This design comes from an exercise in tuning for small area, a short achievable clock period and few clock cycles per item on the open sky130 flow, not from production work.
Where RTL was checked, it was by simulation tests only, not by an equivalence proof against the original.
The series may have gaps, and a smaller design here may also do less where the tests do not look.
Function not checked in runs 1 to 6, 8 and 9: the RTL went through the layout flow alone.

## flow/design.v in outline (module list and top-level ports)
// module booth: 2032 lines
module booth(clk, rst, inp, mtpr, mtpd, done, adds, subs, prod);
  // ...
==> flow/flow/run.sh <==
#!/bin/bash
set -euo pipefail
export ADDER_MAP_FILE=
bash standard.sh > flow_make.log 2>&1
==> flow/standard.sh <==
#!/bin/bash
# synth_recipe.tcl (not shown) runs the flow's synth.tcl, then flattens the netlist and writes it again
# the make line also repeats each setting of config.mk as NAME=value (left out here)
make -C /OpenROAD-flow-scripts/flow DESIGN_CONFIG=/design/flow/config.mk WORK_HOME=/design/flow/orfs CLKGATE_MAP_FILE= SYNTH_SCRIPT=/design/flow/synth_recipe.tcl "${@:-finish}"
==> flow/config.mk <==
export PLATFORM = sky130hd
export DESIGN_NAME = booth
export DESIGN_NICKNAME = booth
export VERILOG_FILES = /design/flow/design.v
export SDC_FILE = /design/flow/constraint.sdc
export NUM_CORES = 4
export LEC_CHECK = 0
export ABC_AREA = 1
export CAP_MARGIN = 20
export CORE_MARGIN = 2
export CORE_UTILIZATION = 40
export PLACE_DENSITY = 0.6
export SLEW_MARGIN = 20
==> flow/constraint.sdc <==
create_clock -name core_clock -period 6.0 [get_ports {clk}]
set_input_delay 1.2000 -clock core_clock [delete_from_list [all_inputs] [get_ports {clk}]]
set_output_delay 1.2000 -clock core_clock [all_outputs]
set_load 0.01 [all_outputs]
run_1/cts.png
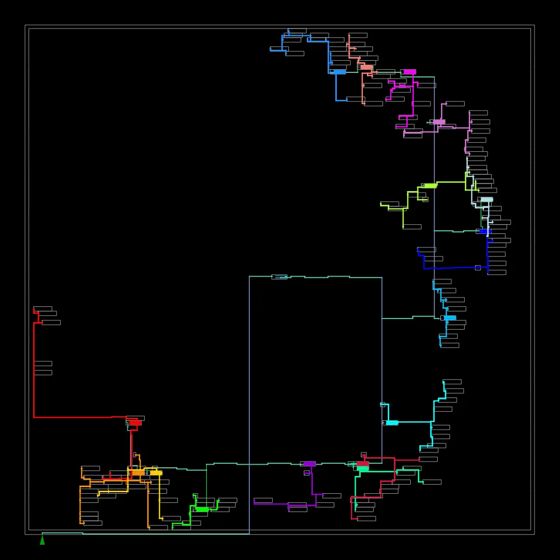
clock sink count: 129
Num CTS Buffers: 17
FF+latch count: 129

run_1/critical_path.png
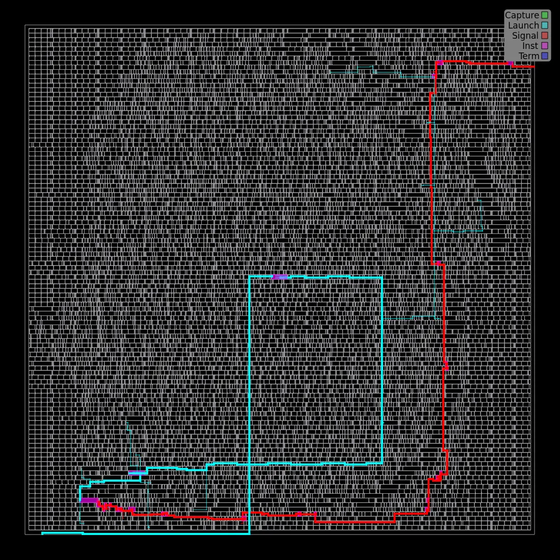
Final Util: 0.440
TNS Setup: 0 ns

run_1/sizing.png
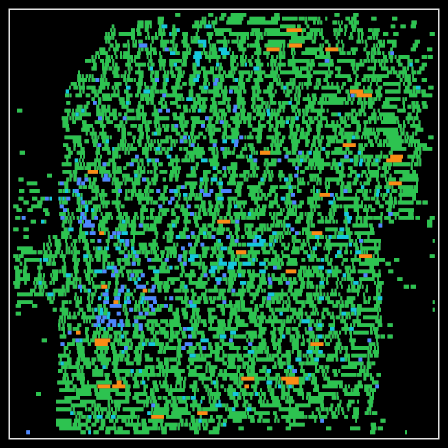
- x2: cyan (cells 256; share 4.1%)
- x6 and larger: orange (cells 36; share 0.57%)
- x3 and x4: blue (cells 194; share 3.1%)
- x1 and smaller: green (cells 5782; share 92%)
fin worst setup slack: 0.332 ns
Syn-to-layout area delta: 9.52%

==> summary.md, run 1 <==
| Metric | Value |
|---|---|
| Vias | `39.6k` |
| Gp weighted congestion | `0.960` |
| Met2 wire length | `57300 µm` |
| Critical path data required time | `4.80 ns` |
| Total track usage | `0.282` |
| Status | `complete, no violations` |
| CP endpoint kind | `output pin` |
| Worst min path class | `in -> reg` |
| Measured slew at the worst slew-check pin | `1.14 ns` |
| Worst hold slack | `1.21 ns` |
| Width of the chip | `304 µm` |
| Core Area | `89600 µm²` |
| Largest net degree at the start of global routing | `95` |
| Met3 Wirelength | `11300 µm` |
| Synthesis-stage register bit count | `129` |
| CTS tree | `yes` |
| Max Root-Sink Buffers | `2` |
| WS Path Type | `reg -> out` |
| DR top layer | `met5` |
| Worst-path fanout max | `3` |
| Reg clk slew, reported paths | `0.06 ns` |
| Critical-path cell with the highest stage delay | `clkdlybuf4s50_1` |
| Layout Nets | `6322` |
| Max Clk Rate | `0.176 GHz` |
| Synth cell types | `61` |
| Global-route wire length before repair | `202000 µm` |
| Setup crit start kind | `flop` |
| Share of layout cells above drive strength 1 | `0.0775` |
| WP buf/inv | `1` |
| MaxCap Viol Count | `0` |
| Drc violations | `0` |
| Starting DRT DRC Count | `3428` |
| Largest cells by area after synthesis | `nand2_1, xor2_1, edfxtp_1` |
| Unrepaired setup endpoints after global routing | `no` |
| Crit path cell chain | `or2_2 > nand2_1 > nand2_1 > nand2_1 > nor2_1 > nor2_2 > o21bai_2 > nand2_1 > nand2_1 > a21o_1 > nand3_1 > nand2_1 > nand2_1 > nand2_1 > nand2_1 > nand2_1 > nand2_1 > nand2_1 > a21oi_1 > o21bai_1 > xor2_1 > clkdlybuf4s50_1` |
| CP most frequent cell | `nand2_1` |
| Worst EP arrival | `4.47 ns` |
| GRT overflow | `0` |
| CP peak stage delay | `0.59 ns` |
| Final hold viol count | `0` |
| Die height | `304 µm` |
| EDFF count, synth | `129` |
| CP top delay family | `simple AND/OR/NAND/NOR gates` |
| Crit. path cell count | `22` |
| Post-CTS sizing | `3` |
| # port buffers | `137` |
| 1st-pass router iterations | `6` |
[run 1: area by class of cell]
type,count,area (µm²),area share
Sequential cell,129,3870,0.0982
Antenna cell,3,7.51,0.000190
Timing Repair Buffer,317,2800,0.0709
Multi-Input combinational cell,4987,27600,0.700
Tap cell,1176,1470,0.0373
Clock inverter,14,204,0.00517
Clock buffer,18,429,0.0109
Inverter,803,3040,0.0772
[run 1: cells by family after synthesis]
group | share of synthesized area
adder cells (fa/ha/maj) | 0.0146
AND/OR/NAND/NOR | 0.356
other | 0.000209
XOR/XNOR | 0.221
AO/OA/AOI/OAI | 0.174
buffers and inverters | 0.127
flip-flops | 0.108
[run 1: cells in the final DEF, fill, tap and decap left out, types with 14 or more instances in the layout]
cell type and instances:
inv_2 27, or2_2 75, clkbuf_16 17, nand3_1 418, nand2_2 41, nand2_1 1779, nor2_1 526, clkdlybuf4s50_1 134
o21ai_0 131, xnor2_1 137, xor2_1 746, a21o_1 37, a21oi_2 34, a21boi_1 18, o22ai_1 424, edfxtp_1 129
buf_4 174, o211ai_1 17, nand3b_1 61, a21oi_1 214, a21boi_0 19, o21bai_1 14, or2_1 53, o21ai_1 44
o22ai_2 25, inv_1 767, maj3_1 48
[run 1: per-stage QoR]
| step | area, µm² | utilization | setup slack [ns] | cells |
|---|---|---|---|---|
| finish | 39400 | 0.440 | 0.332 | 7447 |
| global route | 39400 | 0.440 | 0.00738 | 7447 |
| CTS | 39400 | 0.440 | 0.0404 | 7444 |
| detailed placement | 38800 | 0.433 | 0.333 | 7412 |
| global placement | 38800 | 0.433 | 0.293 | 7412 |
| floorplan | 36000 | - | 2.00 | 6178 |
[run 1: per-layer routing]
metal,vias up,GRT usage
li1,20000,-
met5,-,0
met3,296,0.0435
met4,2,0.132
met2,1567,0.444
met1,17700,0.377
run_1/pinout.png
Pins as bars across the die edge, other pins in grey.
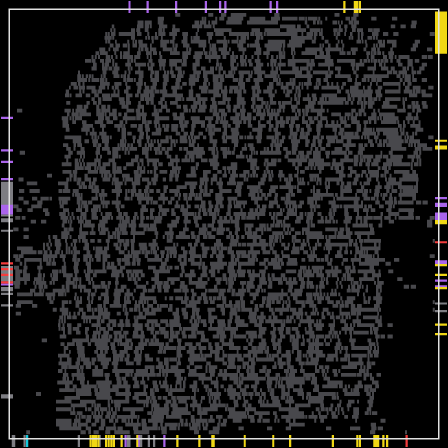

--- run 2: outline of the changes from run 1 ---
flow/design.v: 2032 -> 2032 lines; modules unchanged: 0
  booth: edited, 2032 -> 2032 lines
==> flow/run.sh (new file) <==
#!/bin/bash
# synth_recipe.tcl (not shown) runs the flow's synth.tcl, then flattens the netlist and writes it again
# the make line also repeats each setting of config.mk as NAME=value (left out here)
make -C /OpenROAD-flow-scripts/flow DESIGN_CONFIG=/design/flow/config.mk WORK_HOME=/design/flow/orfs CLKGATE_MAP_FILE= SYNTH_SCRIPT=/design/flow/synth_recipe.tcl finish
--- a/flow/config.mk
+++ b/flow/config.mk
@@ -6,5 +6,4 @@
 export NUM_CORES = 4
 export LEC_CHECK = 0
-export ABC_AREA = 1
 export CAP_MARGIN = 20
 export CORE_MARGIN = 2
removed: flow/flow/run.sh
removed: flow/standard.sh
run_2/pinout.png
Pins as bars across the die edge, other pins in grey.
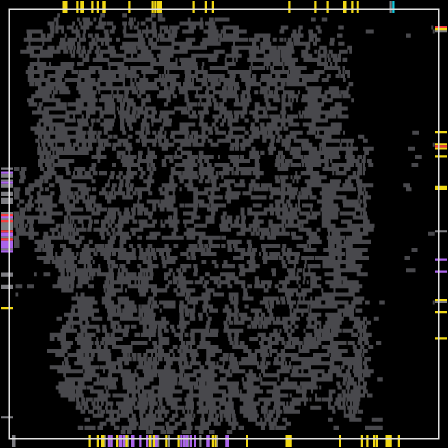
- adds: red (pins 6; direction output; edge 4 west, 2 east)
- mtpd: purple (pins 32; direction input; edge 20 south, 10 west, 2 east)
- inp: cyan (pins 1; direction input; edge north)
- prod: yellow (pins 64; direction output; edge 27 south, 26 north, 10 east, 1 west)
- all pins by edge: 60 south, 39 west, 28 north, 17 east

run_2/sizing.png
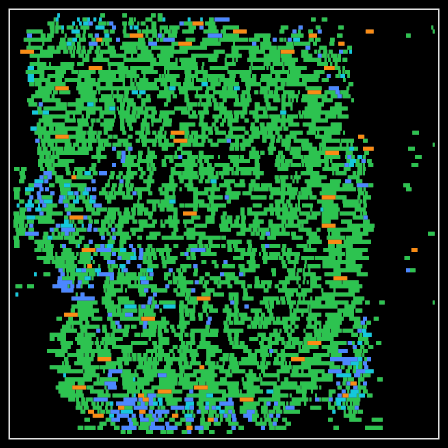
- x1 and smaller: green (cells 2725; share 87%)
- x3 and x4: blue (cells 249; share 7.9%)
- x2: cyan (cells 121; share 3.8%)
- x6 and larger: orange (cells 52; share 1.7%)
Buffers excl. clock: 357
fin worst setup slack: -0.0126 ns
Syn-to-layout area delta: 15.3%
final instance area: 37200 µm²

run_2/m3.png
The bar under the picture is 100 µm long.
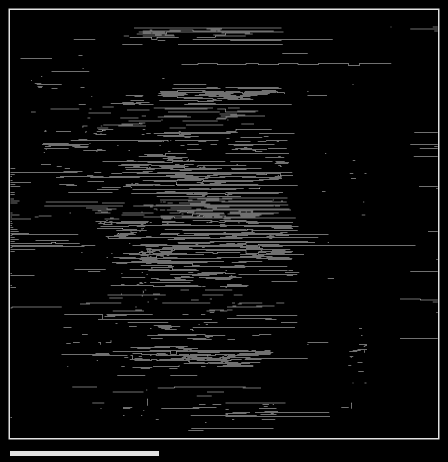
- longest straight run: 110 µm
- share of all routed wire: 11%
- nets with wire on the layer: 364
- main direction: horizontal
- wire length on this layer: 12600 µm
GR Util met3: 0.0756
Vias: 24.7k
Post-Route WL: 110000 µm

==> summary.md, run 2 <==
| Metric | Value |
|---|---|
| GR Util met2 | `0.406` |
| Clock sink count | `239` |
| Global-route wire length before repair | `165000 µm` |
| # port buffers | `137` |
| EDFF count, synth | `239` |
| SO Viols | `negative setup slack` |
| Global route hottest layer | `met2` |
| Final hold viol count | `0` |
| Worst EP arrival | `4.81 ns` |
| Synth cell types | `66` |
| Fin worst setup slack | `-0.0126 ns` |
| Synthesis-stage register bit count | `239` |
| Unrepaired setup endpoints after global routing | `yes` |
| Drc violations | `0` |
| Core Area | `80200 µm²` |
| Width of the chip | `288 µm` |
| Setup violations, final | `2` |
| Layout Nets | `3810` |
| CP endpoint kind | `output pin` |
| Worst min path class | `in -> reg` |
| Status | `failed layout checks` |
| WS Path Type | `reg -> out` |
| Post-DP Area | `35600 µm²` |
| Non-filler cells, final | `4210` |
| Most frequent cells in the layout | `xnor2_1, a22oi_1, fa_1` |
| Share of layout cells above drive strength 1 | `0.134` |
| MaxCap Viol Count | `0` |
| Critical path data required time | `4.80 ns` |
-- run 2: area by class of cell --
cell class	count	area, µm²
antenna	3	7.51
clock buffer	36	752
clock inverter	15	82.6
fill	7466	43000
inverter	374	1400
multi-input combinational	2126	23300
sequential	239	7180
tap	1060	1330
timing repair buffer	357	3090
-- run 2: layer usage --
layer | vias up | part of all wire
met5 | - | 0.00011
met4 | 2 | 0.043
met3 | 274 | 0.11
met2 | 1538 | 0.45
met1 | 12400 | 0.40
li1 | 10400 | -
-- run 2: repair_timing --
| action | 4_1_cts | 5_1_grt |
|---|---|---|
| hold buffers | 0 | 0 |
| gates resized for setup | 118 | 92 |
| setup endpoints to repair | 40 | 35 |
| pin swaps | 19 | 38 |
| buffers inserted | 8 | 11 |
-- run 2: metrics by stage --
stage	setup slack, ns
6_report	-0.0126
5_1_grt	-0.164
4_1_cts	-0.0639
3_5_place_dp	-0.703
3_3_place_gp	-0.735
2_1_floorplan	-0.113
-- run 2: logic make-up after synthesis --
kind of cell / Yosys count / share of synthesized area
DFF: 239 / 0.223
adders and majority gates: 617 / 0.346
and+or+nand+nor: 186 / 0.0278
buffers and inverters: 653 / 0.0771
muxes: 47 / 0.0159
xor gates and xnor gates: 573 / 0.156
other: 2 / 0.000233
AOI/OAI and AO/OA: 699 / 0.155
-- run 2: critical path, stage by stage, from the launching register on --
cell      delay (ns)
edfxtp_1        0.40
fa_2            0.64
fa_1            0.43
ha_1            0.32
buf_4           0.14
buf_6           0.12
a21oi_4         0.19
o21ai_4         0.11
a221oi_4        0.37
buf_6           0.16
a21oi_4         0.09
o31ai_4         0.24
buf_12          0.17
buf_8           0.11
o221ai_4        0.13
o21ai_2         0.20
buf_4           0.15
xnor2_2         0.09
buf_2           0.14
run_2/critical_path.png
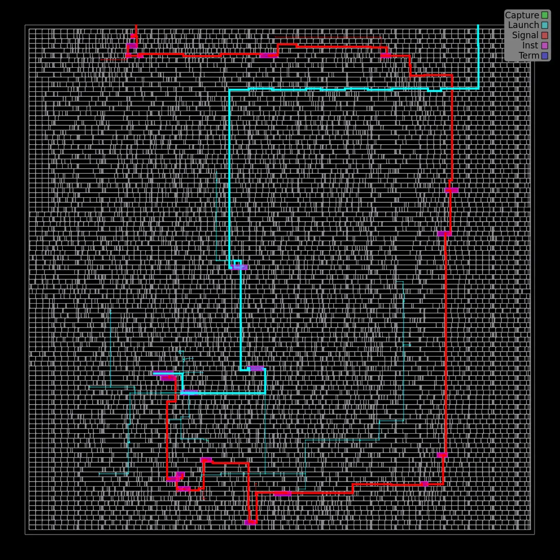

--- run 3: outline of the changes from run 2 ---
flow/design.v: 2032 -> 2107 lines; modules unchanged: 0
  booth: edited, 2032 -> 2107 lines
--- a/flow/config.mk
+++ b/flow/config.mk
@@ -8,5 +8,5 @@
 export CAP_MARGIN = 20
 export CORE_MARGIN = 2
-export CORE_UTILIZATION = 40
-export PLACE_DENSITY = 0.6
+export CORE_UTILIZATION = 65
+export PLACE_DENSITY = 0.75
 export SLEW_MARGIN = 20
run_3/critical_path.png
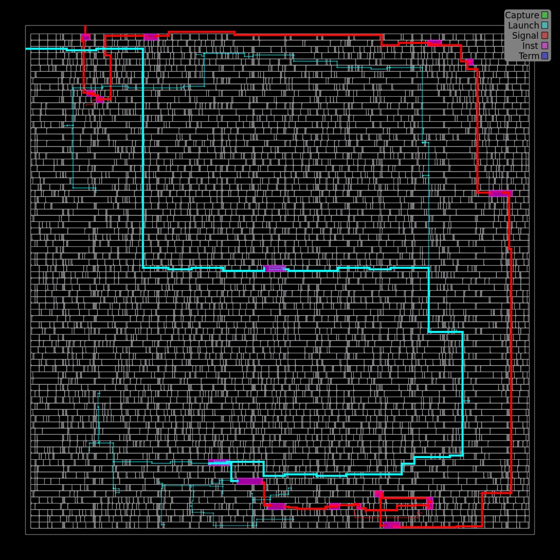
post-layout min period: 5.90 ns
fin worst setup slack: 0.101 ns

run_3/m3.png
The bar under the picture is 50 µm long.
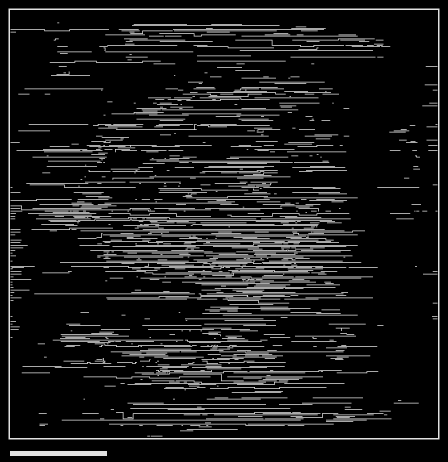
- share of all routed wire: 14%
- nets with wire on the layer: 487
- wire length on this layer: 13900 µm
- main direction: horizontal
- longest straight run: 136 µm
GR Util met3: 0.146
Vias: 24.4k
Post-Route WL: 97100 µm

run_3/cts.png
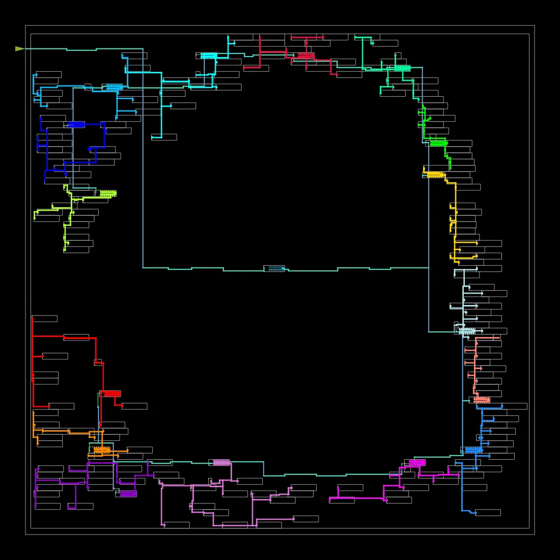
clock root cell: clkbuf_16
clock sink count: 187

==> summary.md, run 3 <==
| Metric | Value |
|---|---|
| Final hold viol count | `0` |
| Critical path data required time | `4.80 ns` |
| Core Area | `46600 µm²` |
| Drc violations | `0` |
| Worst EP arrival | `4.70 ns` |
| # port buffers | `137` |
| Total track usage | `0.404` |
| Share of layout cells above drive strength 1 | `0.102` |
| Max Clk Rate | `0.170 GHz` |
| Max Root-Sink Buffers | `2` |
| Synth cell types | `68` |
| Setup violations, final | `0` |
| Num CTS Buffers | `17` |
| Status | `complete, no violations` |
| GRT overflow | `0` |
| Multi-input logic area | `23100 µm²` |
| Largest cells by area after synthesis | `fa_1, edfxtp_1, xnor2_1` |
| CP endpoint kind | `output pin` |
| Synthesis-stage register bit count | `187` |
| Global-route wire length before repair | `150000 µm` |
| Met2 wire length | `41900 µm` |
| Reg clk slew, reported paths | `0.08 ns` |
| DR top layer | `met5` |
| Area occupied by registers | `5620 µm²` |
| EDFF count, synth | `187` |
run 3: what timing repair did:
item | 4_1_cts | 5_1_grt
pin swaps | 1 | 10
gates resized for setup | 10 | 25
buffers inserted | 2 | 5
setup endpoints to repair | 16 | 20
run 3: kinds of logic after synthesis:
kind of cell	share of synthesized area
AO/OA/AOI/OAI	0.167
XOR/XNOR	0.163
adder cells (fa/ha/maj)	0.363
buffers and inverters	0.0733
flip-flops	0.183
multiplexers	0.0161
other	0.000245
AND/OR/NAND/NOR	0.0339
run 3: final cells by class:
| class | instances | share of cell area |
|---|---|---|
| timing repair buffer | 321 | 0.0849 |
| antenna | 1 | 0.0000735 |
| sequential | 187 | 0.165 |
| clock inverter | 11 | 0.00294 |
| clock buffer | 19 | 0.0127 |
| inverter | 316 | 0.0348 |
| multi-input combinational | 2187 | 0.677 |
| tap | 607 | 0.0223 |
run 3: stage by stage:
stage	instances	util	worst slack [ns]	hold slack (ns)	instance area (µm²)
finish	3649	0.732	0.101	1.24	34100
global route	3649	0.732	-0.00437	1.30	34100
CTS	3643	0.728	-0.0122	1.26	33900
detailed placement	3611	0.715	-0.120	1.80	33300
global placement	3611	0.715	-0.0754	1.78	33300
floorplan	2965	-	0.0284	1.30	30700
run 3: worst max-delay path: stages, from the launching register on:
cell and delay (ns):
edfxtp_1 0.42, fa_1 0.53, ha_1 0.42, a21oi_1 0.28
o211ai_1 0.12, a21boi_1 0.22, nand3_2 0.14, buf_12 0.17
a2111oi_4 0.39, buf_4 0.20, o21ai_4 0.10, a21oi_4 0.23
o221ai_1 0.15, xnor2_1 0.24, clkdlybuf4s50_1 0.58
run 3: metal layers:
layer	track usage	vias to the layer above
met3	0.146	376
met4	0.172	8
met5	0.0196	-
met2	0.592	1821
li1	-	10200
met1	0.542	12000
run_3/pinout.png
Pins as bars across the die edge, other pins in grey.
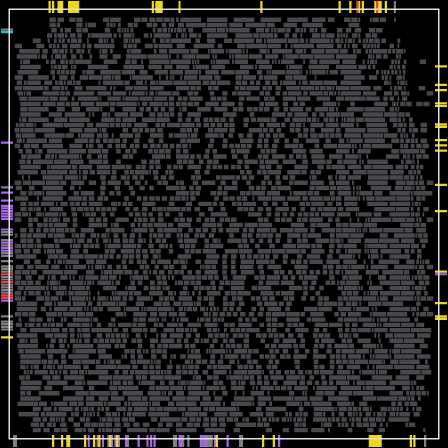

## Run 4: what changed since run 3
--- a/flow/config.mk
+++ b/flow/config.mk
@@ -8,5 +8,5 @@
 export CAP_MARGIN = 20
 export CORE_MARGIN = 2
-export CORE_UTILIZATION = 65
-export PLACE_DENSITY = 0.75
+export CORE_UTILIZATION = 40
+export PLACE_DENSITY = 0.6
 export SLEW_MARGIN = 20
run_4/pinout.png
Pins as bars across the die edge, other pins in grey.
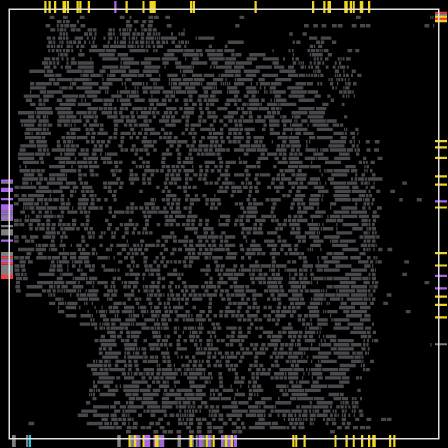
- inp: cyan (pins 1; direction input; edge south)
- prod: yellow (pins 64; direction output; edge 29 north, 22 south, 13 east)
- mtpd: purple (pins 32; direction input; edge 17 south, 11 west, 3 east, 1 north)
- adds: red (pins 6; direction output; edge 4 west, 2 east)
- all pins by edge: 63 south, 31 west, 30 north, 20 east

run_4/util_map.png
28 x 28 tiles, from white (low) to dark blue (high), 0 to 100% covered.
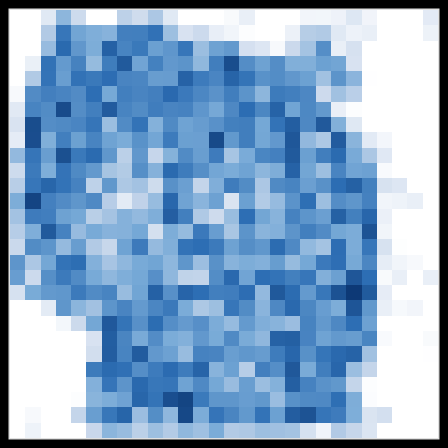
- tiles over 75% full: 9.9%
- mean over tiles: 42%
- emptiest ninth of the die: north-east
- fullest tile: 96%
- nearly empty tiles: 19%

==> summary.md, run 4 <==
| Metric | Value |
|---|---|
| 1st-pass router iterations | `6` |
| Post-Route WL | `103000 µm` |
| CTS tree | `yes` |
| Worst EP arrival | `4.68 ns` |
| Reg clk slew, reported paths | `0.08 ns` |
| WS Path Type | `reg -> out` |
| Die height | `281 µm` |
| Synth cell types | `68` |
| CP endpoint kind | `output pin` |
| Met3 Wirelength | `9490 µm` |
| Max Clk Rate | `0.170 GHz` |
| Clock sink count | `187` |
| Status | `complete, no violations` |
| Critical path data required time | `4.80 ns` |
| Global-route wire length before repair | `158000 µm` |
| Unrepaired setup endpoints after global routing | `yes` |
| Core Area | `75900 µm²` |
| Met2 wire length | `46700 µm` |
| Commonest non-fill, non-tap cell in the layout | `xnor2_1` |
| Critical-path cell with the highest stage delay | `or4_4` |
| Drc violations | `0` |
| Multi-input logic area | `23100 µm²` |
| MaxCap Viol Count | `0` |
| Measured slew at the worst slew-check pin | `0.978 ns` |
| Final Util | `0.458` |
| GRT overflow | `0` |
| Layout Nets | `3723` |
| Synthesis-stage register bit count | `187` |
| Syn-to-layout area delta | `13.3%` |
| Setup crit start kind | `flop` |
| DRT met1 WL | `42500 µm` |
| CP peak stage delay | `0.61 ns` |
| Setup violations, final | `0` |
| Num CTS Buffers | `17` |
| # port buffers | `137` |
run_4/cts.png
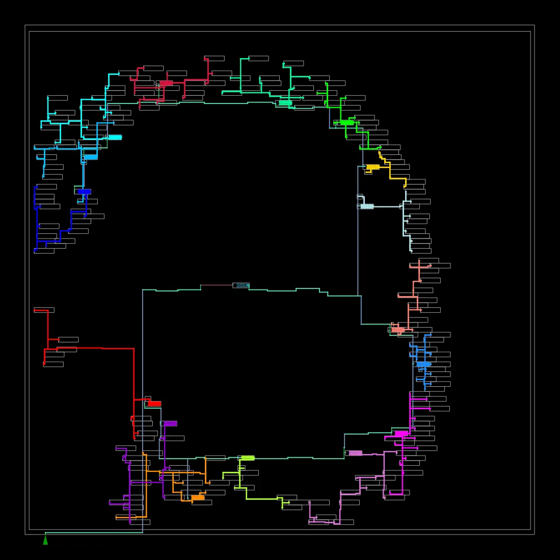
FF+latch count: 187
H-tree lvl count: 4

==> run 4: cell counts after synthesis <==
No cell type changed its count.
==> run 4: stage by stage <==
step / std cells / setup slack (ns) / hold WS (ns)
after global placement: 4045 / -0.229 / 1.78
after global routing: 4085 / -0.0428 / 1.27
after detailed placement: 4045 / -0.188 / 1.79
final: 4085 / 0.121 / 1.23
after CTS: 4077 / 0.0000222 / 1.23
after floorplan: 2965 / 0.0284 / 1.30
==> run 4: cells by family after synthesis <==
| group | Yosys count | share of synthesized area |
|---|---|---|
| buf+inv | 591 | 0.0733 |
| mux | 46 | 0.0161 |
| simple gates | 225 | 0.0339 |
| compound gates | 724 | 0.167 |
| other cells | 2 | 0.000245 |
| xor+xnor | 571 | 0.163 |
| fa+ha+maj | 617 | 0.363 |
| flops | 187 | 0.183 |
==> run 4: metal layers <==
metal  up-vias  track usage
met5         -            0
met4         0        0.106
met3       238       0.0597
met2      1325        0.415
met1     12100        0.361
li1      10200            -
==> run 4: cell type report <==
class | instances | share of cell area
timing repair buffer | 330 | 0.0870
antenna | 4 | 0.000288
clock inverter | 13 | 0.00407
multi-input combinational | 2187 | 0.664
clock buffer | 18 | 0.0123
sequential | 187 | 0.162
inverter | 316 | 0.0341
tap | 1030 | 0.0371
==> run 4: worst max-delay path, delay by kind of cell, from the launching register on <==
family	cells	cell delay, ns
AOI/OAI and AO/OA	4	0.71
xor gates and xnor gates	1	0.21
adders and majority gates	2	0.91
buffers and inverters	2	0.75
DFF	1	0.40
and+or+nand+nor	3	1.19
==> run 4: timing repair <==
action | 4_1_cts | 5_1_grt
setup endpoints to repair | 16 | 15
hold buffers | 0 | 0
pin swaps | 1 | 11
setup buffers | 1 | 4
gates resized for setup | 14 | 18
run_4/sizing.png
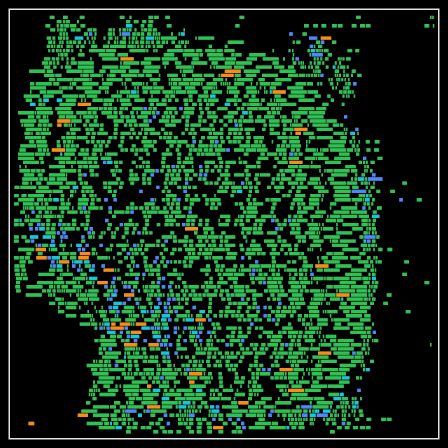

--- run 5: outline of the changes from run 4 ---
flow/design.v: 2107 -> 2109 lines; modules unchanged: 0
  booth: edited, 2107 -> 2109 lines
--- a/flow/config.mk
+++ b/flow/config.mk
@@ -10,3 +10,4 @@
 export CORE_UTILIZATION = 40
 export PLACE_DENSITY = 0.6
+export SETUP_SLACK_MARGIN = 0.8
 export SLEW_MARGIN = 20
run_5/sizing.png
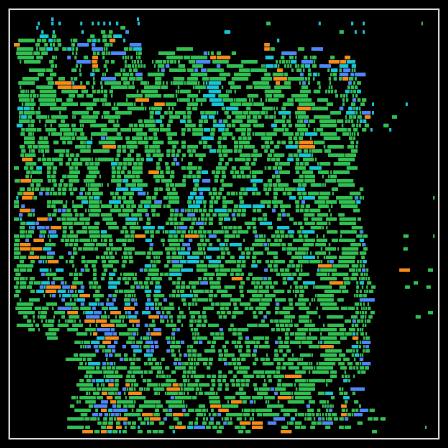
- x6 and larger: orange (cells 93; share 3.1%)
- x3 and x4: blue (cells 203; share 6.8%)
- x1 and smaller: green (cells 2469; share 83%)
- x2: cyan (cells 206; share 6.9%)

run_5/pinout.png
Pins as bars across the die edge, other pins in grey.
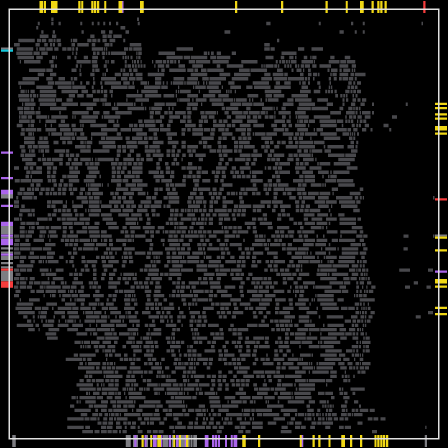
- adds: red (pins 6; direction output; edge 4 west, 1 north, 1 east)
- inp: cyan (pins 1; direction input; edge west)
- mtpd: purple (pins 32; direction input; edge 18 south, 12 west, 1 east, 1 north)
- prod: yellow (pins 64; direction output; edge 27 north, 23 south, 14 east)
- all pins by edge: 62 south, 36 west, 29 north, 17 east
# port buffers: 137
width of the chip: 274 µm
die height: 274 µm

==> summary.md, run 5 <==
| Metric | Value |
|---|---|
| Status | `complete, no violations` |
| MaxCap Viol Count | `0` |
| H-tree lvl count | `4` |
| Reg clk slew, reported paths | `0.07 ns` |
| Measured slew at the worst slew-check pin | `0.883 ns` |
| Total track usage | `0.282` |
| Commonest non-fill, non-tap cell in the layout | `xnor2_1` |
| 1st-pass router iterations | `9` |
| Max Clk Rate | `0.185 GHz` |
| Fill cell count | `6603` |
| Worst slack at placement | `-0.0628 ns` |
| Largest cells by area after synthesis | `fa_1, xnor2_1, edfxtp_1` |
| Starting DRT DRC Count | `2865` |
| Hold_buf cts | `0` |
| Fin worst setup slack | `0.600 ns` |
| Layout Nets | `3641` |
| Synth cell types | `66` |
| DRT met1 WL | `40500 µm` |
| DR top layer | `met5` |
| Post-layout min period | `5.40 ns` |
| Met2 wire length | `46800 µm` |
| Multi-input logic area | `23700 µm²` |
| Area occupied by registers | `4320 µm²` |
| Synthesis-stage register bit count | `144` |
| Clock root cell | `clkbuf_16` |
| GRT overflow | `0` |
| Final instance area | `34300 µm²` |
| Most frequent cells in the layout | `xnor2_1, fa_1, a22oi_1` |
| Final hold viol count | `0` |
| WS Path Type | `reg -> out` |
| Core Area | `71900 µm²` |
run_5/m3.png
The bar under the picture is 100 µm long.
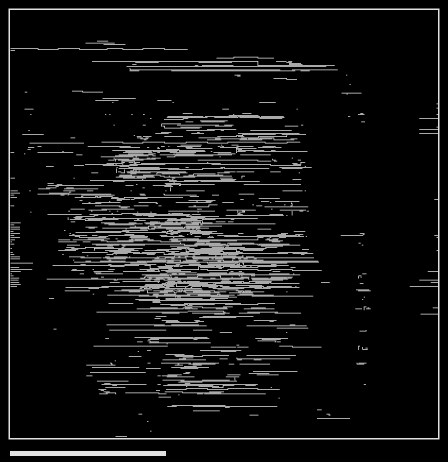
- nets with wire on the layer: 391
- main direction: horizontal
- wire length on this layer: 12400 µm

[run 5: layout make-up]
cell class	instances	share of cell area
Inverter	287	0.0321
Antenna cell	2	0.000146
Multi-Input combinational cell	2165	0.691
Clock buffer	17	0.0124
Clock inverter	15	0.00536
Timing Repair Buffer	343	0.0981
Tap cell	950	0.0346
Sequential cell	144	0.126
[run 5: cells by family after synthesis]
kind of cell,share of synthesized area
adder cells (fa/ha/maj),0.382
buffers and inverters,0.0736
other,0.000258
multiplexers,0.0170
XOR/XNOR,0.172
AND/OR/NAND/NOR,0.0324
AO/OA/AOI/OAI,0.174
flip-flops,0.148
[run 5: worst max-delay path, cell delays in order, from the launching register on]
cell	delay [ns]
edfxtp_1	0.41
fa_2	0.44
ha_4	0.29
and3_4	0.18
and2b_2	0.26
o31ai_4	0.32
buf_6	0.16
o21ai_4	0.06
a211oi_2	0.21
buf_6	0.18
o2111ai_4	0.16
a2111oi_4	0.45
buf_4	0.18
o22ai_2	0.07
xnor2_2	0.15
buf_2	0.15
[run 5: stage by stage]
stage | hold slack, ns | utilization | setup TNS [ns] | cells
after global placement | 1.79 | 0.452 | -0.00535 | 3817
after global routing | 1.30 | 0.478 | 0 | 3922
final | 1.24 | 0.478 | 0 | 3923
after CTS | 1.26 | 0.469 | 0 | 3890
after floorplan | 1.30 | - | 0 | 2859
after detailed placement | 1.80 | 0.452 | -0.132 | 3817
[run 5: timing repair]
item                                    CTS  global route
endpoints found under the hold margin     0             0
endpoints found under the setup margin  100            85
gates resized for setup                 193           130
pin swaps                                40            43
setup buffers                            30            27
cloned                                   11             4
[run 5: metal layers]
metal	up-vias	global-route usage
met2	1683	0.429
met5	-	0.00642
met1	12100	0.357
li1	9919	-
met3	431	0.0881
met4	6	0.155
run_5/cts.png
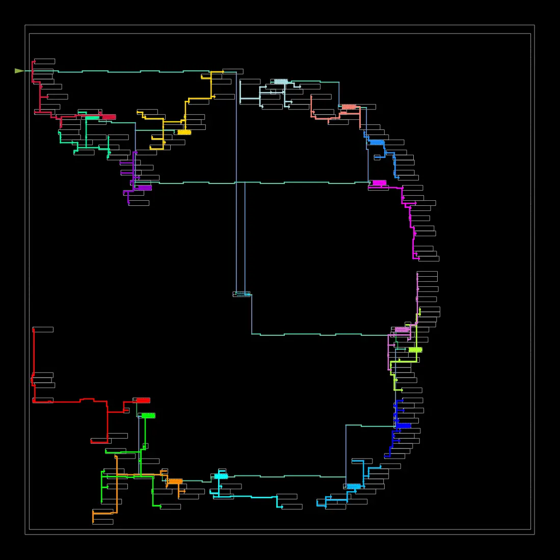

## Run 6: what changed since run 5
--- a/flow/config.mk
+++ b/flow/config.mk
@@ -10,4 +10,4 @@
 export CORE_UTILIZATION = 40
 export PLACE_DENSITY = 0.6
-export SETUP_SLACK_MARGIN = 0.8
+export SETUP_SLACK_MARGIN = 0.3
 export SLEW_MARGIN = 20
run_6/cts.png
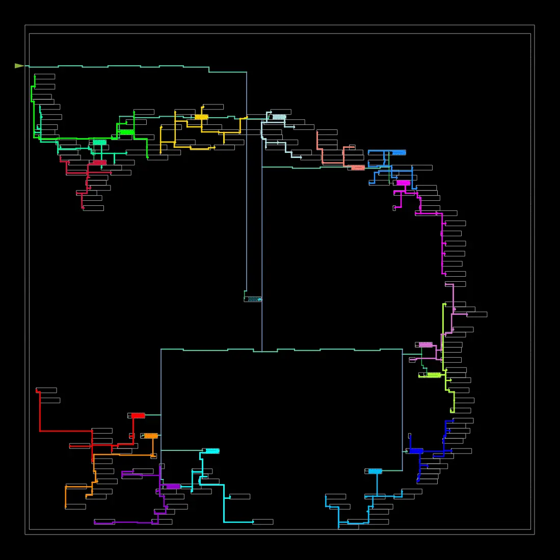
clock sink count: 144
FF+latch count: 144

run_6/sizing.png
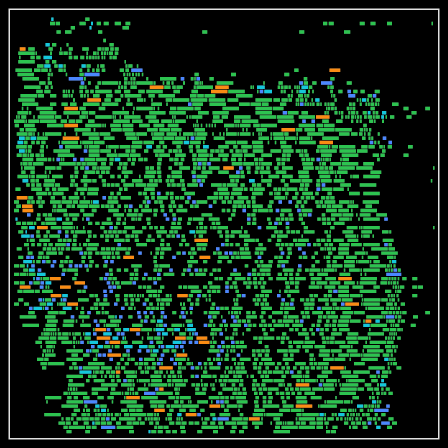
- x1 and smaller: green (cells 2620; share 88%)
- x6 and larger: orange (cells 50; share 1.7%)
- x3 and x4: blue (cells 225; share 7.5%)
- x2: cyan (cells 88; share 3.0%)
final instance area: 33500 µm²
fin worst setup slack: 0.405 ns

run_6/util_map.png
27 x 27 tiles, from white (low) to dark blue (high), 0 to 100% covered.
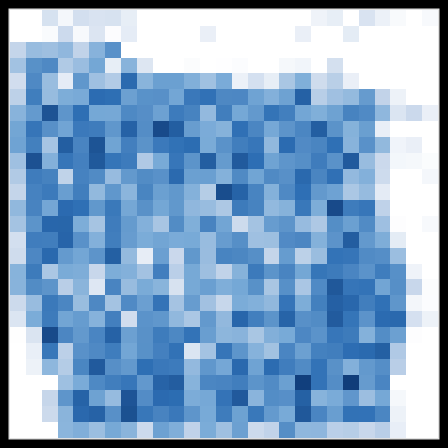
- fullest tile: 95%
- mean over tiles: 43%
- emptiest ninth of the die: north-east
- tiles over 75% full: 8.1%
- nearly empty tiles: 17%
Final Util: 0.466
Core Area: 71900 µm²
initial core utilization: 0.405

==> summary.md, run 6 <==
| Metric | Value |
|---|---|
| Status | `complete, no violations` |
| HPWL after DPL | `79700 µm` |
| Synth cell types | `66` |
| Reg clk slew, reported paths | `0.07 ns` |
| Worst slack at placement | `-0.0226 ns` |
| Vias | `23.1k` |
| Setup crit start kind | `flop` |
| Width of the chip | `274 µm` |
| Syn-to-layout area delta | `15.0%` |
| # port buffers | `137` |
| Num CTS Buffers | `17` |
| Measured slew at the worst slew-check pin | `0.796 ns` |
| Yosys warning total | `1` |
| Max Clk Rate | `0.179 GHz` |
| Largest net degree at the start of global routing | `61` |
| Global-route wire length before repair | `153000 µm` |
| Share of layout cells above drive strength 1 | `0.122` |
| Max Root-Sink Buffers | `2` |
| Critical path data required time | `4.80 ns` |
| Hold_buf cts | `0` |
| Total track usage | `0.273` |
| Die area | `75000 µm²` |
| GRT overflow | `0` |
| EDFF count, synth | `144` |
| MaxCap Viol Count | `0` |
| Post-layout min period | `5.60 ns` |
| Die height | `274 µm` |
| Layout Nets | `3653` |
| Post-Route WL | `100000 µm` |
| WS Path Type | `reg -> out` |
| Fill cell count | `6735` |
| Gp weighted congestion | `0.945` |
| Biggest area consumer among synthesized cells | `fa_1` |
| CTS tree | `yes` |
| Worst min path class | `in -> reg` |
| Final hold viol count | `0` |
| Synthesis-stage register bit count | `144` |
| Drc violations | `0` |
| Setup violations, final | `0` |
| Std-Cell Rows | `98` |
| Non-filler cells, final | `3937` |
| Mapped Area | `29100 µm²` |
| Largest cells by area after synthesis | `fa_1, xnor2_1, edfxtp_1` |
| Placed insts | `3894` |
| Worst-path fanout max | `8` |
| Unrepaired setup endpoints after global routing | `yes` |
| H-tree lvl count | `4` |
| CP endpoint kind | `output pin` |
| 1st-pass router iterations | `6` |
| Worst EP arrival | `4.40 ns` |
| Clock root cell | `clkbuf_16` |
| Most frequent cells in the layout | `xnor2_1, fa_1, a22oi_1` |
| Seq/Total Area, Yosys | `0.148` |
| Commonest non-fill, non-tap cell in the layout | `xnor2_1` |
-- run 6: cell counts after synthesis --
Identical to the previous run, type by type.
-- run 6: repair_timing --
item                       CTS  global route
setup endpoints to repair   25            21
buffers inserted             6             1
resized for setup           25            25
pin swaps                   11             7
-- run 6: logic make-up after synthesis --
kind of cell,share of synthesized area
muxes,0.0170
adders and majority gates,0.382
and+or+nand+nor,0.0324
buffers and inverters,0.0736
other,0.000258
xor gates and xnor gates,0.172
AOI/OAI and AO/OA,0.174
DFF,0.148
-- run 6: cell type report --
class,count,area [µm²],area share
flip-flops and latches,144,4320,0.129
well taps,950,1190,0.0355
inverters,287,1080,0.0321
multi-input cells,2150,22900,0.683
diodes,4,10.0,0.000299
clock buffers,19,433,0.0129
clock inverters,13,163,0.00485
repair buffers,370,3430,0.102
-- run 6: per-layer routing --
layer / vias up / GRT usage / part of all wire
li1: 9924 / - / -
met1: 11800 / 0.365 / 0.40
met2: 1190 / 0.429 / 0.46
met3: 212 / 0.0624 / 0.094
met4: 2 / 0.111 / 0.040
met5: - / 0 / 0.00011
-- run 6: critical path, cell delays in order (launching register included) --
cell and delay [ns]:
edfxtp_1 0.37, ha_1 0.30, ha_1 0.42, a21oi_1 0.28
o21ai_0 0.22, a221oi_1 0.41, o21ai_1 0.17, a41oi_4 0.40
o211ai_4 0.12, buf_12 0.18, a221oi_4 0.29, xnor2_1 0.17
clkdlybuf4s50_1 0.56
-- run 6: stage by stage --
stage           util  hold slack, ns  instance area (µm²)  TNS (ns)
2_1_floorplan      -            1.30                29200         0
3_3_place_gp   0.455            1.63                32700  -0.00631
3_5_place_dp   0.455            1.65                32700   -0.0226
4_1_cts        0.465            1.12                33400         0
5_1_grt        0.466            1.13                33500         0
6_report       0.466            1.13                33500         0
run_6/m3.png
The bar under the picture is 100 µm long.
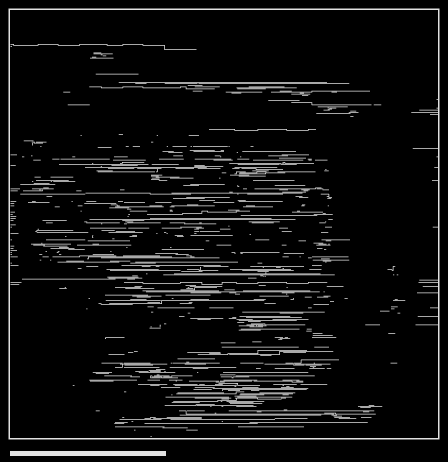

## Run 7: what changed since run 6
--- a/flow/design.v
+++ b/flow/design.v
@@ -2098,11 +2098,9 @@
     wire o_131 = q[134] ^ q[135];
     wire o_132 = q[134] & q[135];
-    wire o_133 = ~q[136];
-    wire o_134 = q[137] ^ o_133;
-    wire o_135 = q[137] & o_133;
-    wire o_136 = q[138] ^ q[136];
-    wire o_137 = q[138] & q[136];
-    wire [62:0] ta = {o_135, o_132, o_130, o_128, o_126, o_124, o_122, o_120, o_118, o_116, o_114, o_112, o_110, o_108, o_106, o_104, o_102, o_100, o_98, o_96, o_94, o_91, o_88, o_85, o_82, o_79, o_76, o_73, o_70, o_67, o_64, o_61, o_58, o_55, o_52, o_50, o_48, o_46, o_44, o_42, o_40, o_38, o_36, o_34, o_32, o_30, o_28, o_26, o_24, o_22, o_20, o_18, o_16, o_14, o_12, o_10, o_8, o_6, o_4, o_2, o_1, q[2], q[0]};
-    wire [62:0] tb = {o_136, o_134, o_131, o_129, o_127, o_125, o_123, o_121, o_119, o_117, o_115, o_113, o_111, o_109, o_107, o_105, o_103, o_101, o_99, o_97, o_95, o_93, o_90, o_87, o_84, o_81, o_78, o_75, o_72, o_69, o_66, o_63, o_60, o_57, o_54, o_51, o_49, o_47, o_45, o_43, o_41, o_39, o_37, o_35, o_33, o_31, o_29, o_27, o_25, o_23, o_21, o_19, o_17, o_15, o_13, o_11, o_9, o_7, o_5, o_3, 1'b0, 1'b0, q[1]};
+    wire o_133 = q[136] ^ q[137];
+    wire o_134 = o_133 ^ 1'b1;
+    wire o_135 = (q[136] & q[137]) | (o_133 & 1'b1);
+    wire [62:0] ta = {q[138], o_134, o_131, o_129, o_127, o_125, o_123, o_121, o_119, o_117, o_115, o_113, o_111, o_109, o_107, o_105, o_103, o_101, o_99, o_97, o_95, o_93, o_90, o_87, o_84, o_81, o_78, o_75, o_72, o_69, o_66, o_63, o_60, o_57, o_54, o_51, o_49, o_47, o_45, o_43, o_41, o_39, o_37, o_35, o_33, o_31, o_29, o_27, o_25, o_23, o_21, o_19, o_17, o_15, o_13, o_11, o_9, o_7, o_5, o_3, o_1, q[2], q[0]};
+    wire [62:0] tb = {o_135, o_132, o_130, o_128, o_126, o_124, o_122, o_120, o_118, o_116, o_114, o_112, o_110, o_108, o_106, o_104, o_102, o_100, o_98, o_96, o_94, o_91, o_88, o_85, o_82, o_79, o_76, o_73, o_70, o_67, o_64, o_61, o_58, o_55, o_52, o_50, o_48, o_46, o_44, o_42, o_40, o_38, o_36, o_34, o_32, o_30, o_28, o_26, o_24, o_22, o_20, o_18, o_16, o_14, o_12, o_10, o_8, o_6, o_4, o_2, 1'b0, 1'b0, q[1]};
     wire [62:0] hi = ta + tb;
     assign prod = {hi[62], hi};
==> flow/flow/run.sh (new file) <==
#!/bin/bash
# The standard layout, with the port buffers that global placement inserts made
# sky130_fd_sc_hd__buf_4 instead of the delay cell buffer_ports picks by default.
set -euo pipefail
export BUFFER_PORTS_ARGS="-buffer_cell sky130_fd_sc_hd__buf_4"
bash standard.sh > flow_make.log 2>&1
==> flow/standard.sh (new file) <==
#!/bin/bash
# synth_recipe.tcl (not shown) runs the flow's synth.tcl, then flattens the netlist and writes it again
# the make line also repeats each setting of config.mk as NAME=value (left out here)
make -C /OpenROAD-flow-scripts/flow DESIGN_CONFIG=/design/flow/config.mk WORK_HOME=/design/flow/orfs CLKGATE_MAP_FILE= SYNTH_SCRIPT=/design/flow/synth_recipe.tcl "${@:-finish}"
removed: flow/run.sh
run_7/m3.png
The bar under the picture is 100 µm long.
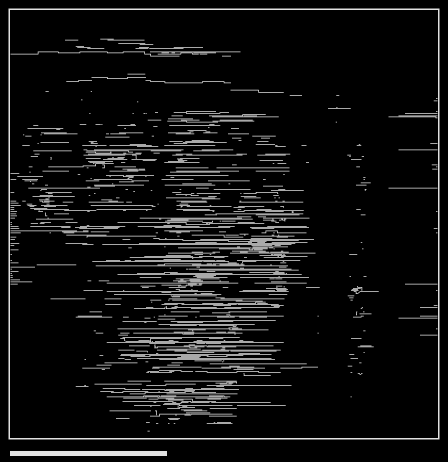
- share of all routed wire: 11%
- main direction: horizontal
- wire length on this layer: 11000 µm

run_7/cts.png
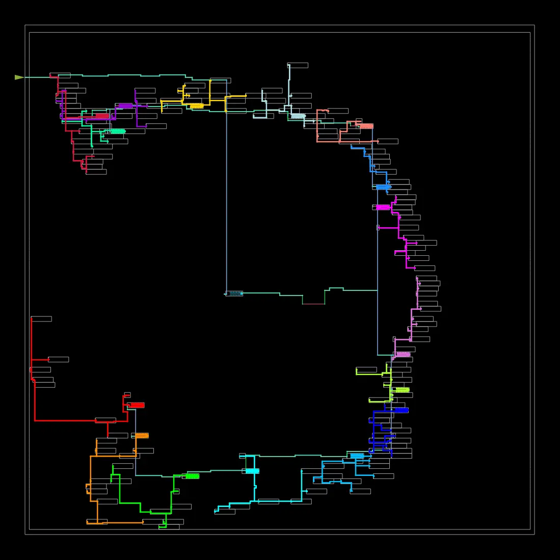

run_7/sizing.png
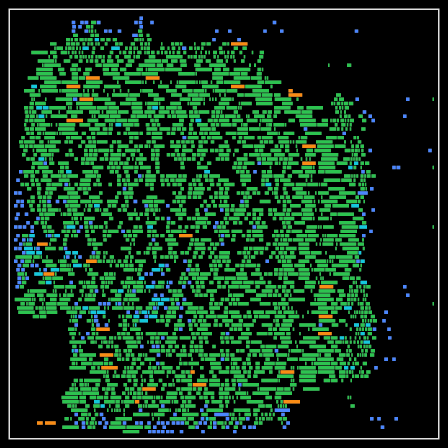
- x3 and x4: blue (cells 238; share 8.4%)
- x2: cyan (cells 74; share 2.6%)
- x1 and smaller: green (cells 2489; share 88%)
- x6 and larger: orange (cells 29; share 1.0%)
Buffers excl. clock: 234
final instance area: 31700 µm²

==> summary.md, run 7 <==
| Metric | Value |
|---|---|
| Syn-to-layout area delta | `9.34%` |
| Reg clk slew, reported paths | `0.07 ns` |
| GR Util met2 | `0.401` |
| Worst min path class | `in -> reg` |
| Post-Route WL | `98000 µm` |
| EDFF count, synth | `144` |
| Share of layout cells above drive strength 1 | `0.120` |
| WS Path Type | `reg -> out` |
| Setup crit start kind | `flop` |
| GR Util met3 | `0.0730` |
| Fin worst setup slack | `0.403 ns` |
| GRT overflow | `0` |
| Max Root-Sink Buffers | `2` |
| Worst slack at placement | `0.333 ns` |
| Initial core utilization | `0.405` |
| Total track usage | `0.263` |
| Number of diodes | `0` |
| Final hold viol count | `0` |
| Layout Nets | `3500` |
| Largest cells by area after synthesis | `fa_1, xnor2_1, edfxtp_1` |
| H-tree lvl count | `4` |
| Non-filler cells, final | `3780` |
| Status | `complete, no violations` |
| MaxCap Viol Count | `0` |
| Unrepaired setup endpoints after global routing | `no` |
| Worst EP arrival | `4.40 ns` |
| Std-Cell Rows | `98` |
| Most frequent cells in the layout | `xnor2_1, fa_1, a22oi_1` |
| Starting DRT DRC Count | `2531` |
| Fill cell count | `6767` |
| Max Clk Rate | `0.179 GHz` |
| Die area | `74700 µm²` |
| Critical path data required time | `4.80 ns` |
| 1st-pass router iterations | `7` |
| Commonest non-fill, non-tap cell in the layout | `xnor2_1` |
| CP endpoint kind | `output pin` |
| Mapped Area | `29000 µm²` |
| Vias | `22.9k` |
| Yosys warning total | `1` |
| Global route hottest layer | `met2` |
| Largest net degree at the start of global routing | `145` |
| Measured slew at the worst slew-check pin | `0.999 ns` |
| Drc violations | `0` |
| Hold_buf cts | `0` |
| Num CTS Buffers | `17` |
| Setup violations, final | `0` |
| Clock sink count | `144` |
| Synth cell types | `74` |
| Die height | `273 µm` |
Testbench counts for the RTL of run 7, summed over its fixed seeds: cycles 2,400, items 2,400.
run 7: cell type report:
cell class,instances,area [µm²],share of cell area
multi-input combinational,2139,22700,0.716
tap,950,1190,0.0375
clock buffer,20,437,0.0138
clock inverter,12,183,0.00576
sequential,144,4320,0.136
timing repair buffer,234,1810,0.0571
inverter,281,1060,0.0333
run 7: logic make-up after synthesis:
kind of cell	count (synthesis)	share of synthesized area
other cells	2	0.000259
mux	48	0.0177
xor+xnor	572	0.173
fa+ha+maj	616	0.384
compound gates	696	0.169
flops	144	0.149
buf+inv	559	0.0737
simple gates	203	0.0334
run 7: worst max-delay path, cell delays in order (launching register included):
cell and delay [ns]:
edfxtp_1 0.40, fa_1 0.49, ha_2 0.43, nand4_1 0.27, nor4_2 0.30, nand2_1 0.10, o211ai_1 0.28, nor3_1 0.08
buf_4 0.18, a21bo_1 0.31, o31a_1 0.42, o31ai_1 0.30, xor2_1 0.20, buf_4 0.15
run 7: metal layers:
metal  share of wire  routed length, µm
met5               0                  0
met4           0.048               4670
met3            0.11              11000
met2            0.44              42800
met1            0.40              39400
run 7: stage by stage:
stage          cell area [µm²]  utilization
6_report                 31700        0.443
5_1_grt                  31700        0.443
4_1_cts                  31700        0.442
3_5_place_dp             31000        0.433
3_3_place_gp             31000        0.433
2_1_floorplan            29000            -
run 7: repair_timing:
action                                  in CTS  in global routing
buffers inserted                             2                  1
gates resized for setup                      7                  7
pin swaps                                    3                  2
endpoints found under the setup margin      10                  5
run_7/util_map.png
27 x 27 tiles, from white (low) to dark blue (high), 0 to 100% covered.
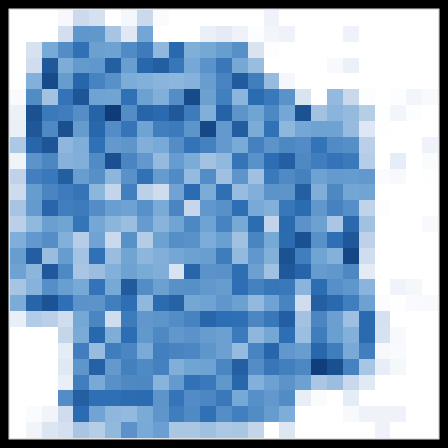

==> run 8: too many edits to list; what changed since run 7 <==
flow/design.v: 2107 -> 2667 lines; modules unchanged: 0
  booth: edited, 2107 -> 2667 lines
run_8/util_map.png
27 x 27 tiles, from white (low) to dark blue (high), 0 to 100% covered.
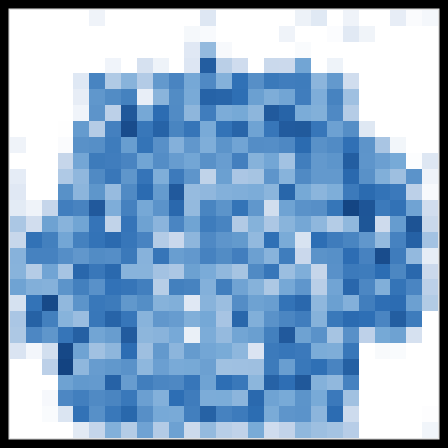
- tiles over 75% full: 8.1%
- fullest tile: 93%
- mean over tiles: 40%
- nearly empty tiles: 23%

run_8/m3.png
The bar under the picture is 100 µm long.
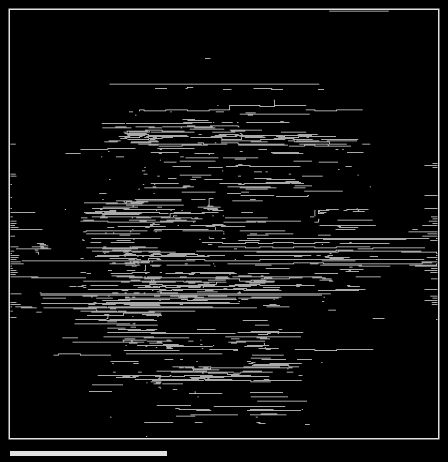
- main direction: horizontal
- wire length on this layer: 10800 µm
- share of all routed wire: 11%
- nets with wire on the layer: 321
- longest straight run: 183 µm
GR Util met3: 0.0766
Post-Route WL: 95000 µm
Vias: 21.7k

run_8/pinout.png
Pins as bars across the die edge, other pins in grey.
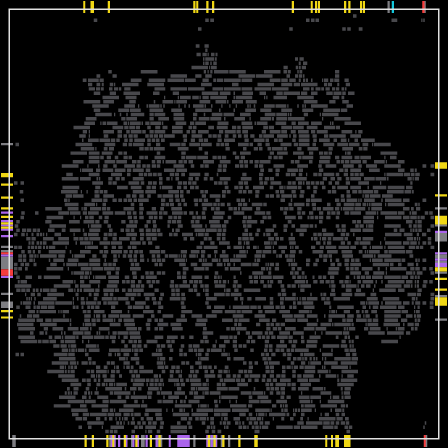
- inp: cyan (pins 1; direction input; edge north)
- adds: red (pins 6; direction output; edge 4 west, 1 north, 1 south)
- mtpd: purple (pins 32; direction input; edge 20 south, 7 west, 5 east)
- prod: yellow (pins 64; direction output; edge 22 south, 16 north, 16 east, 10 west)
- all pins by edge: 57 south, 34 west, 33 east, 20 north

==> summary.md, run 8 <==
| Metric | Value |
|---|---|
| Status | `complete, no violations` |
| Final instance area | `30800 µm²` |
| EDFF count, synth | `144` |
| GR Util met2 | `0.403` |
| Number of diodes | `0` |
| Clock root cell | `clkbuf_16` |
| Num CTS Buffers | `17` |
| Measured slew at the worst slew-check pin | `0.796 ns` |
| Critical path data required time | `4.80 ns` |
| CTS tree | `yes` |
| Unrepaired setup endpoints after global routing | `yes` |
| Most frequent cells in the layout | `xnor2_1, fa_1, a22oi_1` |
| CP endpoint kind | `output pin` |
| Mapped Area | `28700 µm²` |
| Met1 Track Usage GR | `0.347` |
| Yosys warning total | `1` |
| Synth cell types | `67` |
| Die height | `272 µm` |
| Fin worst setup slack | `0.449 ns` |
| Die area | `73900 µm²` |
| Width of the chip | `272 µm` |
| Syn-to-layout area delta | `7.41%` |
| Worst min path class | `in -> reg` |
| Clock sink count | `144` |
| Hold_buf cts | `0` |
| 1st-pass router iterations | `6` |
| TNS Setup | `0 ns` |
| Biggest area consumer among synthesized cells | `fa_1` |
| WS Path Type | `reg -> out` |
| Max Clk Rate | `0.180 GHz` |
| Worst slack at placement | `0.345 ns` |
| Final hold viol count | `0` |
| # port buffers | `137` |
| Worst-path fanout max | `4` |
| HPWL after DPL | `68200 µm` |
| Worst EP arrival | `4.35 ns` |
| Drc violations | `0` |
| Worst hold slack | `1.00 ns` |
| H-tree lvl count | `4` |
| GRT overflow | `0` |
| Max Root-Sink Buffers | `2` |
| Initial core utilization | `0.403` |
| Seq/Total Area, Yosys | `0.151` |
| Gp weighted congestion | `0.945` |
| Post-DP Area | `30200 µm²` |
run 8: changes by cell type after synthesis, sizes merged, moves of 13 or more:
cell / change
nand2b: +15
xor2: -35
a21o: -15
nand2: -34
buf: +38
o21ai: -30
nand4: -13
a21oi: -53
xnor2: -14
run 8: critical path, stage by stage, from the launching register on:
cell,delay (ns)
edfxtp_1,0.40
fa_1,0.45
ha_1,0.34
a31oi_2,0.16
a221oi_4,0.47
nand2_1,0.31
a211oi_1,0.44
o21bai_2,0.30
a21boi_1,0.30
nor2_1,0.11
o311ai_2,0.35
buf_4,0.20
run 8: cell families after synthesis:
family | after synthesis | share of synthesized area
buffers and inverters | 598 | 0.0875
muxes | 57 | 0.0211
adders and majority gates | 621 | 0.392
AOI/OAI and AO/OA | 604 | 0.156
xor gates and xnor gates | 523 | 0.160
DFF | 144 | 0.151
other | 2 | 0.000262
and+or+nand+nor | 188 | 0.0331
run 8: through the flow:
step | cells | util
after floorplan | 2739 | -
after global placement | 3591 | 0.424
after detailed placement | 3591 | 0.424
after CTS | 3623 | 0.432
after global routing | 3623 | 0.432
final | 3623 | 0.432
run 8: repair_timing:
action,in CTS,in global routing
endpoints found under the setup margin,3,9
pin swaps,0,0
gates resized for setup,2,2
buffers inserted,0,0
run 8: layout make-up:
cell class / count / area [µm²] / share of cell area
flip-flops and latches: 144 / 4320 / 0.140
clock buffers: 18 / 429 / 0.0139
multi-input cells: 1997 / 22000 / 0.714
inverters: 279 / 1050 / 0.0340
clock inverters: 14 / 133 / 0.00431
repair buffers: 221 / 1700 / 0.0552
well taps: 950 / 1190 / 0.0386
run 8: routing by layer:
layer / vias to the layer above / routed length (µm) / share of wire
li1: 9025 / - / -
met1: 11100 / 37700 / 0.40
met2: 1363 / 42600 / 0.45
met3: 252 / 10800 / 0.11
met4: 0 / 3910 / 0.041
met5: - / 0 / 0
run_8/cts.png
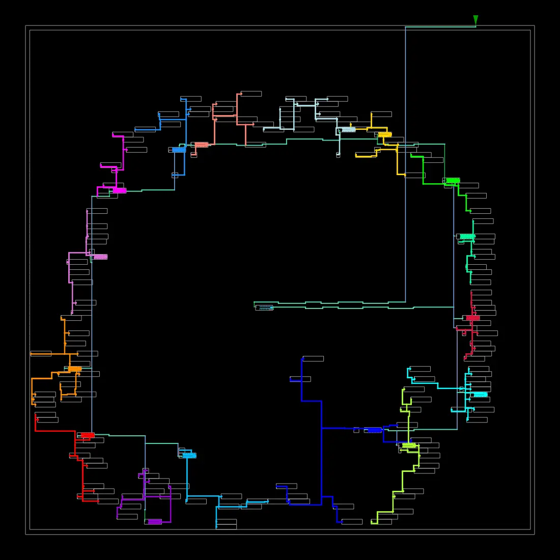

## Run 9: what changed since run 8
==> flow/flow/run.sh (replaced) <==
#!/bin/bash
# The standard layout (standard.sh) with two changes:
#  - synthesis runs Yosys's synth with -noabc, so the early "abc -fast" does not remap the
#    generated adder trees before extract_fa; the full adders then come out without the
#    inverters that the remapped polarity needs. Everything else in the synthesis script
#    (synth_recipe.tcl, ORFS synth.tcl, flatten, renaming) is unchanged, so are the registers.
#  - the port buffers that global placement inserts are sky130_fd_sc_hd__buf_4 instead of
#    the delay cell buffer_ports picks by default.
# Each tool's output goes to its own log in this folder (make's to flow_make.log; ORFS
# keeps per-step logs under orfs/logs).
set -euo pipefail
here=$(pwd)
sed 's/yosys synth -nofsm -noshare /yosys synth -nofsm -noshare -noabc /' synth_recipe.tcl > my_synth.tcl
grep -q -- '-noabc' my_synth.tcl
sed "s#SYNTH_SCRIPT=[^ ]*#SYNTH_SCRIPT=$here/my_synth.tcl#" standard.sh > my_standard.sh
grep -q "SYNTH_SCRIPT=$here/my_synth.tcl" my_standard.sh
export BUFFER_PORTS_ARGS="-buffer_cell sky130_fd_sc_hd__buf_4"
bash my_standard.sh > flow_make.log 2>&1
run_9/cts.png
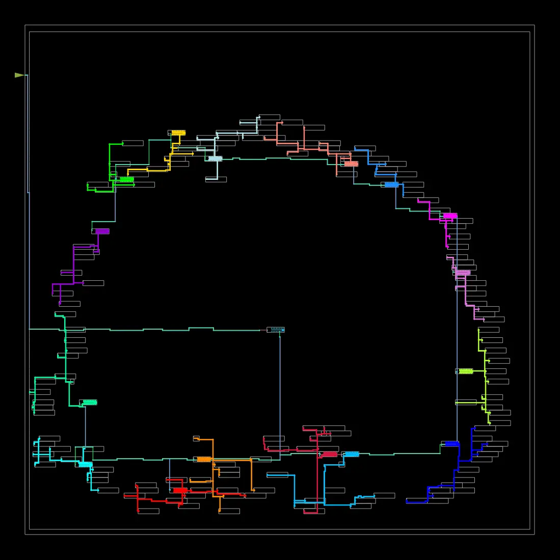

run_9/pinout.png
Pins as bars across the die edge, other pins in grey.
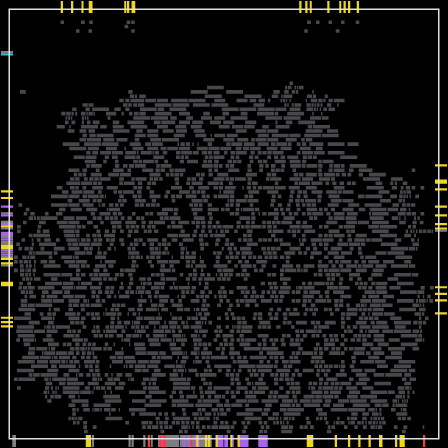
- adds: red (pins 6; direction output; edge south)
- inp: cyan (pins 1; direction input; edge west)
- prod: yellow (pins 64; direction output; edge 23 south, 17 north, 12 east, 12 west)
- mtpd: purple (pins 32; direction input; edge 24 south, 8 west)
- all pins by edge: 83 south, 31 west, 17 north, 13 east

==> summary.md, run 9 <==
| Metric | Value |
|---|---|
| Core Area | `68600 µm²` |
| Num CTS Buffers | `17` |
| Reg clk slew, reported paths | `0.06 ns` |
| Starting DRT DRC Count | `2319` |
| CP endpoint kind | `output pin` |
| Clock sink count | `144` |
| Std-Cell Rows | `96` |
| Crit path cell chain | `fa_1 > ha_1 > nand3_1 > a22oi_2 > a32oi_2 > o211ai_4 > a22oi_4 > or3_4 > a21boi_1 > o21ai_1 > a211oi_1 > buf_4` |
| Hold_buf cts | `0` |
| Max Root-Sink Buffers | `2` |
| Synthesis-stage register bit count | `144` |
| Synth cell types | `60` |
| Initial core utilization | `0.405` |
| Worst min path class | `in -> reg` |
| Post-DP Area | `29200 µm²` |
| Critical path data required time | `4.80 ns` |
| Die area | `71500 µm²` |
| Critical-path cell with the highest stage delay | `or3_4` |
| Gp weighted congestion | `0.882` |
| Measured slew at the worst slew-check pin | `0.724 ns` |
| Yosys warning total | `1` |
| Status | `complete, no violations` |
| Biggest area consumer among synthesized cells | `fa_1` |
| H-tree lvl count | `4` |
| Worst-path fanout max | `4` |
| HPWL after DPL | `61400 µm` |
| Global-route wire length before repair | `132000 µm` |
| Final instance area | `29900 µm²` |
| GRT overflow | `0` |
| Drc violations | `0` |
| Mapped Area | `27800 µm²` |
| Max Clk Rate | `0.184 GHz` |
| Setup violations, final | `0` |
| Die height | `267 µm` |
| 1st-pass router iterations | `7` |
| Commonest non-fill, non-tap cell in the layout | `xnor2_1` |
run_9/critical_path.png
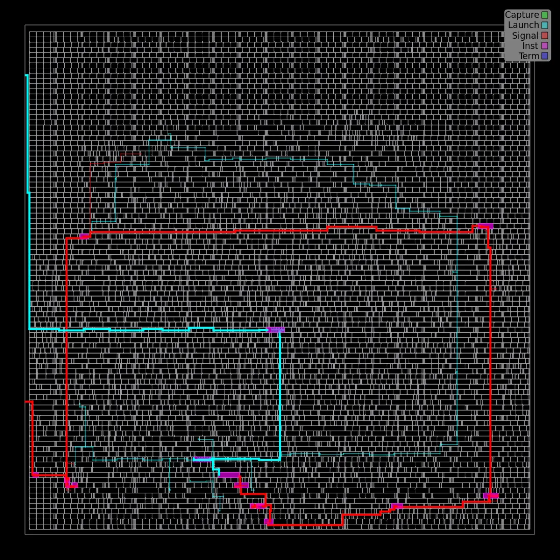
post-layout min period: 5.43 ns
Final Util: 0.436
non-filler cells, final: 3370
fin worst setup slack: 0.571 ns

## run 9: cell types whose count changed in the layout (fill, tap and decap cells not counted), moves of 12 or more
| cell | previous run | this run |
|---|---|---|
| a22oi_1 | 440 | 465 |
| nand2b_1 | 21 | 5 |
| nand2_1 | 49 | 35 |
| inv_1 | 264 | 113 |
| inv_2 | 12 | 0 |
| nand3_1 | 24 | 12 |
| mux2i_1 | 30 | 8 |
| xnor2_1 | 490 | 523 |
## run 9: worst max-delay path: cells and delay by family (launching register included)
kind                     cells  cell delay [ns]
AND/OR/NAND/NOR              2             0.61
flip-flops                   1             0.40
buffers and inverters        1             0.19
AO/OA/AOI/OAI                7             1.74
adder cells (fa/ha/maj)      2             0.79
## run 9: area by class of cell
type | instances | area [µm²]
fillers | 6385 | 38700
multi-input cells | 1934 | 21700
flip-flops and latches | 144 | 4320
repair buffers | 213 | 1670
well taps | 931 | 1160
clock buffers | 17 | 425
inverters | 113 | 424
clock inverters | 15 | 204
diodes | 3 | 7.51
## run 9: repair_timing
action                                  4_1_cts  5_1_grt
resized for setup                             0        4
endpoints found under the setup margin        0        7
buffers inserted                              0        1
hold endpoints to repair                      0        0
## run 9: layer usage
layer,vias up,track usage,part of all wire
met1,10400,0.309,0.39
met2,1089,0.398,0.48
met4,0,0.0998,0.039
met5,-,0,0
li1,8426,-,-
met3,199,0.0548,0.088
## run 9: stage by stage
stage | instances | setup WS (ns) | hold WS, ns
2_1_floorplan | 2512 | 0.393 | 1.30
3_3_place_gp | 3334 | 0.472 | 1.46
3_5_place_dp | 3334 | 0.416 | 1.46
4_1_cts | 3366 | 0.310 | 0.923
5_1_grt | 3370 | 0.335 | 0.941
6_report | 3370 | 0.571 | 0.968
## run 9: logic make-up (layout without fill, tap and decap cells)
kind of cell	count (synthesis)	in the layout	share of synthesized area
adder cells (fa/ha/maj)	621	621	0.405
AO/OA/AOI/OAI	582	582	0.155
XOR/XNOR	559	559	0.176
buffers and inverters	434	358	0.0679
flip-flops	144	144	0.156
AND/OR/NAND/NOR	122	122	0.0213
multiplexers	46	46	0.0183
other	2	7	0.000271
run_9/sizing.png
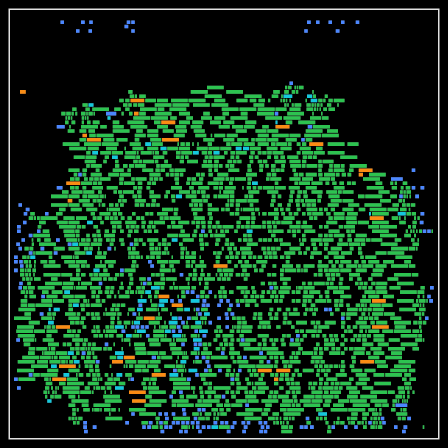

## Run 10: large edit since run 9, in outline
flow/design.v: 2667 -> 2680 lines; modules unchanged: 0
  booth: edited, 2667 -> 2680 lines
run_10/sizing.png
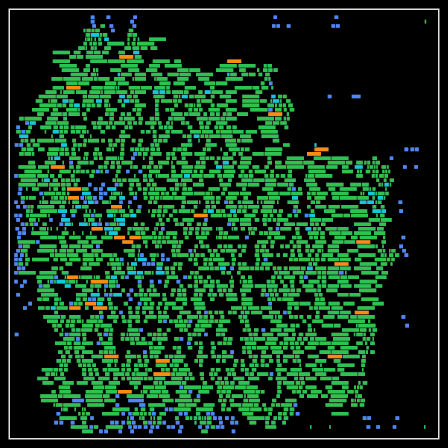
- x6 and larger: orange (cells 28; share 1.2%)
- x3 and x4: blue (cells 234; share 9.8%)
- x2: cyan (cells 72; share 3.0%)
- x1 and smaller: green (cells 2063; share 86%)
Syn-to-layout area delta: 8.06%
Buffers excl. clock: 235
fin worst setup slack: 0.593 ns

run_10/cts.png
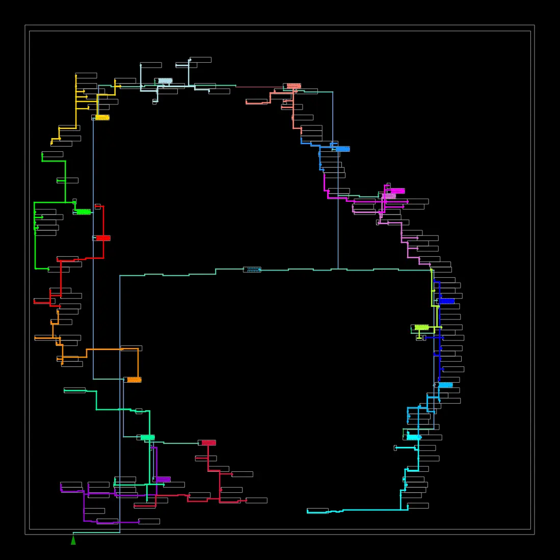
clock sink count: 126
FF+latch count: 126

run_10/pinout.png
Pins as bars across the die edge, other pins in grey.
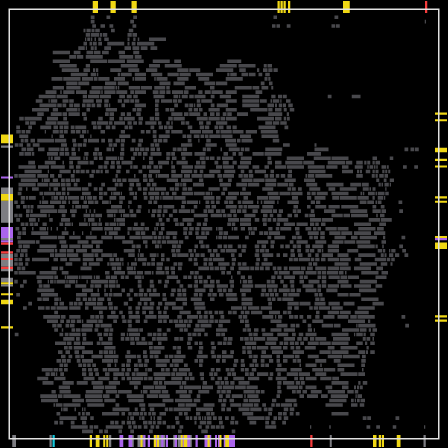
- mtpd: purple (pins 32; direction input; edge 24 south, 7 west, 1 east)
- inp: cyan (pins 1; direction input; edge south)
- prod: yellow (pins 64; direction output; edge 21 south, 17 north, 14 east, 12 west)
- adds: red (pins 6; direction output; edge 4 west, 1 north, 1 south)
- all pins by edge: 64 south, 47 west, 18 north, 15 east
width of the chip: 264 µm
die height: 264 µm

==> summary.md, run 10 <==
| Metric | Value |
|---|---|
| Status | `complete, no violations` |
| Largest net degree at the start of global routing | `68` |
| Worst min path class | `in -> reg` |
| MaxCap Viol Count | `0` |
| Setup violations, final | `0` |
| Gp weighted congestion | `0.888` |
| Std-Cell Rows | `95` |
| # port buffers | `137` |
| Worst EP arrival | `5.63 ns` |
| Met1 Track Usage GR | `0.334` |
| Worst slack at placement | `0.180 ns` |
| Post-Route WL | `87600 µm` |
| Critical-path cell with the highest stage delay | `fa_1` |
| Reg clk slew, reported paths | `0.06 ns` |
| Post-layout min period | `5.41 ns` |
| TNS Setup | `0 ns` |
| Most frequent cells in the layout | `xnor2_1, fa_1, a22oi_1` |
| Mapped Area | `27100 µm²` |
| Hold_buf cts | `0` |
| Largest cells by area after synthesis | `fa_1, xnor2_1, edfxtp_1` |
| EDFF count, synth | `126` |
| Final hold viol count | `0` |
| HPWL after DPL | `63200 µm` |
| Post-CTS sizing | `0` |
| Post-DP Area | `28700 µm²` |
| Measured slew at the worst slew-check pin | `0.865 ns` |
| Seq/Total Area, Yosys | `0.140` |
| Initial core utilization | `0.403` |
| Vias | `19.9k` |
| Synthesis-stage register bit count | `126` |
| Synth cell types | `61` |
| Max Root-Sink Buffers | `2` |
| Clock root cell | `clkbuf_16` |
| Critical path data required time | `6.22 ns` |
| Starting DRT DRC Count | `2206` |
| CP endpoint kind | `flop` |
| Num CTS Buffers | `17` |
| Setup Fix Bufs, Post-CTS | `0` |
| WS Path Type | `in -> reg` |
| CP top delay family | `adder cells` |
Testbench counts for the RTL of run 10, summed over its fixed seeds: cycles 2,400, items 2,400.
-- run 10: cell count changes in the layout (fill, tap and decap cells not counted), moves of 5 or more --
cell,before,now
ha_1,159,135
nand4_1,2,8
nor2_1,27,13
edfxtp_1,144,126
buf_4,207,226
o21a_1,11,1
nand2_1,35,30
xnor2_1,523,529
fa_1,462,473
a21oi_1,27,22
a31oi_1,2,8
nor3_1,14,9
inv_6,5,0
-- run 10: logic make-up (layout without fill, tap and decap cells) --
group                      after synthesis  in the layout  synth area share
buffers and inverters                  430            376            0.0690
DFF                                    126            126             0.140
xor gates and xnor gates               567            567             0.183
and+or+nand+nor                         97             97            0.0192
other                                    2              6          0.000277
muxes                                   46             46            0.0188
AOI/OAI and AO/OA                      573            573             0.158
adders and majority gates              608            608             0.412
-- run 10: metal layers --
metal / vias up / part of all wire
met1: 10200 / 0.40
met4: 2 / 0.044
met2: 1154 / 0.45
met5: - / 0.000091
li1: 8249 / -
met3: 249 / 0.11
-- run 10: area by class of cell --
type | count | area (µm²)
antenna | 2 | 5.00
multi-input combinational | 1895 | 21500
clock buffer | 20 | 437
fill | 6214 | 37900
tap | 873 | 1090
inverter | 109 | 409
clock inverter | 12 | 121
sequential | 126 | 3780
timing repair buffer | 235 | 1880
-- run 10: stage by stage --
stage / utilization / instances / hold WS [ns]
floorplan: - / 2451 / 1.30
global placement: 0.427 / 3238 / 1.65
detailed placement: 0.427 / 3238 / 1.66
CTS: 0.436 / 3270 / 1.12
global route: 0.436 / 3272 / 1.15
finish: 0.436 / 3272 / 1.15
run_10/util_map.png
26 x 26 tiles, from white (low) to dark blue (high), 0 to 100% covered.
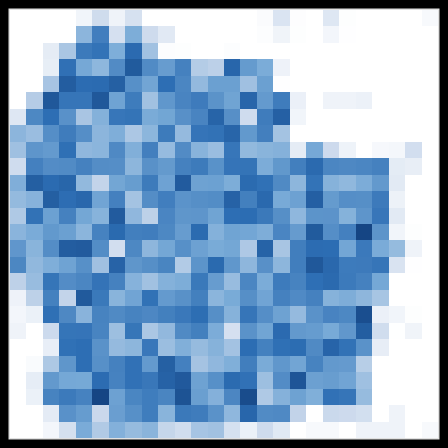

## Run 11: what changed since run 10
--- a/flow/config.mk
+++ b/flow/config.mk
@@ -10,4 +10,4 @@
 export CORE_UTILIZATION = 40
 export PLACE_DENSITY = 0.6
-export SETUP_SLACK_MARGIN = 0.3
+export SETUP_SLACK_MARGIN = 2.0
 export SLEW_MARGIN = 20
run_11/util_map.png
26 x 26 tiles, from white (low) to dark blue (high), 0 to 100% covered.
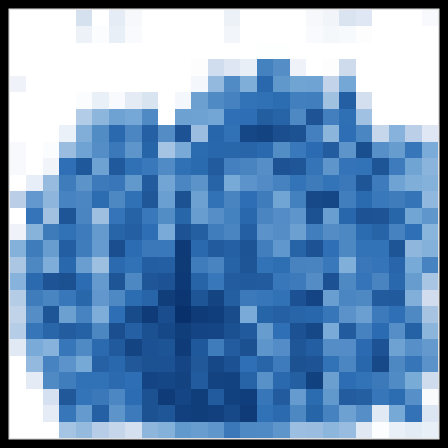
- densest ninth of the die: south
- fullest tile: 100%
- nearly empty tiles: 20%
- mean over tiles: 51%
- tiles over 75% full: 29%
- emptiest ninth of the die: north-west

run_11/cts.png
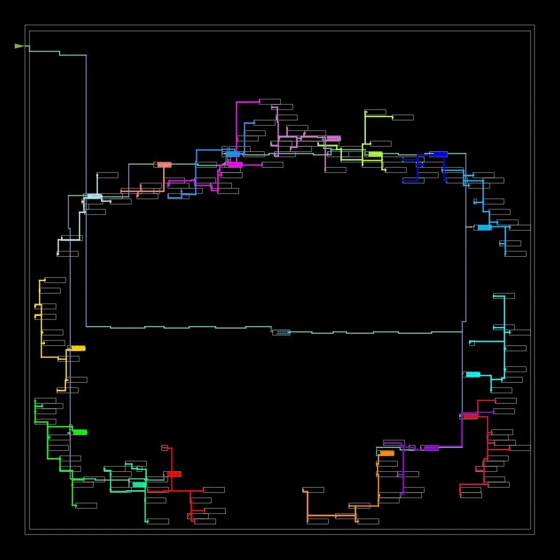

==> summary.md, run 11 <==
| Metric | Value |
|---|---|
| Largest cells by area after synthesis | `fa_1, xnor2_1, edfxtp_1` |
| Adder-Cell Fraction of Synth Area | `0.412` |
| Worst EP arrival | `3.71 ns` |
| Worst slack at placement | `0.386 ns` |
| Clock root cell | `clkbuf_16` |
| Synth Area in Compound Gates | `0.158` |
| Fin worst setup slack | `1.09 ns` |
| Gp weighted congestion | `0.863` |
| Post-synthesis xor/xnor area fraction | `0.183` |
| Post-Synth Simple-Gate Area | `0.0192` |
| Drc violations | `0` |
| # port buffers | `137` |
| EDFF count, synth | `126` |
| HPWL after DPL | `61900 µm` |
| Post-synthesis mux area share | `0.0188` |
| Yosys warning total | `1` |
| Mapped Area | `27100 µm²` |
| TNS Setup | `0 ns` |
| Layout Nets | `3319` |
| Final hold viol count | `0` |
| Final Util | `0.551` |
| Setup crit start kind | `flop` |
| Die area | `69800 µm²` |
| Std-Cell Rows | `95` |
| GRT overflow | `0` |
| Measured slew at the worst slew-check pin | `0.862 ns` |
| CP endpoint kind | `output pin` |
| Commonest non-fill, non-tap cell in the layout | `xnor2_1` |
| Largest net degree at the start of global routing | `55` |
| Max Clk Rate | `0.204 GHz` |
| CTS tree | `yes` |
| H-tree lvl count | `4` |
| Max Root-Sink Buffers | `2` |
| Unrepaired setup endpoints after global routing | `yes` |
| Initial core utilization | `0.403` |
| Starting DRT DRC Count | `2769` |
| Most frequent cells in the layout | `xnor2_1, fa_2, buf_4` |
| Status | `complete, no violations` |
| Setup violations, final | `0` |
| Die height | `264 µm` |
| Biggest area consumer among synthesized cells | `fa_1` |
| Width of the chip | `264 µm` |
| Post-layout min period | `4.91 ns` |
| Post-Route WL | `109000 µm` |
| Clock sink count | `126` |
| Global-route wire length before repair | `160000 µm` |
| Hold_buf cts | `0` |
| Worst hold slack | `1.14 ns` |
| WS Path Type | `reg -> out` |
| Synthesis-stage register bit count | `126` |
run_11/sizing.png
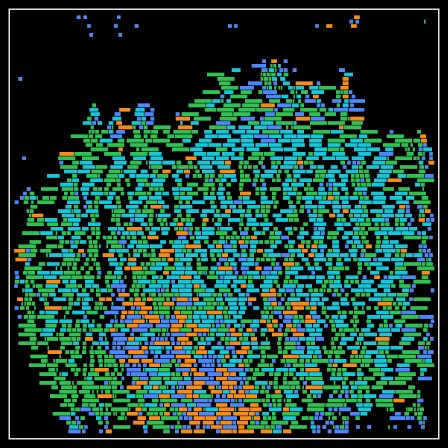
- x3 and x4: blue (cells 420; share 16%)
- x2: cyan (cells 739; share 28%)
- x6 and larger: orange (cells 231; share 8.7%)
- x1 and smaller: green (cells 1266; share 48%)
Syn-to-layout area delta: 36.6%
final instance area: 37000 µm²

run 11: cell counts after synthesis:
Identical to the previous run, type by type.
run 11: area by class of cell:
| cell class | instances | area, µm² |
|---|---|---|
| Antenna cell | 1 | 2.50 |
| Clock buffer | 18 | 429 |
| Clock inverter | 13 | 164 |
| Fill cell | 5370 | 30200 |
| Inverter | 109 | 534 |
| Multi-Input combinational cell | 1921 | 25900 |
| Sequential cell | 126 | 3780 |
| Tap cell | 873 | 1090 |
| Timing Repair Buffer | 469 | 5110 |
run 11: stage by stage:
step / cell area [µm²] / std cells
after CTS: 35500 / 3468
after detailed placement: 29700 / 3207
after global routing: 37000 / 3529
final: 37000 / 3530
after global placement: 29700 / 3207
after floorplan: 29000 / 2451
run 11: kinds of logic after synthesis:
kind of cell | after synthesis
compound gates | 573
mux | 46
flops | 126
fa+ha+maj | 608
simple gates | 97
buf+inv | 430
xor+xnor | 567
other cells | 2
run 11: timing repair:
item | CTS | global route
buffers inserted | 199 | 56
pin swaps | 392 | 221
endpoints found under the setup margin | 148 | 148
gates cloned | 31 | 5
gates resized for setup | 634 | 190
endpoints found under the hold margin | 0 | 0
run 11: worst max-delay path, cell delays in order, from the launching register on:
cell	delay [ns]
edfxtp_1	0.40
fa_1	0.55
ha_4	0.33
nand4_1	0.17
o41a_1	0.50
a311oi_4	0.48
nor3_4	0.14
o21ai_2	0.22
buf_4	0.15
xor2_1	0.14
buf_4	0.14
run 11: routing by layer:
layer / GRT usage / up-vias / part of all wire
met5: 0.00485 / - / 0.00028
met3: 0.109 / 585 / 0.12
met1: 0.368 / 11500 / 0.35
met4: 0.210 / 4 / 0.083
li1: - / 8836 / -
met2: 0.475 / 1695 / 0.45
run_11/m3.png
The bar under the picture is 100 µm long.
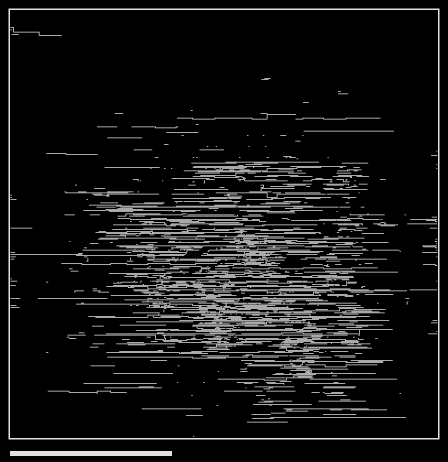

## Run 12: what changed since run 11
--- a/flow/config.mk
+++ b/flow/config.mk
@@ -10,4 +10,4 @@
 export CORE_UTILIZATION = 40
 export PLACE_DENSITY = 0.6
-export SETUP_SLACK_MARGIN = 2.0
+export SETUP_SLACK_MARGIN = 1.5
 export SLEW_MARGIN = 20
run_12/m3.png
The bar under the picture is 100 µm long.
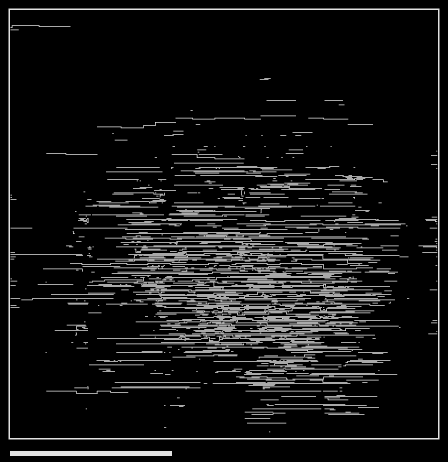
- main direction: horizontal
- longest straight run: 109 µm
- wire length on this layer: 13300 µm
- share of all routed wire: 12%
- nets with wire on the layer: 398

run_12/cts.png
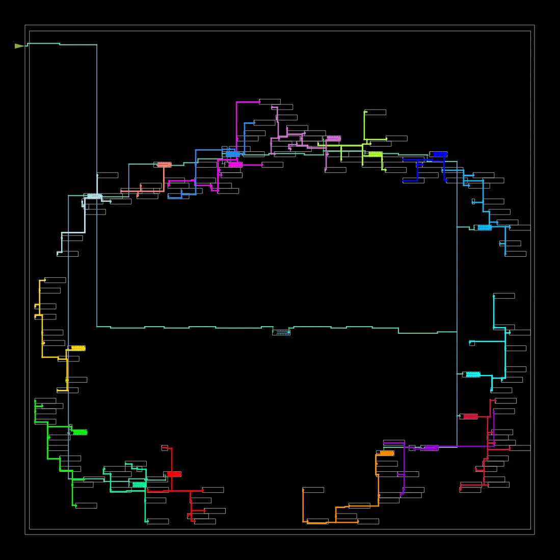

run_12/sizing.png
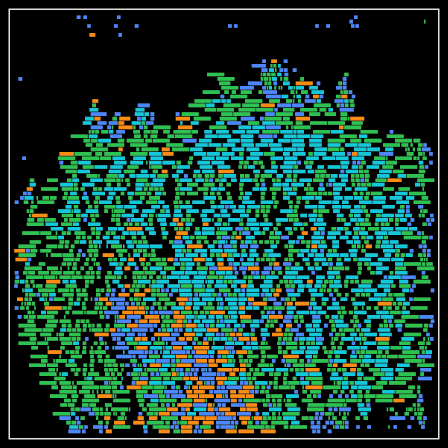
- x6 and larger: orange (cells 189; share 7.2%)
- x3 and x4: blue (cells 415; share 16%)
- x2: cyan (cells 693; share 26%)
- x1 and smaller: green (cells 1330; share 51%)
Buffers excl. clock: 440
fin worst setup slack: 1.05 ns
Syn-to-layout area delta: 33.6%
final instance area: 36200 µm²

==> summary.md, run 12 <==
| Metric | Value |
|---|---|
| Status | `complete, no violations` |
| EDFF count, synth | `126` |
| Post-layout min period | `4.95 ns` |
| Vias | `22.5k` |
| Unrepaired setup endpoints after global routing | `yes` |
| 1st-pass router iterations | `6` |
| Most frequent cells in the layout | `xnor2_1, buf_4, fa_2` |
| Fill cell count | `5499` |
| TNS Setup | `0 ns` |
| Worst EP arrival | `3.75 ns` |
| Largest cells by area after synthesis | `fa_1, xnor2_1, edfxtp_1` |
| Drc violations | `0` |
| Measured slew at the worst slew-check pin | `0.861 ns` |
| Setup crit start kind | `flop` |
| Synthesis-stage register bit count | `126` |
| Clock root cell | `clkbuf_16` |
| Mapped Area | `27100 µm²` |
| Layout Nets | `3290` |
| Worst slack at placement | `0.386 ns` |
| GRT overflow | `0` |
| Yosys warning total | `1` |
| Worst-path fanout max | `5` |
| Worst min path class | `in -> reg` |
| Core Area | `67200 µm²` |
| Initial core utilization | `0.403` |
| Width of the chip | `264 µm` |
| Commonest non-fill, non-tap cell in the layout | `xnor2_1` |
| CP endpoint kind | `output pin` |
| Final hold viol count | `0` |
| Non-filler cells, final | `3502` |
| Std-Cell Rows | `95` |
| Die height | `264 µm` |
| Gp weighted congestion | `0.863` |
| Placed insts | `3207` |
| Hold_buf cts | `0` |
| CP peak stage delay | `0.54 ns` |
| # port buffers | `137` |
| Setup violations, final | `0` |
| MaxCap Viol Count | `0` |
| Worst hold slack | `1.13 ns` |
| Global-route wire length before repair | `155000 µm` |
| Final Util | `0.539` |
-- run 12: worst max-delay path: cells and delay by family (launching register included) --
kind            cells  cell delay, ns
xor+xnor            1            0.16
buf+inv             1            0.14
fa+ha+maj           2            0.86
simple gates        2            0.37
flops               1            0.40
compound gates      4            1.32
-- run 12: final cells by class --
class,instances,area (µm²),area share
Tap cell,873,1090,0.0302
Clock buffer,18,429,0.0119
Clock inverter,13,164,0.00453
Multi-Input combinational cell,1921,25600,0.707
Inverter,109,517,0.0143
Timing Repair Buffer,440,4600,0.127
Sequential cell,126,3780,0.105
Antenna cell,2,5.00,0.000138
-- run 12: cell families after synthesis --
logic type | share of synthesized area
compound gates | 0.158
simple gates | 0.0192
buf+inv | 0.0690
fa+ha+maj | 0.412
flops | 0.140
xor+xnor | 0.183
other cells | 0.000277
mux | 0.0188
-- run 12: metal layers --
metal | wire length [µm] | part of all wire | global-route usage
met2 | 47700 | 0.44 | 0.457
met3 | 13300 | 0.12 | 0.0966
met1 | 37500 | 0.35 | 0.363
met4 | 8890 | 0.083 | 0.204
met5 | 74 | 0.00069 | 0.000693
-- run 12: stage by stage --
step                instance area [µm²]
floorplan                         29000
global placement                  29700
detailed placement                29700
CTS                               34100
global route                      36200
finish                            36200
-- run 12: what timing repair did --
item                                    CTS  global route
cloned                                   29             5
gates resized for setup                 423           276
endpoints found under the setup margin  115           108
pin swaps                               289           277
buffers inserted                        149            79
run_12/pinout.png
Pins as bars across the die edge, other pins in grey.
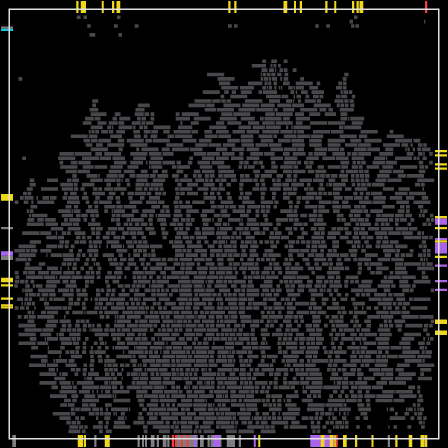

## Run 13: what changed since run 12
--- a/flow/config.mk
+++ b/flow/config.mk
@@ -10,4 +10,4 @@
 export CORE_UTILIZATION = 40
 export PLACE_DENSITY = 0.6
-export SETUP_SLACK_MARGIN = 1.5
+export SETUP_SLACK_MARGIN = 1.2
 export SLEW_MARGIN = 20
run_13/pinout.png
Pins as bars across the die edge, other pins in grey.
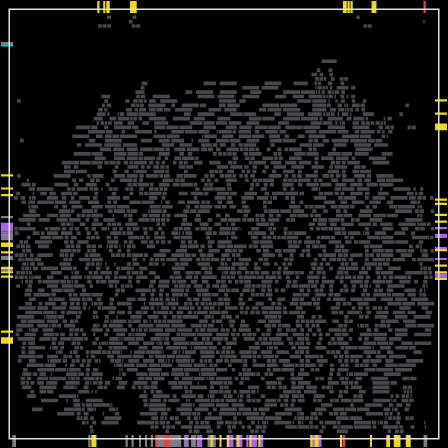
- prod: yellow (pins 64; direction output; edge 23 south, 15 north, 13 east, 13 west)
- mtpd: purple (pins 32; direction input; edge 20 south, 7 east, 5 west)
- inp: cyan (pins 1; direction input; edge west)
- adds: red (pins 6; direction output; edge 5 south, 1 north)
- all pins by edge: 81 south, 27 west, 20 east, 16 north

run_13/m3.png
The bar under the picture is 100 µm long.
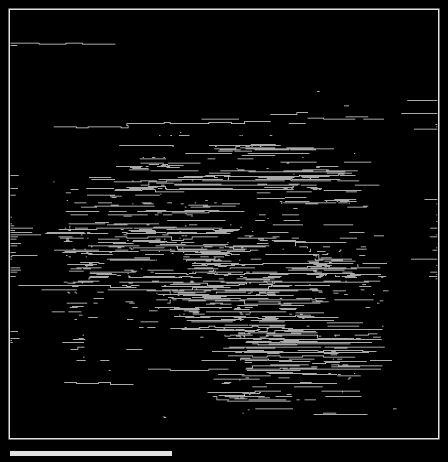
- main direction: horizontal
- longest straight run: 78.7 µm
- nets with wire on the layer: 319
Post-Route WL: 96700 µm
Vias: 21.2k
GR Util met3: 0.0688

run_13/sizing.png
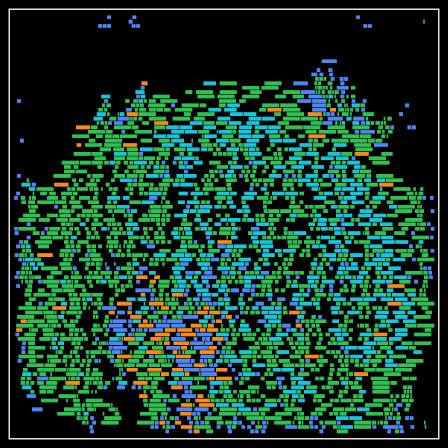
- x6 and larger: orange (cells 85; share 3.4%)
- x2: cyan (cells 433; share 17%)
- x3 and x4: blue (cells 338; share 14%)
- x1 and smaller: green (cells 1626; share 66%)

==> summary.md, run 13 <==
| Metric | Value |
|---|---|
| Status | `complete, no violations` |
| Gp weighted congestion | `0.884` |
| Critical path data required time | `4.80 ns` |
| Final hold viol count | `0` |
| Synth cell types | `61` |
| Core Area | `67200 µm²` |
| Starting DRT DRC Count | `2568` |
| Max Root-Sink Buffers | `2` |
| TNS Setup | `0 ns` |
| WS Path Type | `reg -> out` |
| Most frequent cells in the layout | `xnor2_1, a22oi_1, fa_1` |
| CP most frequent cell | `ha_1` |
| Post-synthesis xor/xnor area fraction | `0.183` |
| 1st-pass router iterations | `6` |
| Crit. path cell count | `11` |
| Clock root cell | `clkbuf_16` |
| EDFF count, synth | `126` |
| Unrepaired setup endpoints after global routing | `yes` |
| CP peak stage delay | `0.54 ns` |
| Num CTS Buffers | `17` |
| Biggest area consumer among synthesized cells | `fa_1` |
| Measured slew at the worst slew-check pin | `0.842 ns` |
| # port buffers | `137` |
| Worst hold slack | `1.08 ns` |
| Multi-input logic area | `24000 µm²` |
| Setup crit start kind | `flop` |
| CP endpoint kind | `output pin` |
| Die height | `264 µm` |
| WP buf/inv | `1` |
| Adder-Cell Fraction of Synth Area | `0.412` |
| Setup violations, final | `0` |
| Yosys warning total | `1` |
| Synth Area in Compound Gates | `0.158` |
| Layout Nets | `3144` |
| CP top delay family | `simple AND/OR/NAND/NOR gates` |
| Post-synthesis mux area share | `0.0188` |
| GRT overflow | `0` |
| Synthesis-stage register bit count | `126` |
| Post-Synth Simple-Gate Area | `0.0192` |
| H-tree lvl count | `4` |
==> run 13: cell types whose count changed in the layout (fill, tap and decap cells not counted), moves of 66 or more <==
cell     previous run  this run
xnor2_2            89        22
a22oi_2           219       135
a22oi_1           247       331
fa_2              281       199
fa_1              192       274
xnor2_1           440       506
==> run 13: stage by stage <==
| stage | util | cell area, µm² | std cells | worst slack (ns) |
|---|---|---|---|---|
| floorplan | - | 29000 | 2451 | 0.806 |
| global placement | 0.443 | 29700 | 3203 | 0.452 |
| detailed placement | 0.443 | 29700 | 3203 | 0.425 |
| CTS | 0.467 | 31400 | 3283 | 1.01 |
| global route | 0.486 | 32600 | 3355 | 0.764 |
| finish | 0.486 | 32600 | 3356 | 0.907 |
==> run 13: logic make-up (layout without fill, tap and decap cells) <==
family	after synthesis	after routing
buffers and inverters	430	439
muxes	46	68
other	2	5
adders and majority gates	608	608
AOI/OAI and AO/OA	573	573
DFF	126	126
xor gates and xnor gates	567	567
and+or+nand+nor	97	97
==> run 13: timing repair <==
action                                  in CTS  in global routing
setup buffers                               34                 64
pin swaps                                   40                 74
gates resized for setup                     94                126
endpoints found under the setup margin      59                 68
cloned                                      14                  8
==> run 13: layout make-up <==
class / instances / share of cell area
diodes: 1 / 0.0000767
clock buffers: 17 / 0.0130
clock inverters: 15 / 0.00452
inverters: 109 / 0.0141
multi-input cells: 1917 / 0.736
flip-flops and latches: 126 / 0.116
well taps: 873 / 0.0335
repair buffers: 298 / 0.0826
==> run 13: per-layer routing <==
metal / GRT usage / wire length [µm]
met1: 0.339 / 35900
met2: 0.439 / 45700
met3: 0.0688 / 9940
met4: 0.144 / 5080
met5: 0 / 19
run_13/critical_path.png
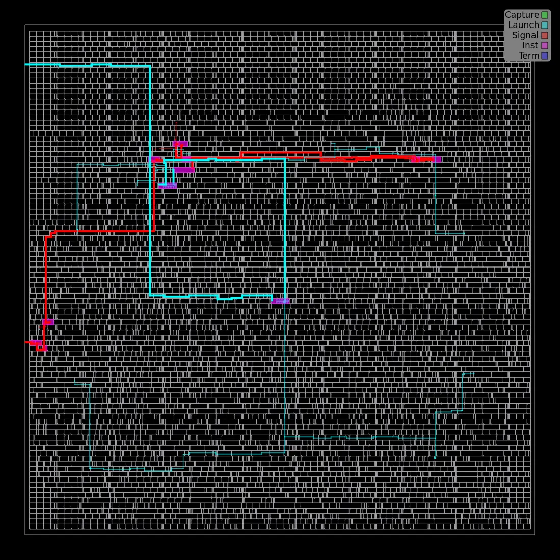

## Run 14: what changed since run 13
--- a/flow/config.mk
+++ b/flow/config.mk
@@ -6,4 +6,5 @@
 export NUM_CORES = 4
 export LEC_CHECK = 0
+export ABC_AREA = 1
 export CAP_MARGIN = 20
 export CORE_MARGIN = 2
run_14/critical_path.png
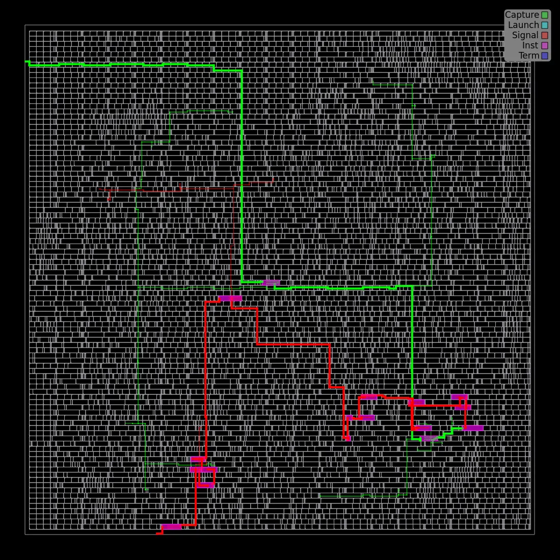
Final Util: 0.479
fin worst setup slack: 1.18 ns
post-layout min period: 4.82 ns
non-filler cells, final: 3885

run_14/cts.png
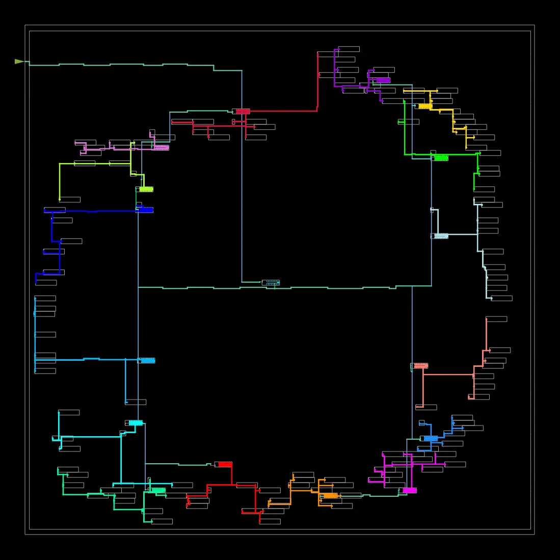

==> summary.md, run 14 <==
| Metric | Value |
|---|---|
| Status | `complete, no violations` |
| Synth cell types | `38` |
| CTS tree | `yes` |
| Crit path cell chain | `buf_16 > clkinv_8 > ha_4 > mux2i_4 > buf_12 > bufbuf_16 > o22ai_1 > xor2_1 > fa_2 > fa_2 > fa_2 > fa_2 > fa_2 > fa_2` |
| TNS Setup | `0 ns` |
| Mapped Area | `27700 µm²` |
| WP buf/inv | `4` |
| Total track usage | `0.276` |
| CP top delay family | `adder cells` |
| Final instance area | `32800 µm²` |
| Most frequent cells in the layout | `xor2_1, o22ai_1, nand2_1, fa_1, buf_4` |
| Setup violations, final | `0` |
| EDFF count, synth | `126` |
| Synthesis-stage register bit count | `126` |
| # port buffers | `137` |
| Global-route wire length before repair | `146000 µm` |
| Measured slew at the worst slew-check pin | `0.992 ns` |
| Yosys warning total | `1` |
| Num CTS Buffers | `17` |
| Worst-path fanout max | `6` |
| Critical path data required time | `6.23 ns` |
| CP most frequent cell | `fa_2` |
| Reg clk slew, reported paths | `0.06 ns` |
| H-tree lvl count | `4` |
| Commonest non-fill, non-tap cell in the layout | `xor2_1` |
| Setup crit start kind | `input pin` |
| Worst EP arrival | `5.05 ns` |
| Post-DP Area | `30600 µm²` |
| Drc violations | `0` |
| Number of diodes | `0` |
| Clock root cell | `clkbuf_16` |
| Placed insts | `3767` |
| HPWL after DPL | `70100 µm` |
| Max Root-Sink Buffers | `2` |
| Hold_buf cts | `0` |
| Crit. path cell count | `14` |
| Largest cells by area after synthesis | `fa_1, xor2_1, edfxtp_1` |
| Unrepaired setup endpoints after global routing | `yes` |
| Std-Cell Rows | `96` |
| Die height | `267 µm` |
run_14/sizing.png
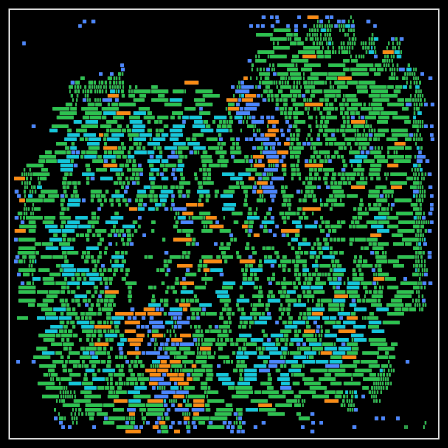
- x1 and smaller: green (cells 2231; share 76%)
- x6 and larger: orange (cells 109; share 3.7%)
- x2: cyan (cells 264; share 8.9%)
- x3 and x4: blue (cells 350; share 12%)
Buffers excl. clock: 368
Syn-to-layout area delta: 18.7%

[run 14: changes by cell type in the layout (fill, tap and decap cells not counted), sizes merged, moves of 8 or more]
cell    previous run  this run
xnor2            529         1
xor2              38       516
a22oi            466         0
o22ai              0       465
nand2             30       314
inv              109       232
nor2              13        85
buf              298       358
mux2              60         0
a21oi             23        66
nand3              9        52
a21o              15         6
a211oi             8         0
[run 14: cell families (layout without fill, tap and decap cells)]
kind of cell | after synthesis | count (layout) | share of synthesized area
simple gates | 465 | 465 | 0.0710
xor+xnor | 517 | 517 | 0.164
compound gates | 582 | 582 | 0.128
other cells | 2 | 4 | 0.000271
buf+inv | 566 | 638 | 0.0914
fa+ha+maj | 608 | 608 | 0.403
mux | 14 | 14 | 0.00507
flops | 126 | 126 | 0.137
[run 14: per-stage QoR]
step | hold WS [ns] | worst slack (ns)
after floorplan | 1.30 | 1.00
after global placement | 1.55 | 0.459
after detailed placement | 1.55 | 0.470
after CTS | 1.02 | 1.19
after global routing | 0.982 | 1.13
final | 0.994 | 1.18
[run 14: final cells by class]
type	count	area [µm²]	share of cell area
Clock buffer	19	433	0.0132
Clock inverter	11	120	0.00366
Inverter	240	986	0.0300
Multi-Input combinational cell	2190	22600	0.688
Sequential cell	126	3780	0.115
Tap cell	931	1160	0.0355
Timing Repair Buffer	368	3780	0.115
[run 14: routing by layer]
metal	wire [µm]	global-route usage	vias to the layer above
li1	-	-	9671
met4	3790	0.118	2
met2	47500	0.460	1139
met1	38500	0.356	11400
met3	7670	0.0408	200
met5	12	0	-
[run 14: repair_timing]
action / 4_1_cts / 5_1_grt
gates cloned: 11 / 3
pin swaps: 18 / 63
setup buffers: 42 / 32
endpoints found under the setup margin: 81 / 45
gates resized for setup: 57 / 93
run_14/m3.png
The bar under the picture is 100 µm long.
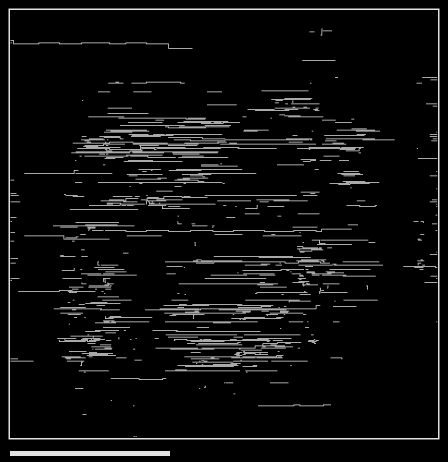

## Run 15: what changed since run 14
--- a/flow/config.mk
+++ b/flow/config.mk
@@ -6,9 +6,8 @@
 export NUM_CORES = 4
 export LEC_CHECK = 0
-export ABC_AREA = 1
 export CAP_MARGIN = 20
 export CORE_MARGIN = 2
 export CORE_UTILIZATION = 40
 export PLACE_DENSITY = 0.6
-export SETUP_SLACK_MARGIN = 1.2
+export SETUP_SLACK_MARGIN = 0.8
 export SLEW_MARGIN = 20
run_15/m3.png
The bar under the picture is 100 µm long.
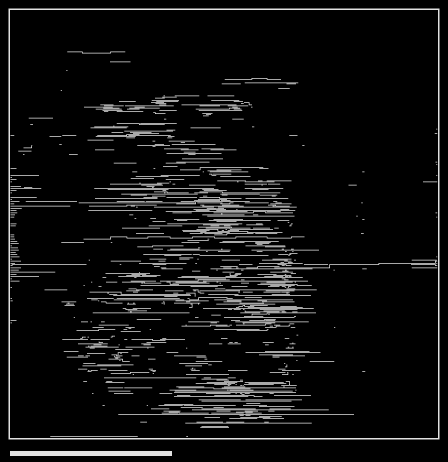
- longest straight run: 145 µm
- share of all routed wire: 11%
- main direction: horizontal
GR Util met3: 0.0678
Vias: 20.0k
Post-Route WL: 87200 µm

run_15/cts.png
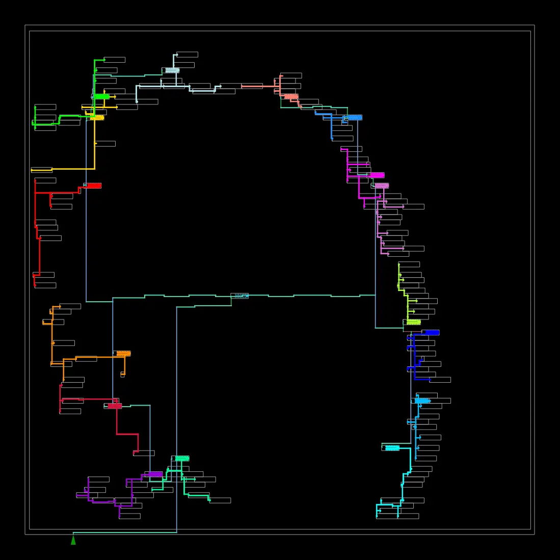

==> summary.md, run 15 <==
| Metric | Value |
|---|---|
| Adder-Cell Fraction of Synth Area | `0.412` |
| Worst min path class | `in -> reg` |
| EDFF count, synth | `126` |
| Clock root cell | `clkbuf_16` |
| CTS tree | `yes` |
| Setup crit start kind | `input pin` |
| Drc violations | `0` |
| Status | `complete, no violations` |
| Setup violations, final | `0` |
| Worst slack at placement | `0.322 ns` |
| H-tree lvl count | `4` |
| Number of diodes | `0` |
| Largest family of logic cells by synthesized area | `adder cells` |
| Width of the chip | `264 µm` |
| Starting DRT DRC Count | `2162` |
| Num CTS Buffers | `17` |
| Die area | `69800 µm²` |
| HPWL after DPL | `61200 µm` |
| 1st-pass router iterations | `7` |
| WS Path Type | `in -> reg` |
| Synth Area in Compound Gates | `0.158` |
| Post-synthesis mux area share | `0.0188` |
| Max Clk Rate | `0.196 GHz` |
| Critical path data required time | `6.22 ns` |
| TNS Setup | `0 ns` |
| Post-Synth Simple-Gate Area | `0.0192` |
| Seq/Total Area, Yosys | `0.140` |
| Max Root-Sink Buffers | `2` |
| Worst EP arrival | `5.31 ns` |
| Synthesis-stage register bit count | `126` |
| Gp weighted congestion | `0.888` |
| Clock sink count | `126` |
| GRT overflow | `0` |
| Synth cell types | `61` |
| Unrepaired setup endpoints after global routing | `no` |
| Commonest non-fill, non-tap cell in the layout | `xnor2_1` |
| Initial core utilization | `0.403` |
| Largest net degree at the start of global routing | `67` |
| Mapped Area | `27100 µm²` |
| Most frequent cells in the layout | `xnor2_1, a22oi_1, fa_1` |
| Share of layout cells above drive strength 1 | `0.169` |
| CP endpoint kind | `flop` |
| Post-synthesis xor/xnor area fraction | `0.183` |
| MaxCap Viol Count | `0` |
| Die height | `264 µm` |
| Final instance area | `29500 µm²` |
| Global-route wire length before repair | `133000 µm` |
run_15/critical_path.png
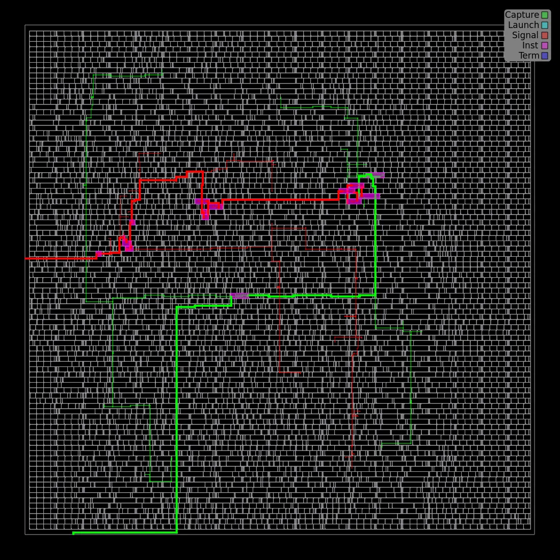
non-filler cells, final: 3244
post-layout min period: 5.09 ns
Final Util: 0.439
fin worst setup slack: 0.911 ns

[run 15: cell families (layout without fill, tap and decap cells)]
family,after synthesis,in the layout
multiplexers,46,48
XOR/XNOR,567,567
other,2,4
adder cells (fa/ha/maj),608,608
AND/OR/NAND/NOR,97,97
AO/OA/AOI/OAI,573,573
buffers and inverters,430,348
flip-flops,126,126
[run 15: layout make-up]
type	count	area, µm²
Fill cell	6193	37700
Multi-Input combinational cell	1897	21900
Sequential cell	126	3780
Timing Repair Buffer	211	1750
Tap cell	873	1090
Clock buffer	19	433
Inverter	109	409
Clock inverter	9	98.8
[run 15: worst max-delay path: stages]
cell and delay (ns):
buf_4 0.14, inv_2 0.10, ha_1 0.14, mux2_2 0.57, buf_4 0.35, a22oi_1 0.11
xnor2_1 0.23, fa_1 0.47, fa_1 0.63, fa_2 0.47, fa_1 0.41, fa_1 0.47
[run 15: timing repair]
action | CTS | global route
pin swaps | 1 | 4
gates resized for setup | 2 | 15
buffers inserted | 1 | 3
setup endpoints to repair | 3 | 21
gates cloned | 0 | 2
[run 15: metrics by stage]
stage	hold WS [ns]	util	std cells
finish	1.19	0.439	3244
global route	1.17	0.439	3244
CTS	1.16	0.437	3239
detailed placement	1.65	0.429	3210
global placement	1.66	0.429	3210
floorplan	1.30	-	2451
[run 15: layer usage]
layer	global-route usage	part of all wire
met5	0	0.00015
met4	0.106	0.041
met3	0.0678	0.11
met2	0.400	0.47
met1	0.322	0.39
run_15/sizing.png
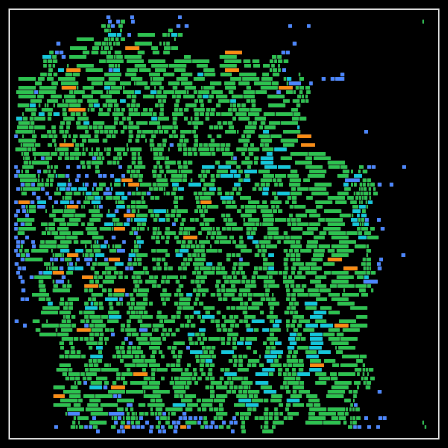

## Run 16: what changed since run 15
--- a/flow/config.mk
+++ b/flow/config.mk
@@ -10,4 +10,4 @@
 export CORE_UTILIZATION = 40
 export PLACE_DENSITY = 0.6
-export SETUP_SLACK_MARGIN = 0.8
+export SETUP_SLACK_MARGIN = 1.0
 export SLEW_MARGIN = 20
run_16/sizing.png
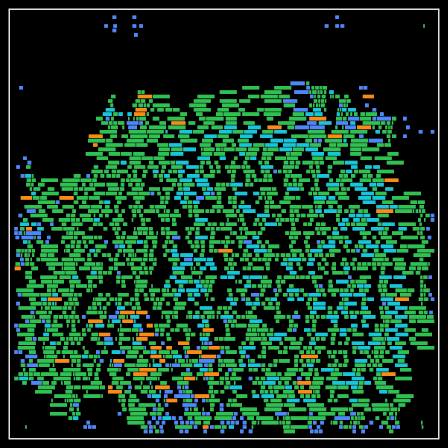
- x1 and smaller: green (cells 1804; share 76%)
- x6 and larger: orange (cells 53; share 2.2%)
- x3 and x4: blue (cells 220; share 9.3%)
- x2: cyan (cells 288; share 12%)
Syn-to-layout area delta: 12.4%
Buffers excl. clock: 197
final instance area: 30500 µm²
fin worst setup slack: 0.986 ns

run_16/cts.png
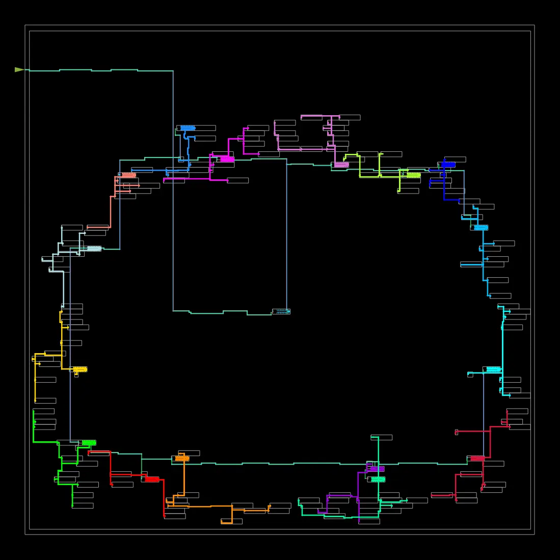

==> summary.md, run 16 <==
| Metric | Value |
|---|---|
| Std-Cell Rows | `95` |
| Status | `complete, no violations` |
| # port buffers | `137` |
| Largest cells by area after synthesis | `fa_1, xnor2_1, edfxtp_1` |
| Gp weighted congestion | `0.860` |
| CP endpoint kind | `output pin` |
| Width of the chip | `264 µm` |
| Post-DP Area | `29200 µm²` |
| Vias | `20.0k` |
| EDFF count, synth | `126` |
| Setup crit start kind | `flop` |
| Max Root-Sink Buffers | `2` |
| Synthesis-stage register bit count | `126` |
| Core Area | `67200 µm²` |
| Area occupied by registers | `3780 µm²` |
| Num CTS Buffers | `17` |
| Drc violations | `0` |
| Commonest non-fill, non-tap cell in the layout | `xnor2_1` |
| Unrepaired setup endpoints after global routing | `yes` |
| Fill cell count | `6112` |
| Worst EP arrival | `3.81 ns` |
| Worst min path class | `in -> reg` |
| Biggest area consumer among synthesized cells | `fa_1` |
| Multi-input logic area | `22800 µm²` |
| Largest net degree at the start of global routing | `66` |
| Reg clk slew, reported paths | `0.06 ns` |
| Die area | `69800 µm²` |
| Max Clk Rate | `0.199 GHz` |
| Most frequent cells in the layout | `xnor2_1, a22oi_1, fa_1` |
| Share of layout cells above drive strength 1 | `0.237` |
| GRT overflow | `0` |
| Initial core utilization | `0.403` |
| CTS tree | `yes` |
| H-tree lvl count | `4` |
| Total track usage | `0.257` |
| 1st-pass router iterations | `5` |
run_16/critical_path.png
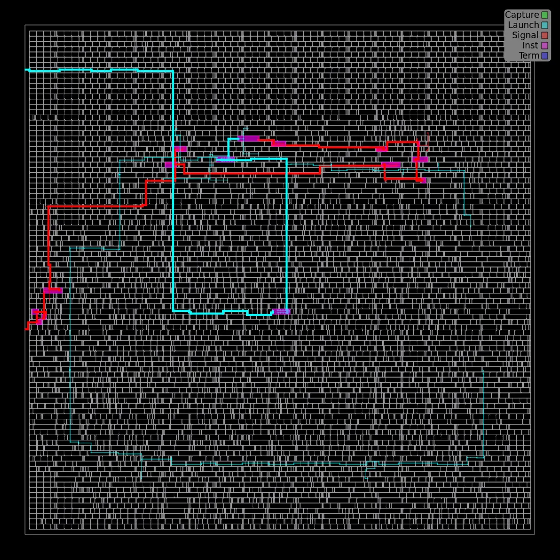
non-filler cells, final: 3239
post-layout min period: 5.01 ns
Final Util: 0.453

[run 16: per-stage QoR]
| stage | setup WS, ns | hold slack [ns] | instances |
|---|---|---|---|
| final | 0.986 | 0.998 | 3239 |
| after detailed placement | 0.475 | 1.50 | 3187 |
| after global routing | 0.788 | 0.993 | 3239 |
| after global placement | 0.487 | 1.50 | 3187 |
| after CTS | 0.939 | 0.968 | 3225 |
| after floorplan | 0.810 | 1.30 | 2451 |
[run 16: kinds of logic after synthesis]
| group | count (synthesis) | share of synthesized area |
|---|---|---|
| fa+ha+maj | 608 | 0.412 |
| compound gates | 573 | 0.158 |
| xor+xnor | 567 | 0.183 |
| buf+inv | 430 | 0.0690 |
| flops | 126 | 0.140 |
| simple gates | 97 | 0.0192 |
| mux | 46 | 0.0188 |
| other cells | 2 | 0.000277 |
[run 16: cell type report]
class,count,share of cell area
Tap cell,873,0.0359
Clock inverter,14,0.00629
Multi-Input combinational cell,1901,0.750
Clock buffer,18,0.0141
Antenna cell,1,0.0000822
Sequential cell,126,0.124
Timing Repair Buffer,197,0.0559
Inverter,109,0.0136
[run 16: timing repair]
item / CTS / global route
hold endpoints to repair: 0 / 0
endpoints found under the setup margin: 18 / 45
gates resized for setup: 24 / 38
hold buffers: 0 / 0
buffers inserted: 6 / 7
pin swaps: 18 / 22
cloned: 0 / 6
[run 16: critical path: stages (launching register included)]
cell and delay, ns:
edfxtp_1 0.40, fa_1 0.51, ha_2 0.42, nand2_1 0.12, nor4_4 0.34, nand2_2 0.13, a311oi_4 0.52, nor3_4 0.07
buf_12 0.17, o2111ai_4 0.20, a31oi_1 0.13, xnor2_1 0.15, buf_4 0.14
[run 16: layer usage]
| layer | track usage | wire length, µm | vias up |
|---|---|---|---|
| li1 | - | - | 8180 |
| met1 | 0.317 | 33800 | 10400 |
| met2 | 0.417 | 42500 | 1125 |
| met3 | 0.0606 | 8180 | 280 |
| met4 | 0.138 | 4900 | 0 |
| met5 | 0.00139 | 0 | - |

## Gallery

Cell density map.
image #1
22 x 22 tiles, from white (low) to dark blue (high), 0 to 100% covered.
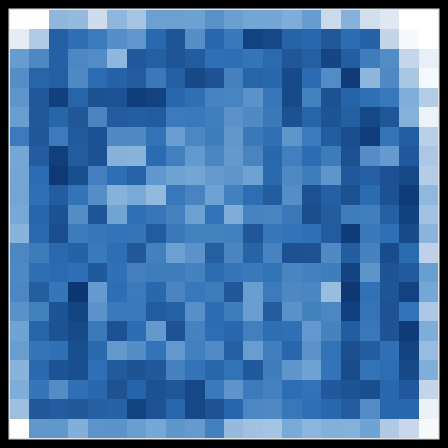
image #2
26 x 26 tiles, from white (low) to dark blue (high), 0 to 100% covered.
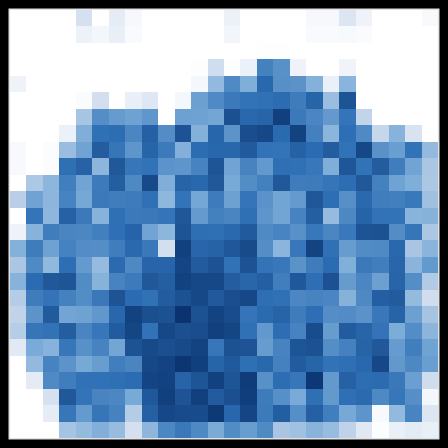
image #3
26 x 26 tiles, from white (low) to dark blue (high), 0 to 100% covered.
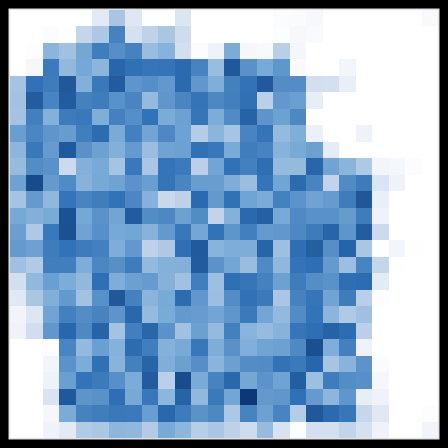
image #4
27 x 27 tiles, from white (low) to dark blue (high), 0 to 100% covered.
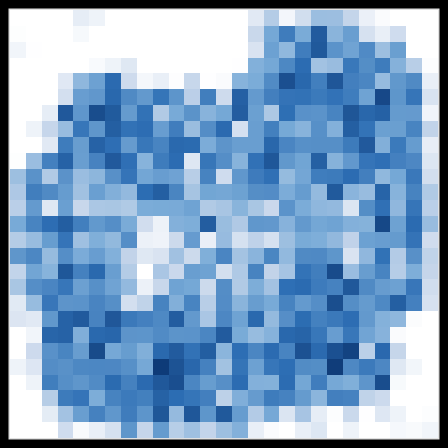
image #5
29 x 29 tiles, from white (low) to dark blue (high), 0 to 100% covered.
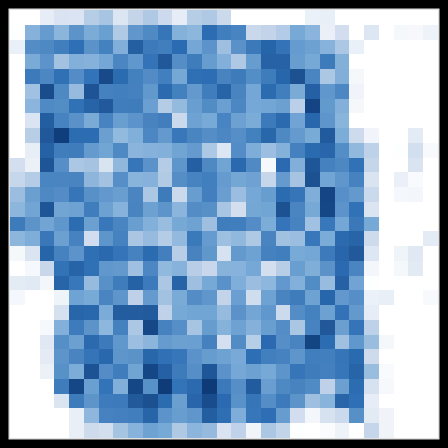
image #6
30 x 30 tiles, from white (low) to dark blue (high), 0 to 100% covered.
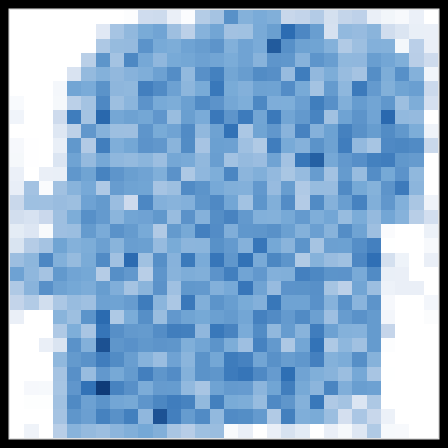
| picture | from |
|---|---|
| image #3 | run 15 |
| image #2 | run 12 |
| image #5 | run 2 |
| image #6 | run 1 |
| image #4 | run 14 |
| image #1 | run 3 |

Key to image #3:
- tiles over 75% full: 8.1%
- nearly empty tiles: 23%
- fullest tile: 97%


==> screenshots <==
The worst timing path.
panel A
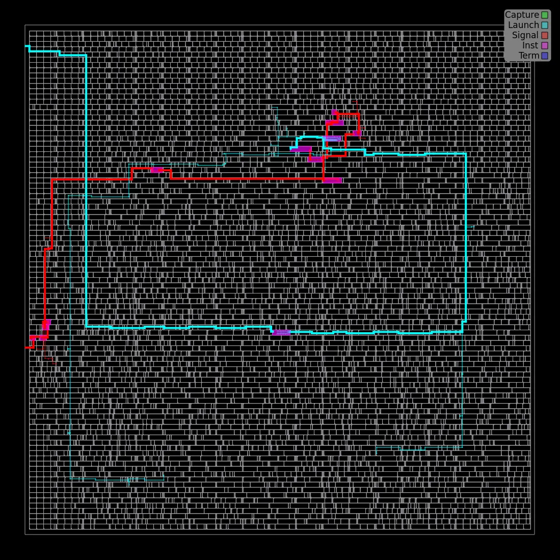
panel B
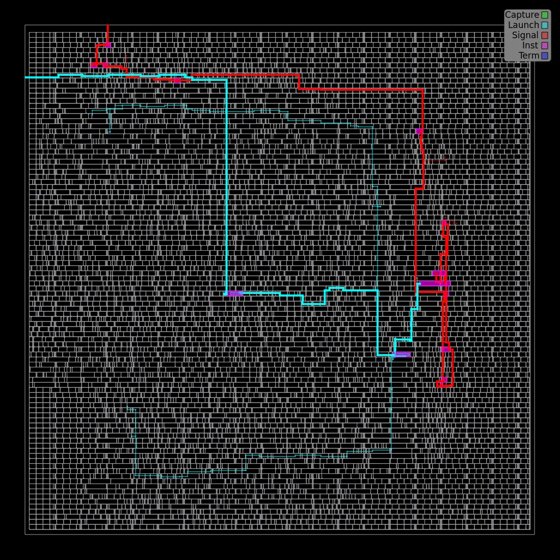
panel C
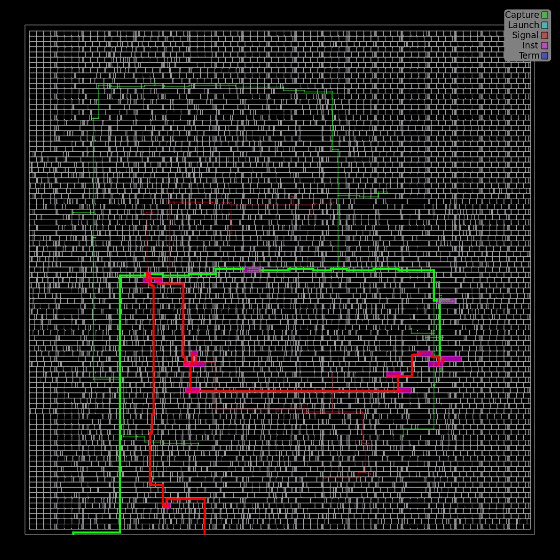
Panel C is run 10.
Panel B is run 7.
Panel A is run 11.

==> port drivers added, routing unchanged <==
In the flow no input, the clock included, has a driving cell. The finished layouts below were timed again as built, in two steps. Step 1, drivers: a clkbuf_16 drives clk and a buf_2 each remaining input, both assumed. Step 2 also shifts input and output timing later by t, the mid clock arrival at the registers, as if the neighbouring blocks saw the same clock. Three values: ideal, step 1, step 2; two values: the first two.
run	t, ns	slack for setup (ns)	worst setup path after step 2	clock arrival spread, ns	slew at the worst register clock pin (ns)
run 1	0.549	0.332 / 0.267 / 0.227	input to register	0.020 / 0.020	0.07 / 0.07
run 2	0.643	-0.013 / -0.079 / -0.479	input to register	0.022 / 0.022	0.07 / 0.07
run 3	0.557	0.101 / 0.040 / -0.035	input to register	0.027 / 0.027	0.08 / 0.08
run 4	0.558	0.121 / 0.058 / -0.041	input to register	0.021 / 0.022	0.08 / 0.08
run 5	0.565	0.600 / 0.534 / 0.274	input to register	0.022 / 0.022	0.07 / 0.07
run 6	0.544	0.405 / 0.343 / -0.053	input to register	0.011 / 0.011	0.07 / 0.07
run 7	0.536	0.403 / 0.340 / 0.311	input to register	0.018 / 0.017	0.07 / 0.07
run 8	0.565	0.449 / 0.383 / 0.335	input to register	0.030 / 0.031	0.08 / 0.08
run 9	0.548	0.571 / 0.508 / 0.374	input to register	0.018 / 0.018	0.07 / 0.07
run 10	0.544	0.593 / 0.610 / 0.065	input to register	0.027 / 0.027	0.06 / 0.06
run 11	0.561	1.089 / 1.016 / 0.606	input to register	0.017 / 0.017	0.06 / 0.06
run 12	0.562	1.046 / 0.973 / 0.560	input to register	0.018 / 0.018	0.06 / 0.06
run 13	0.556	0.907 / 0.841 / 0.509	input to register	0.014 / 0.013	0.06 / 0.06
run 14	0.552	1.182 / 1.158 / 0.607	input to register	0.011 / 0.011	0.06 / 0.06
run 15	0.534	0.911 / 0.919 / 0.395	input to register	0.010 / 0.010	0.06 / 0.06
run 16	0.559	0.986 / 0.920 / 0.516	input to register	0.027 / 0.027	0.06 / 0.06
With both steps, setup timing fails in run 3, run 4 and run 6, where it was met with ideal ports. The setup slack of run 14, which loses most, moves by -0.024 ns with the drivers and by -0.575 ns with both steps.
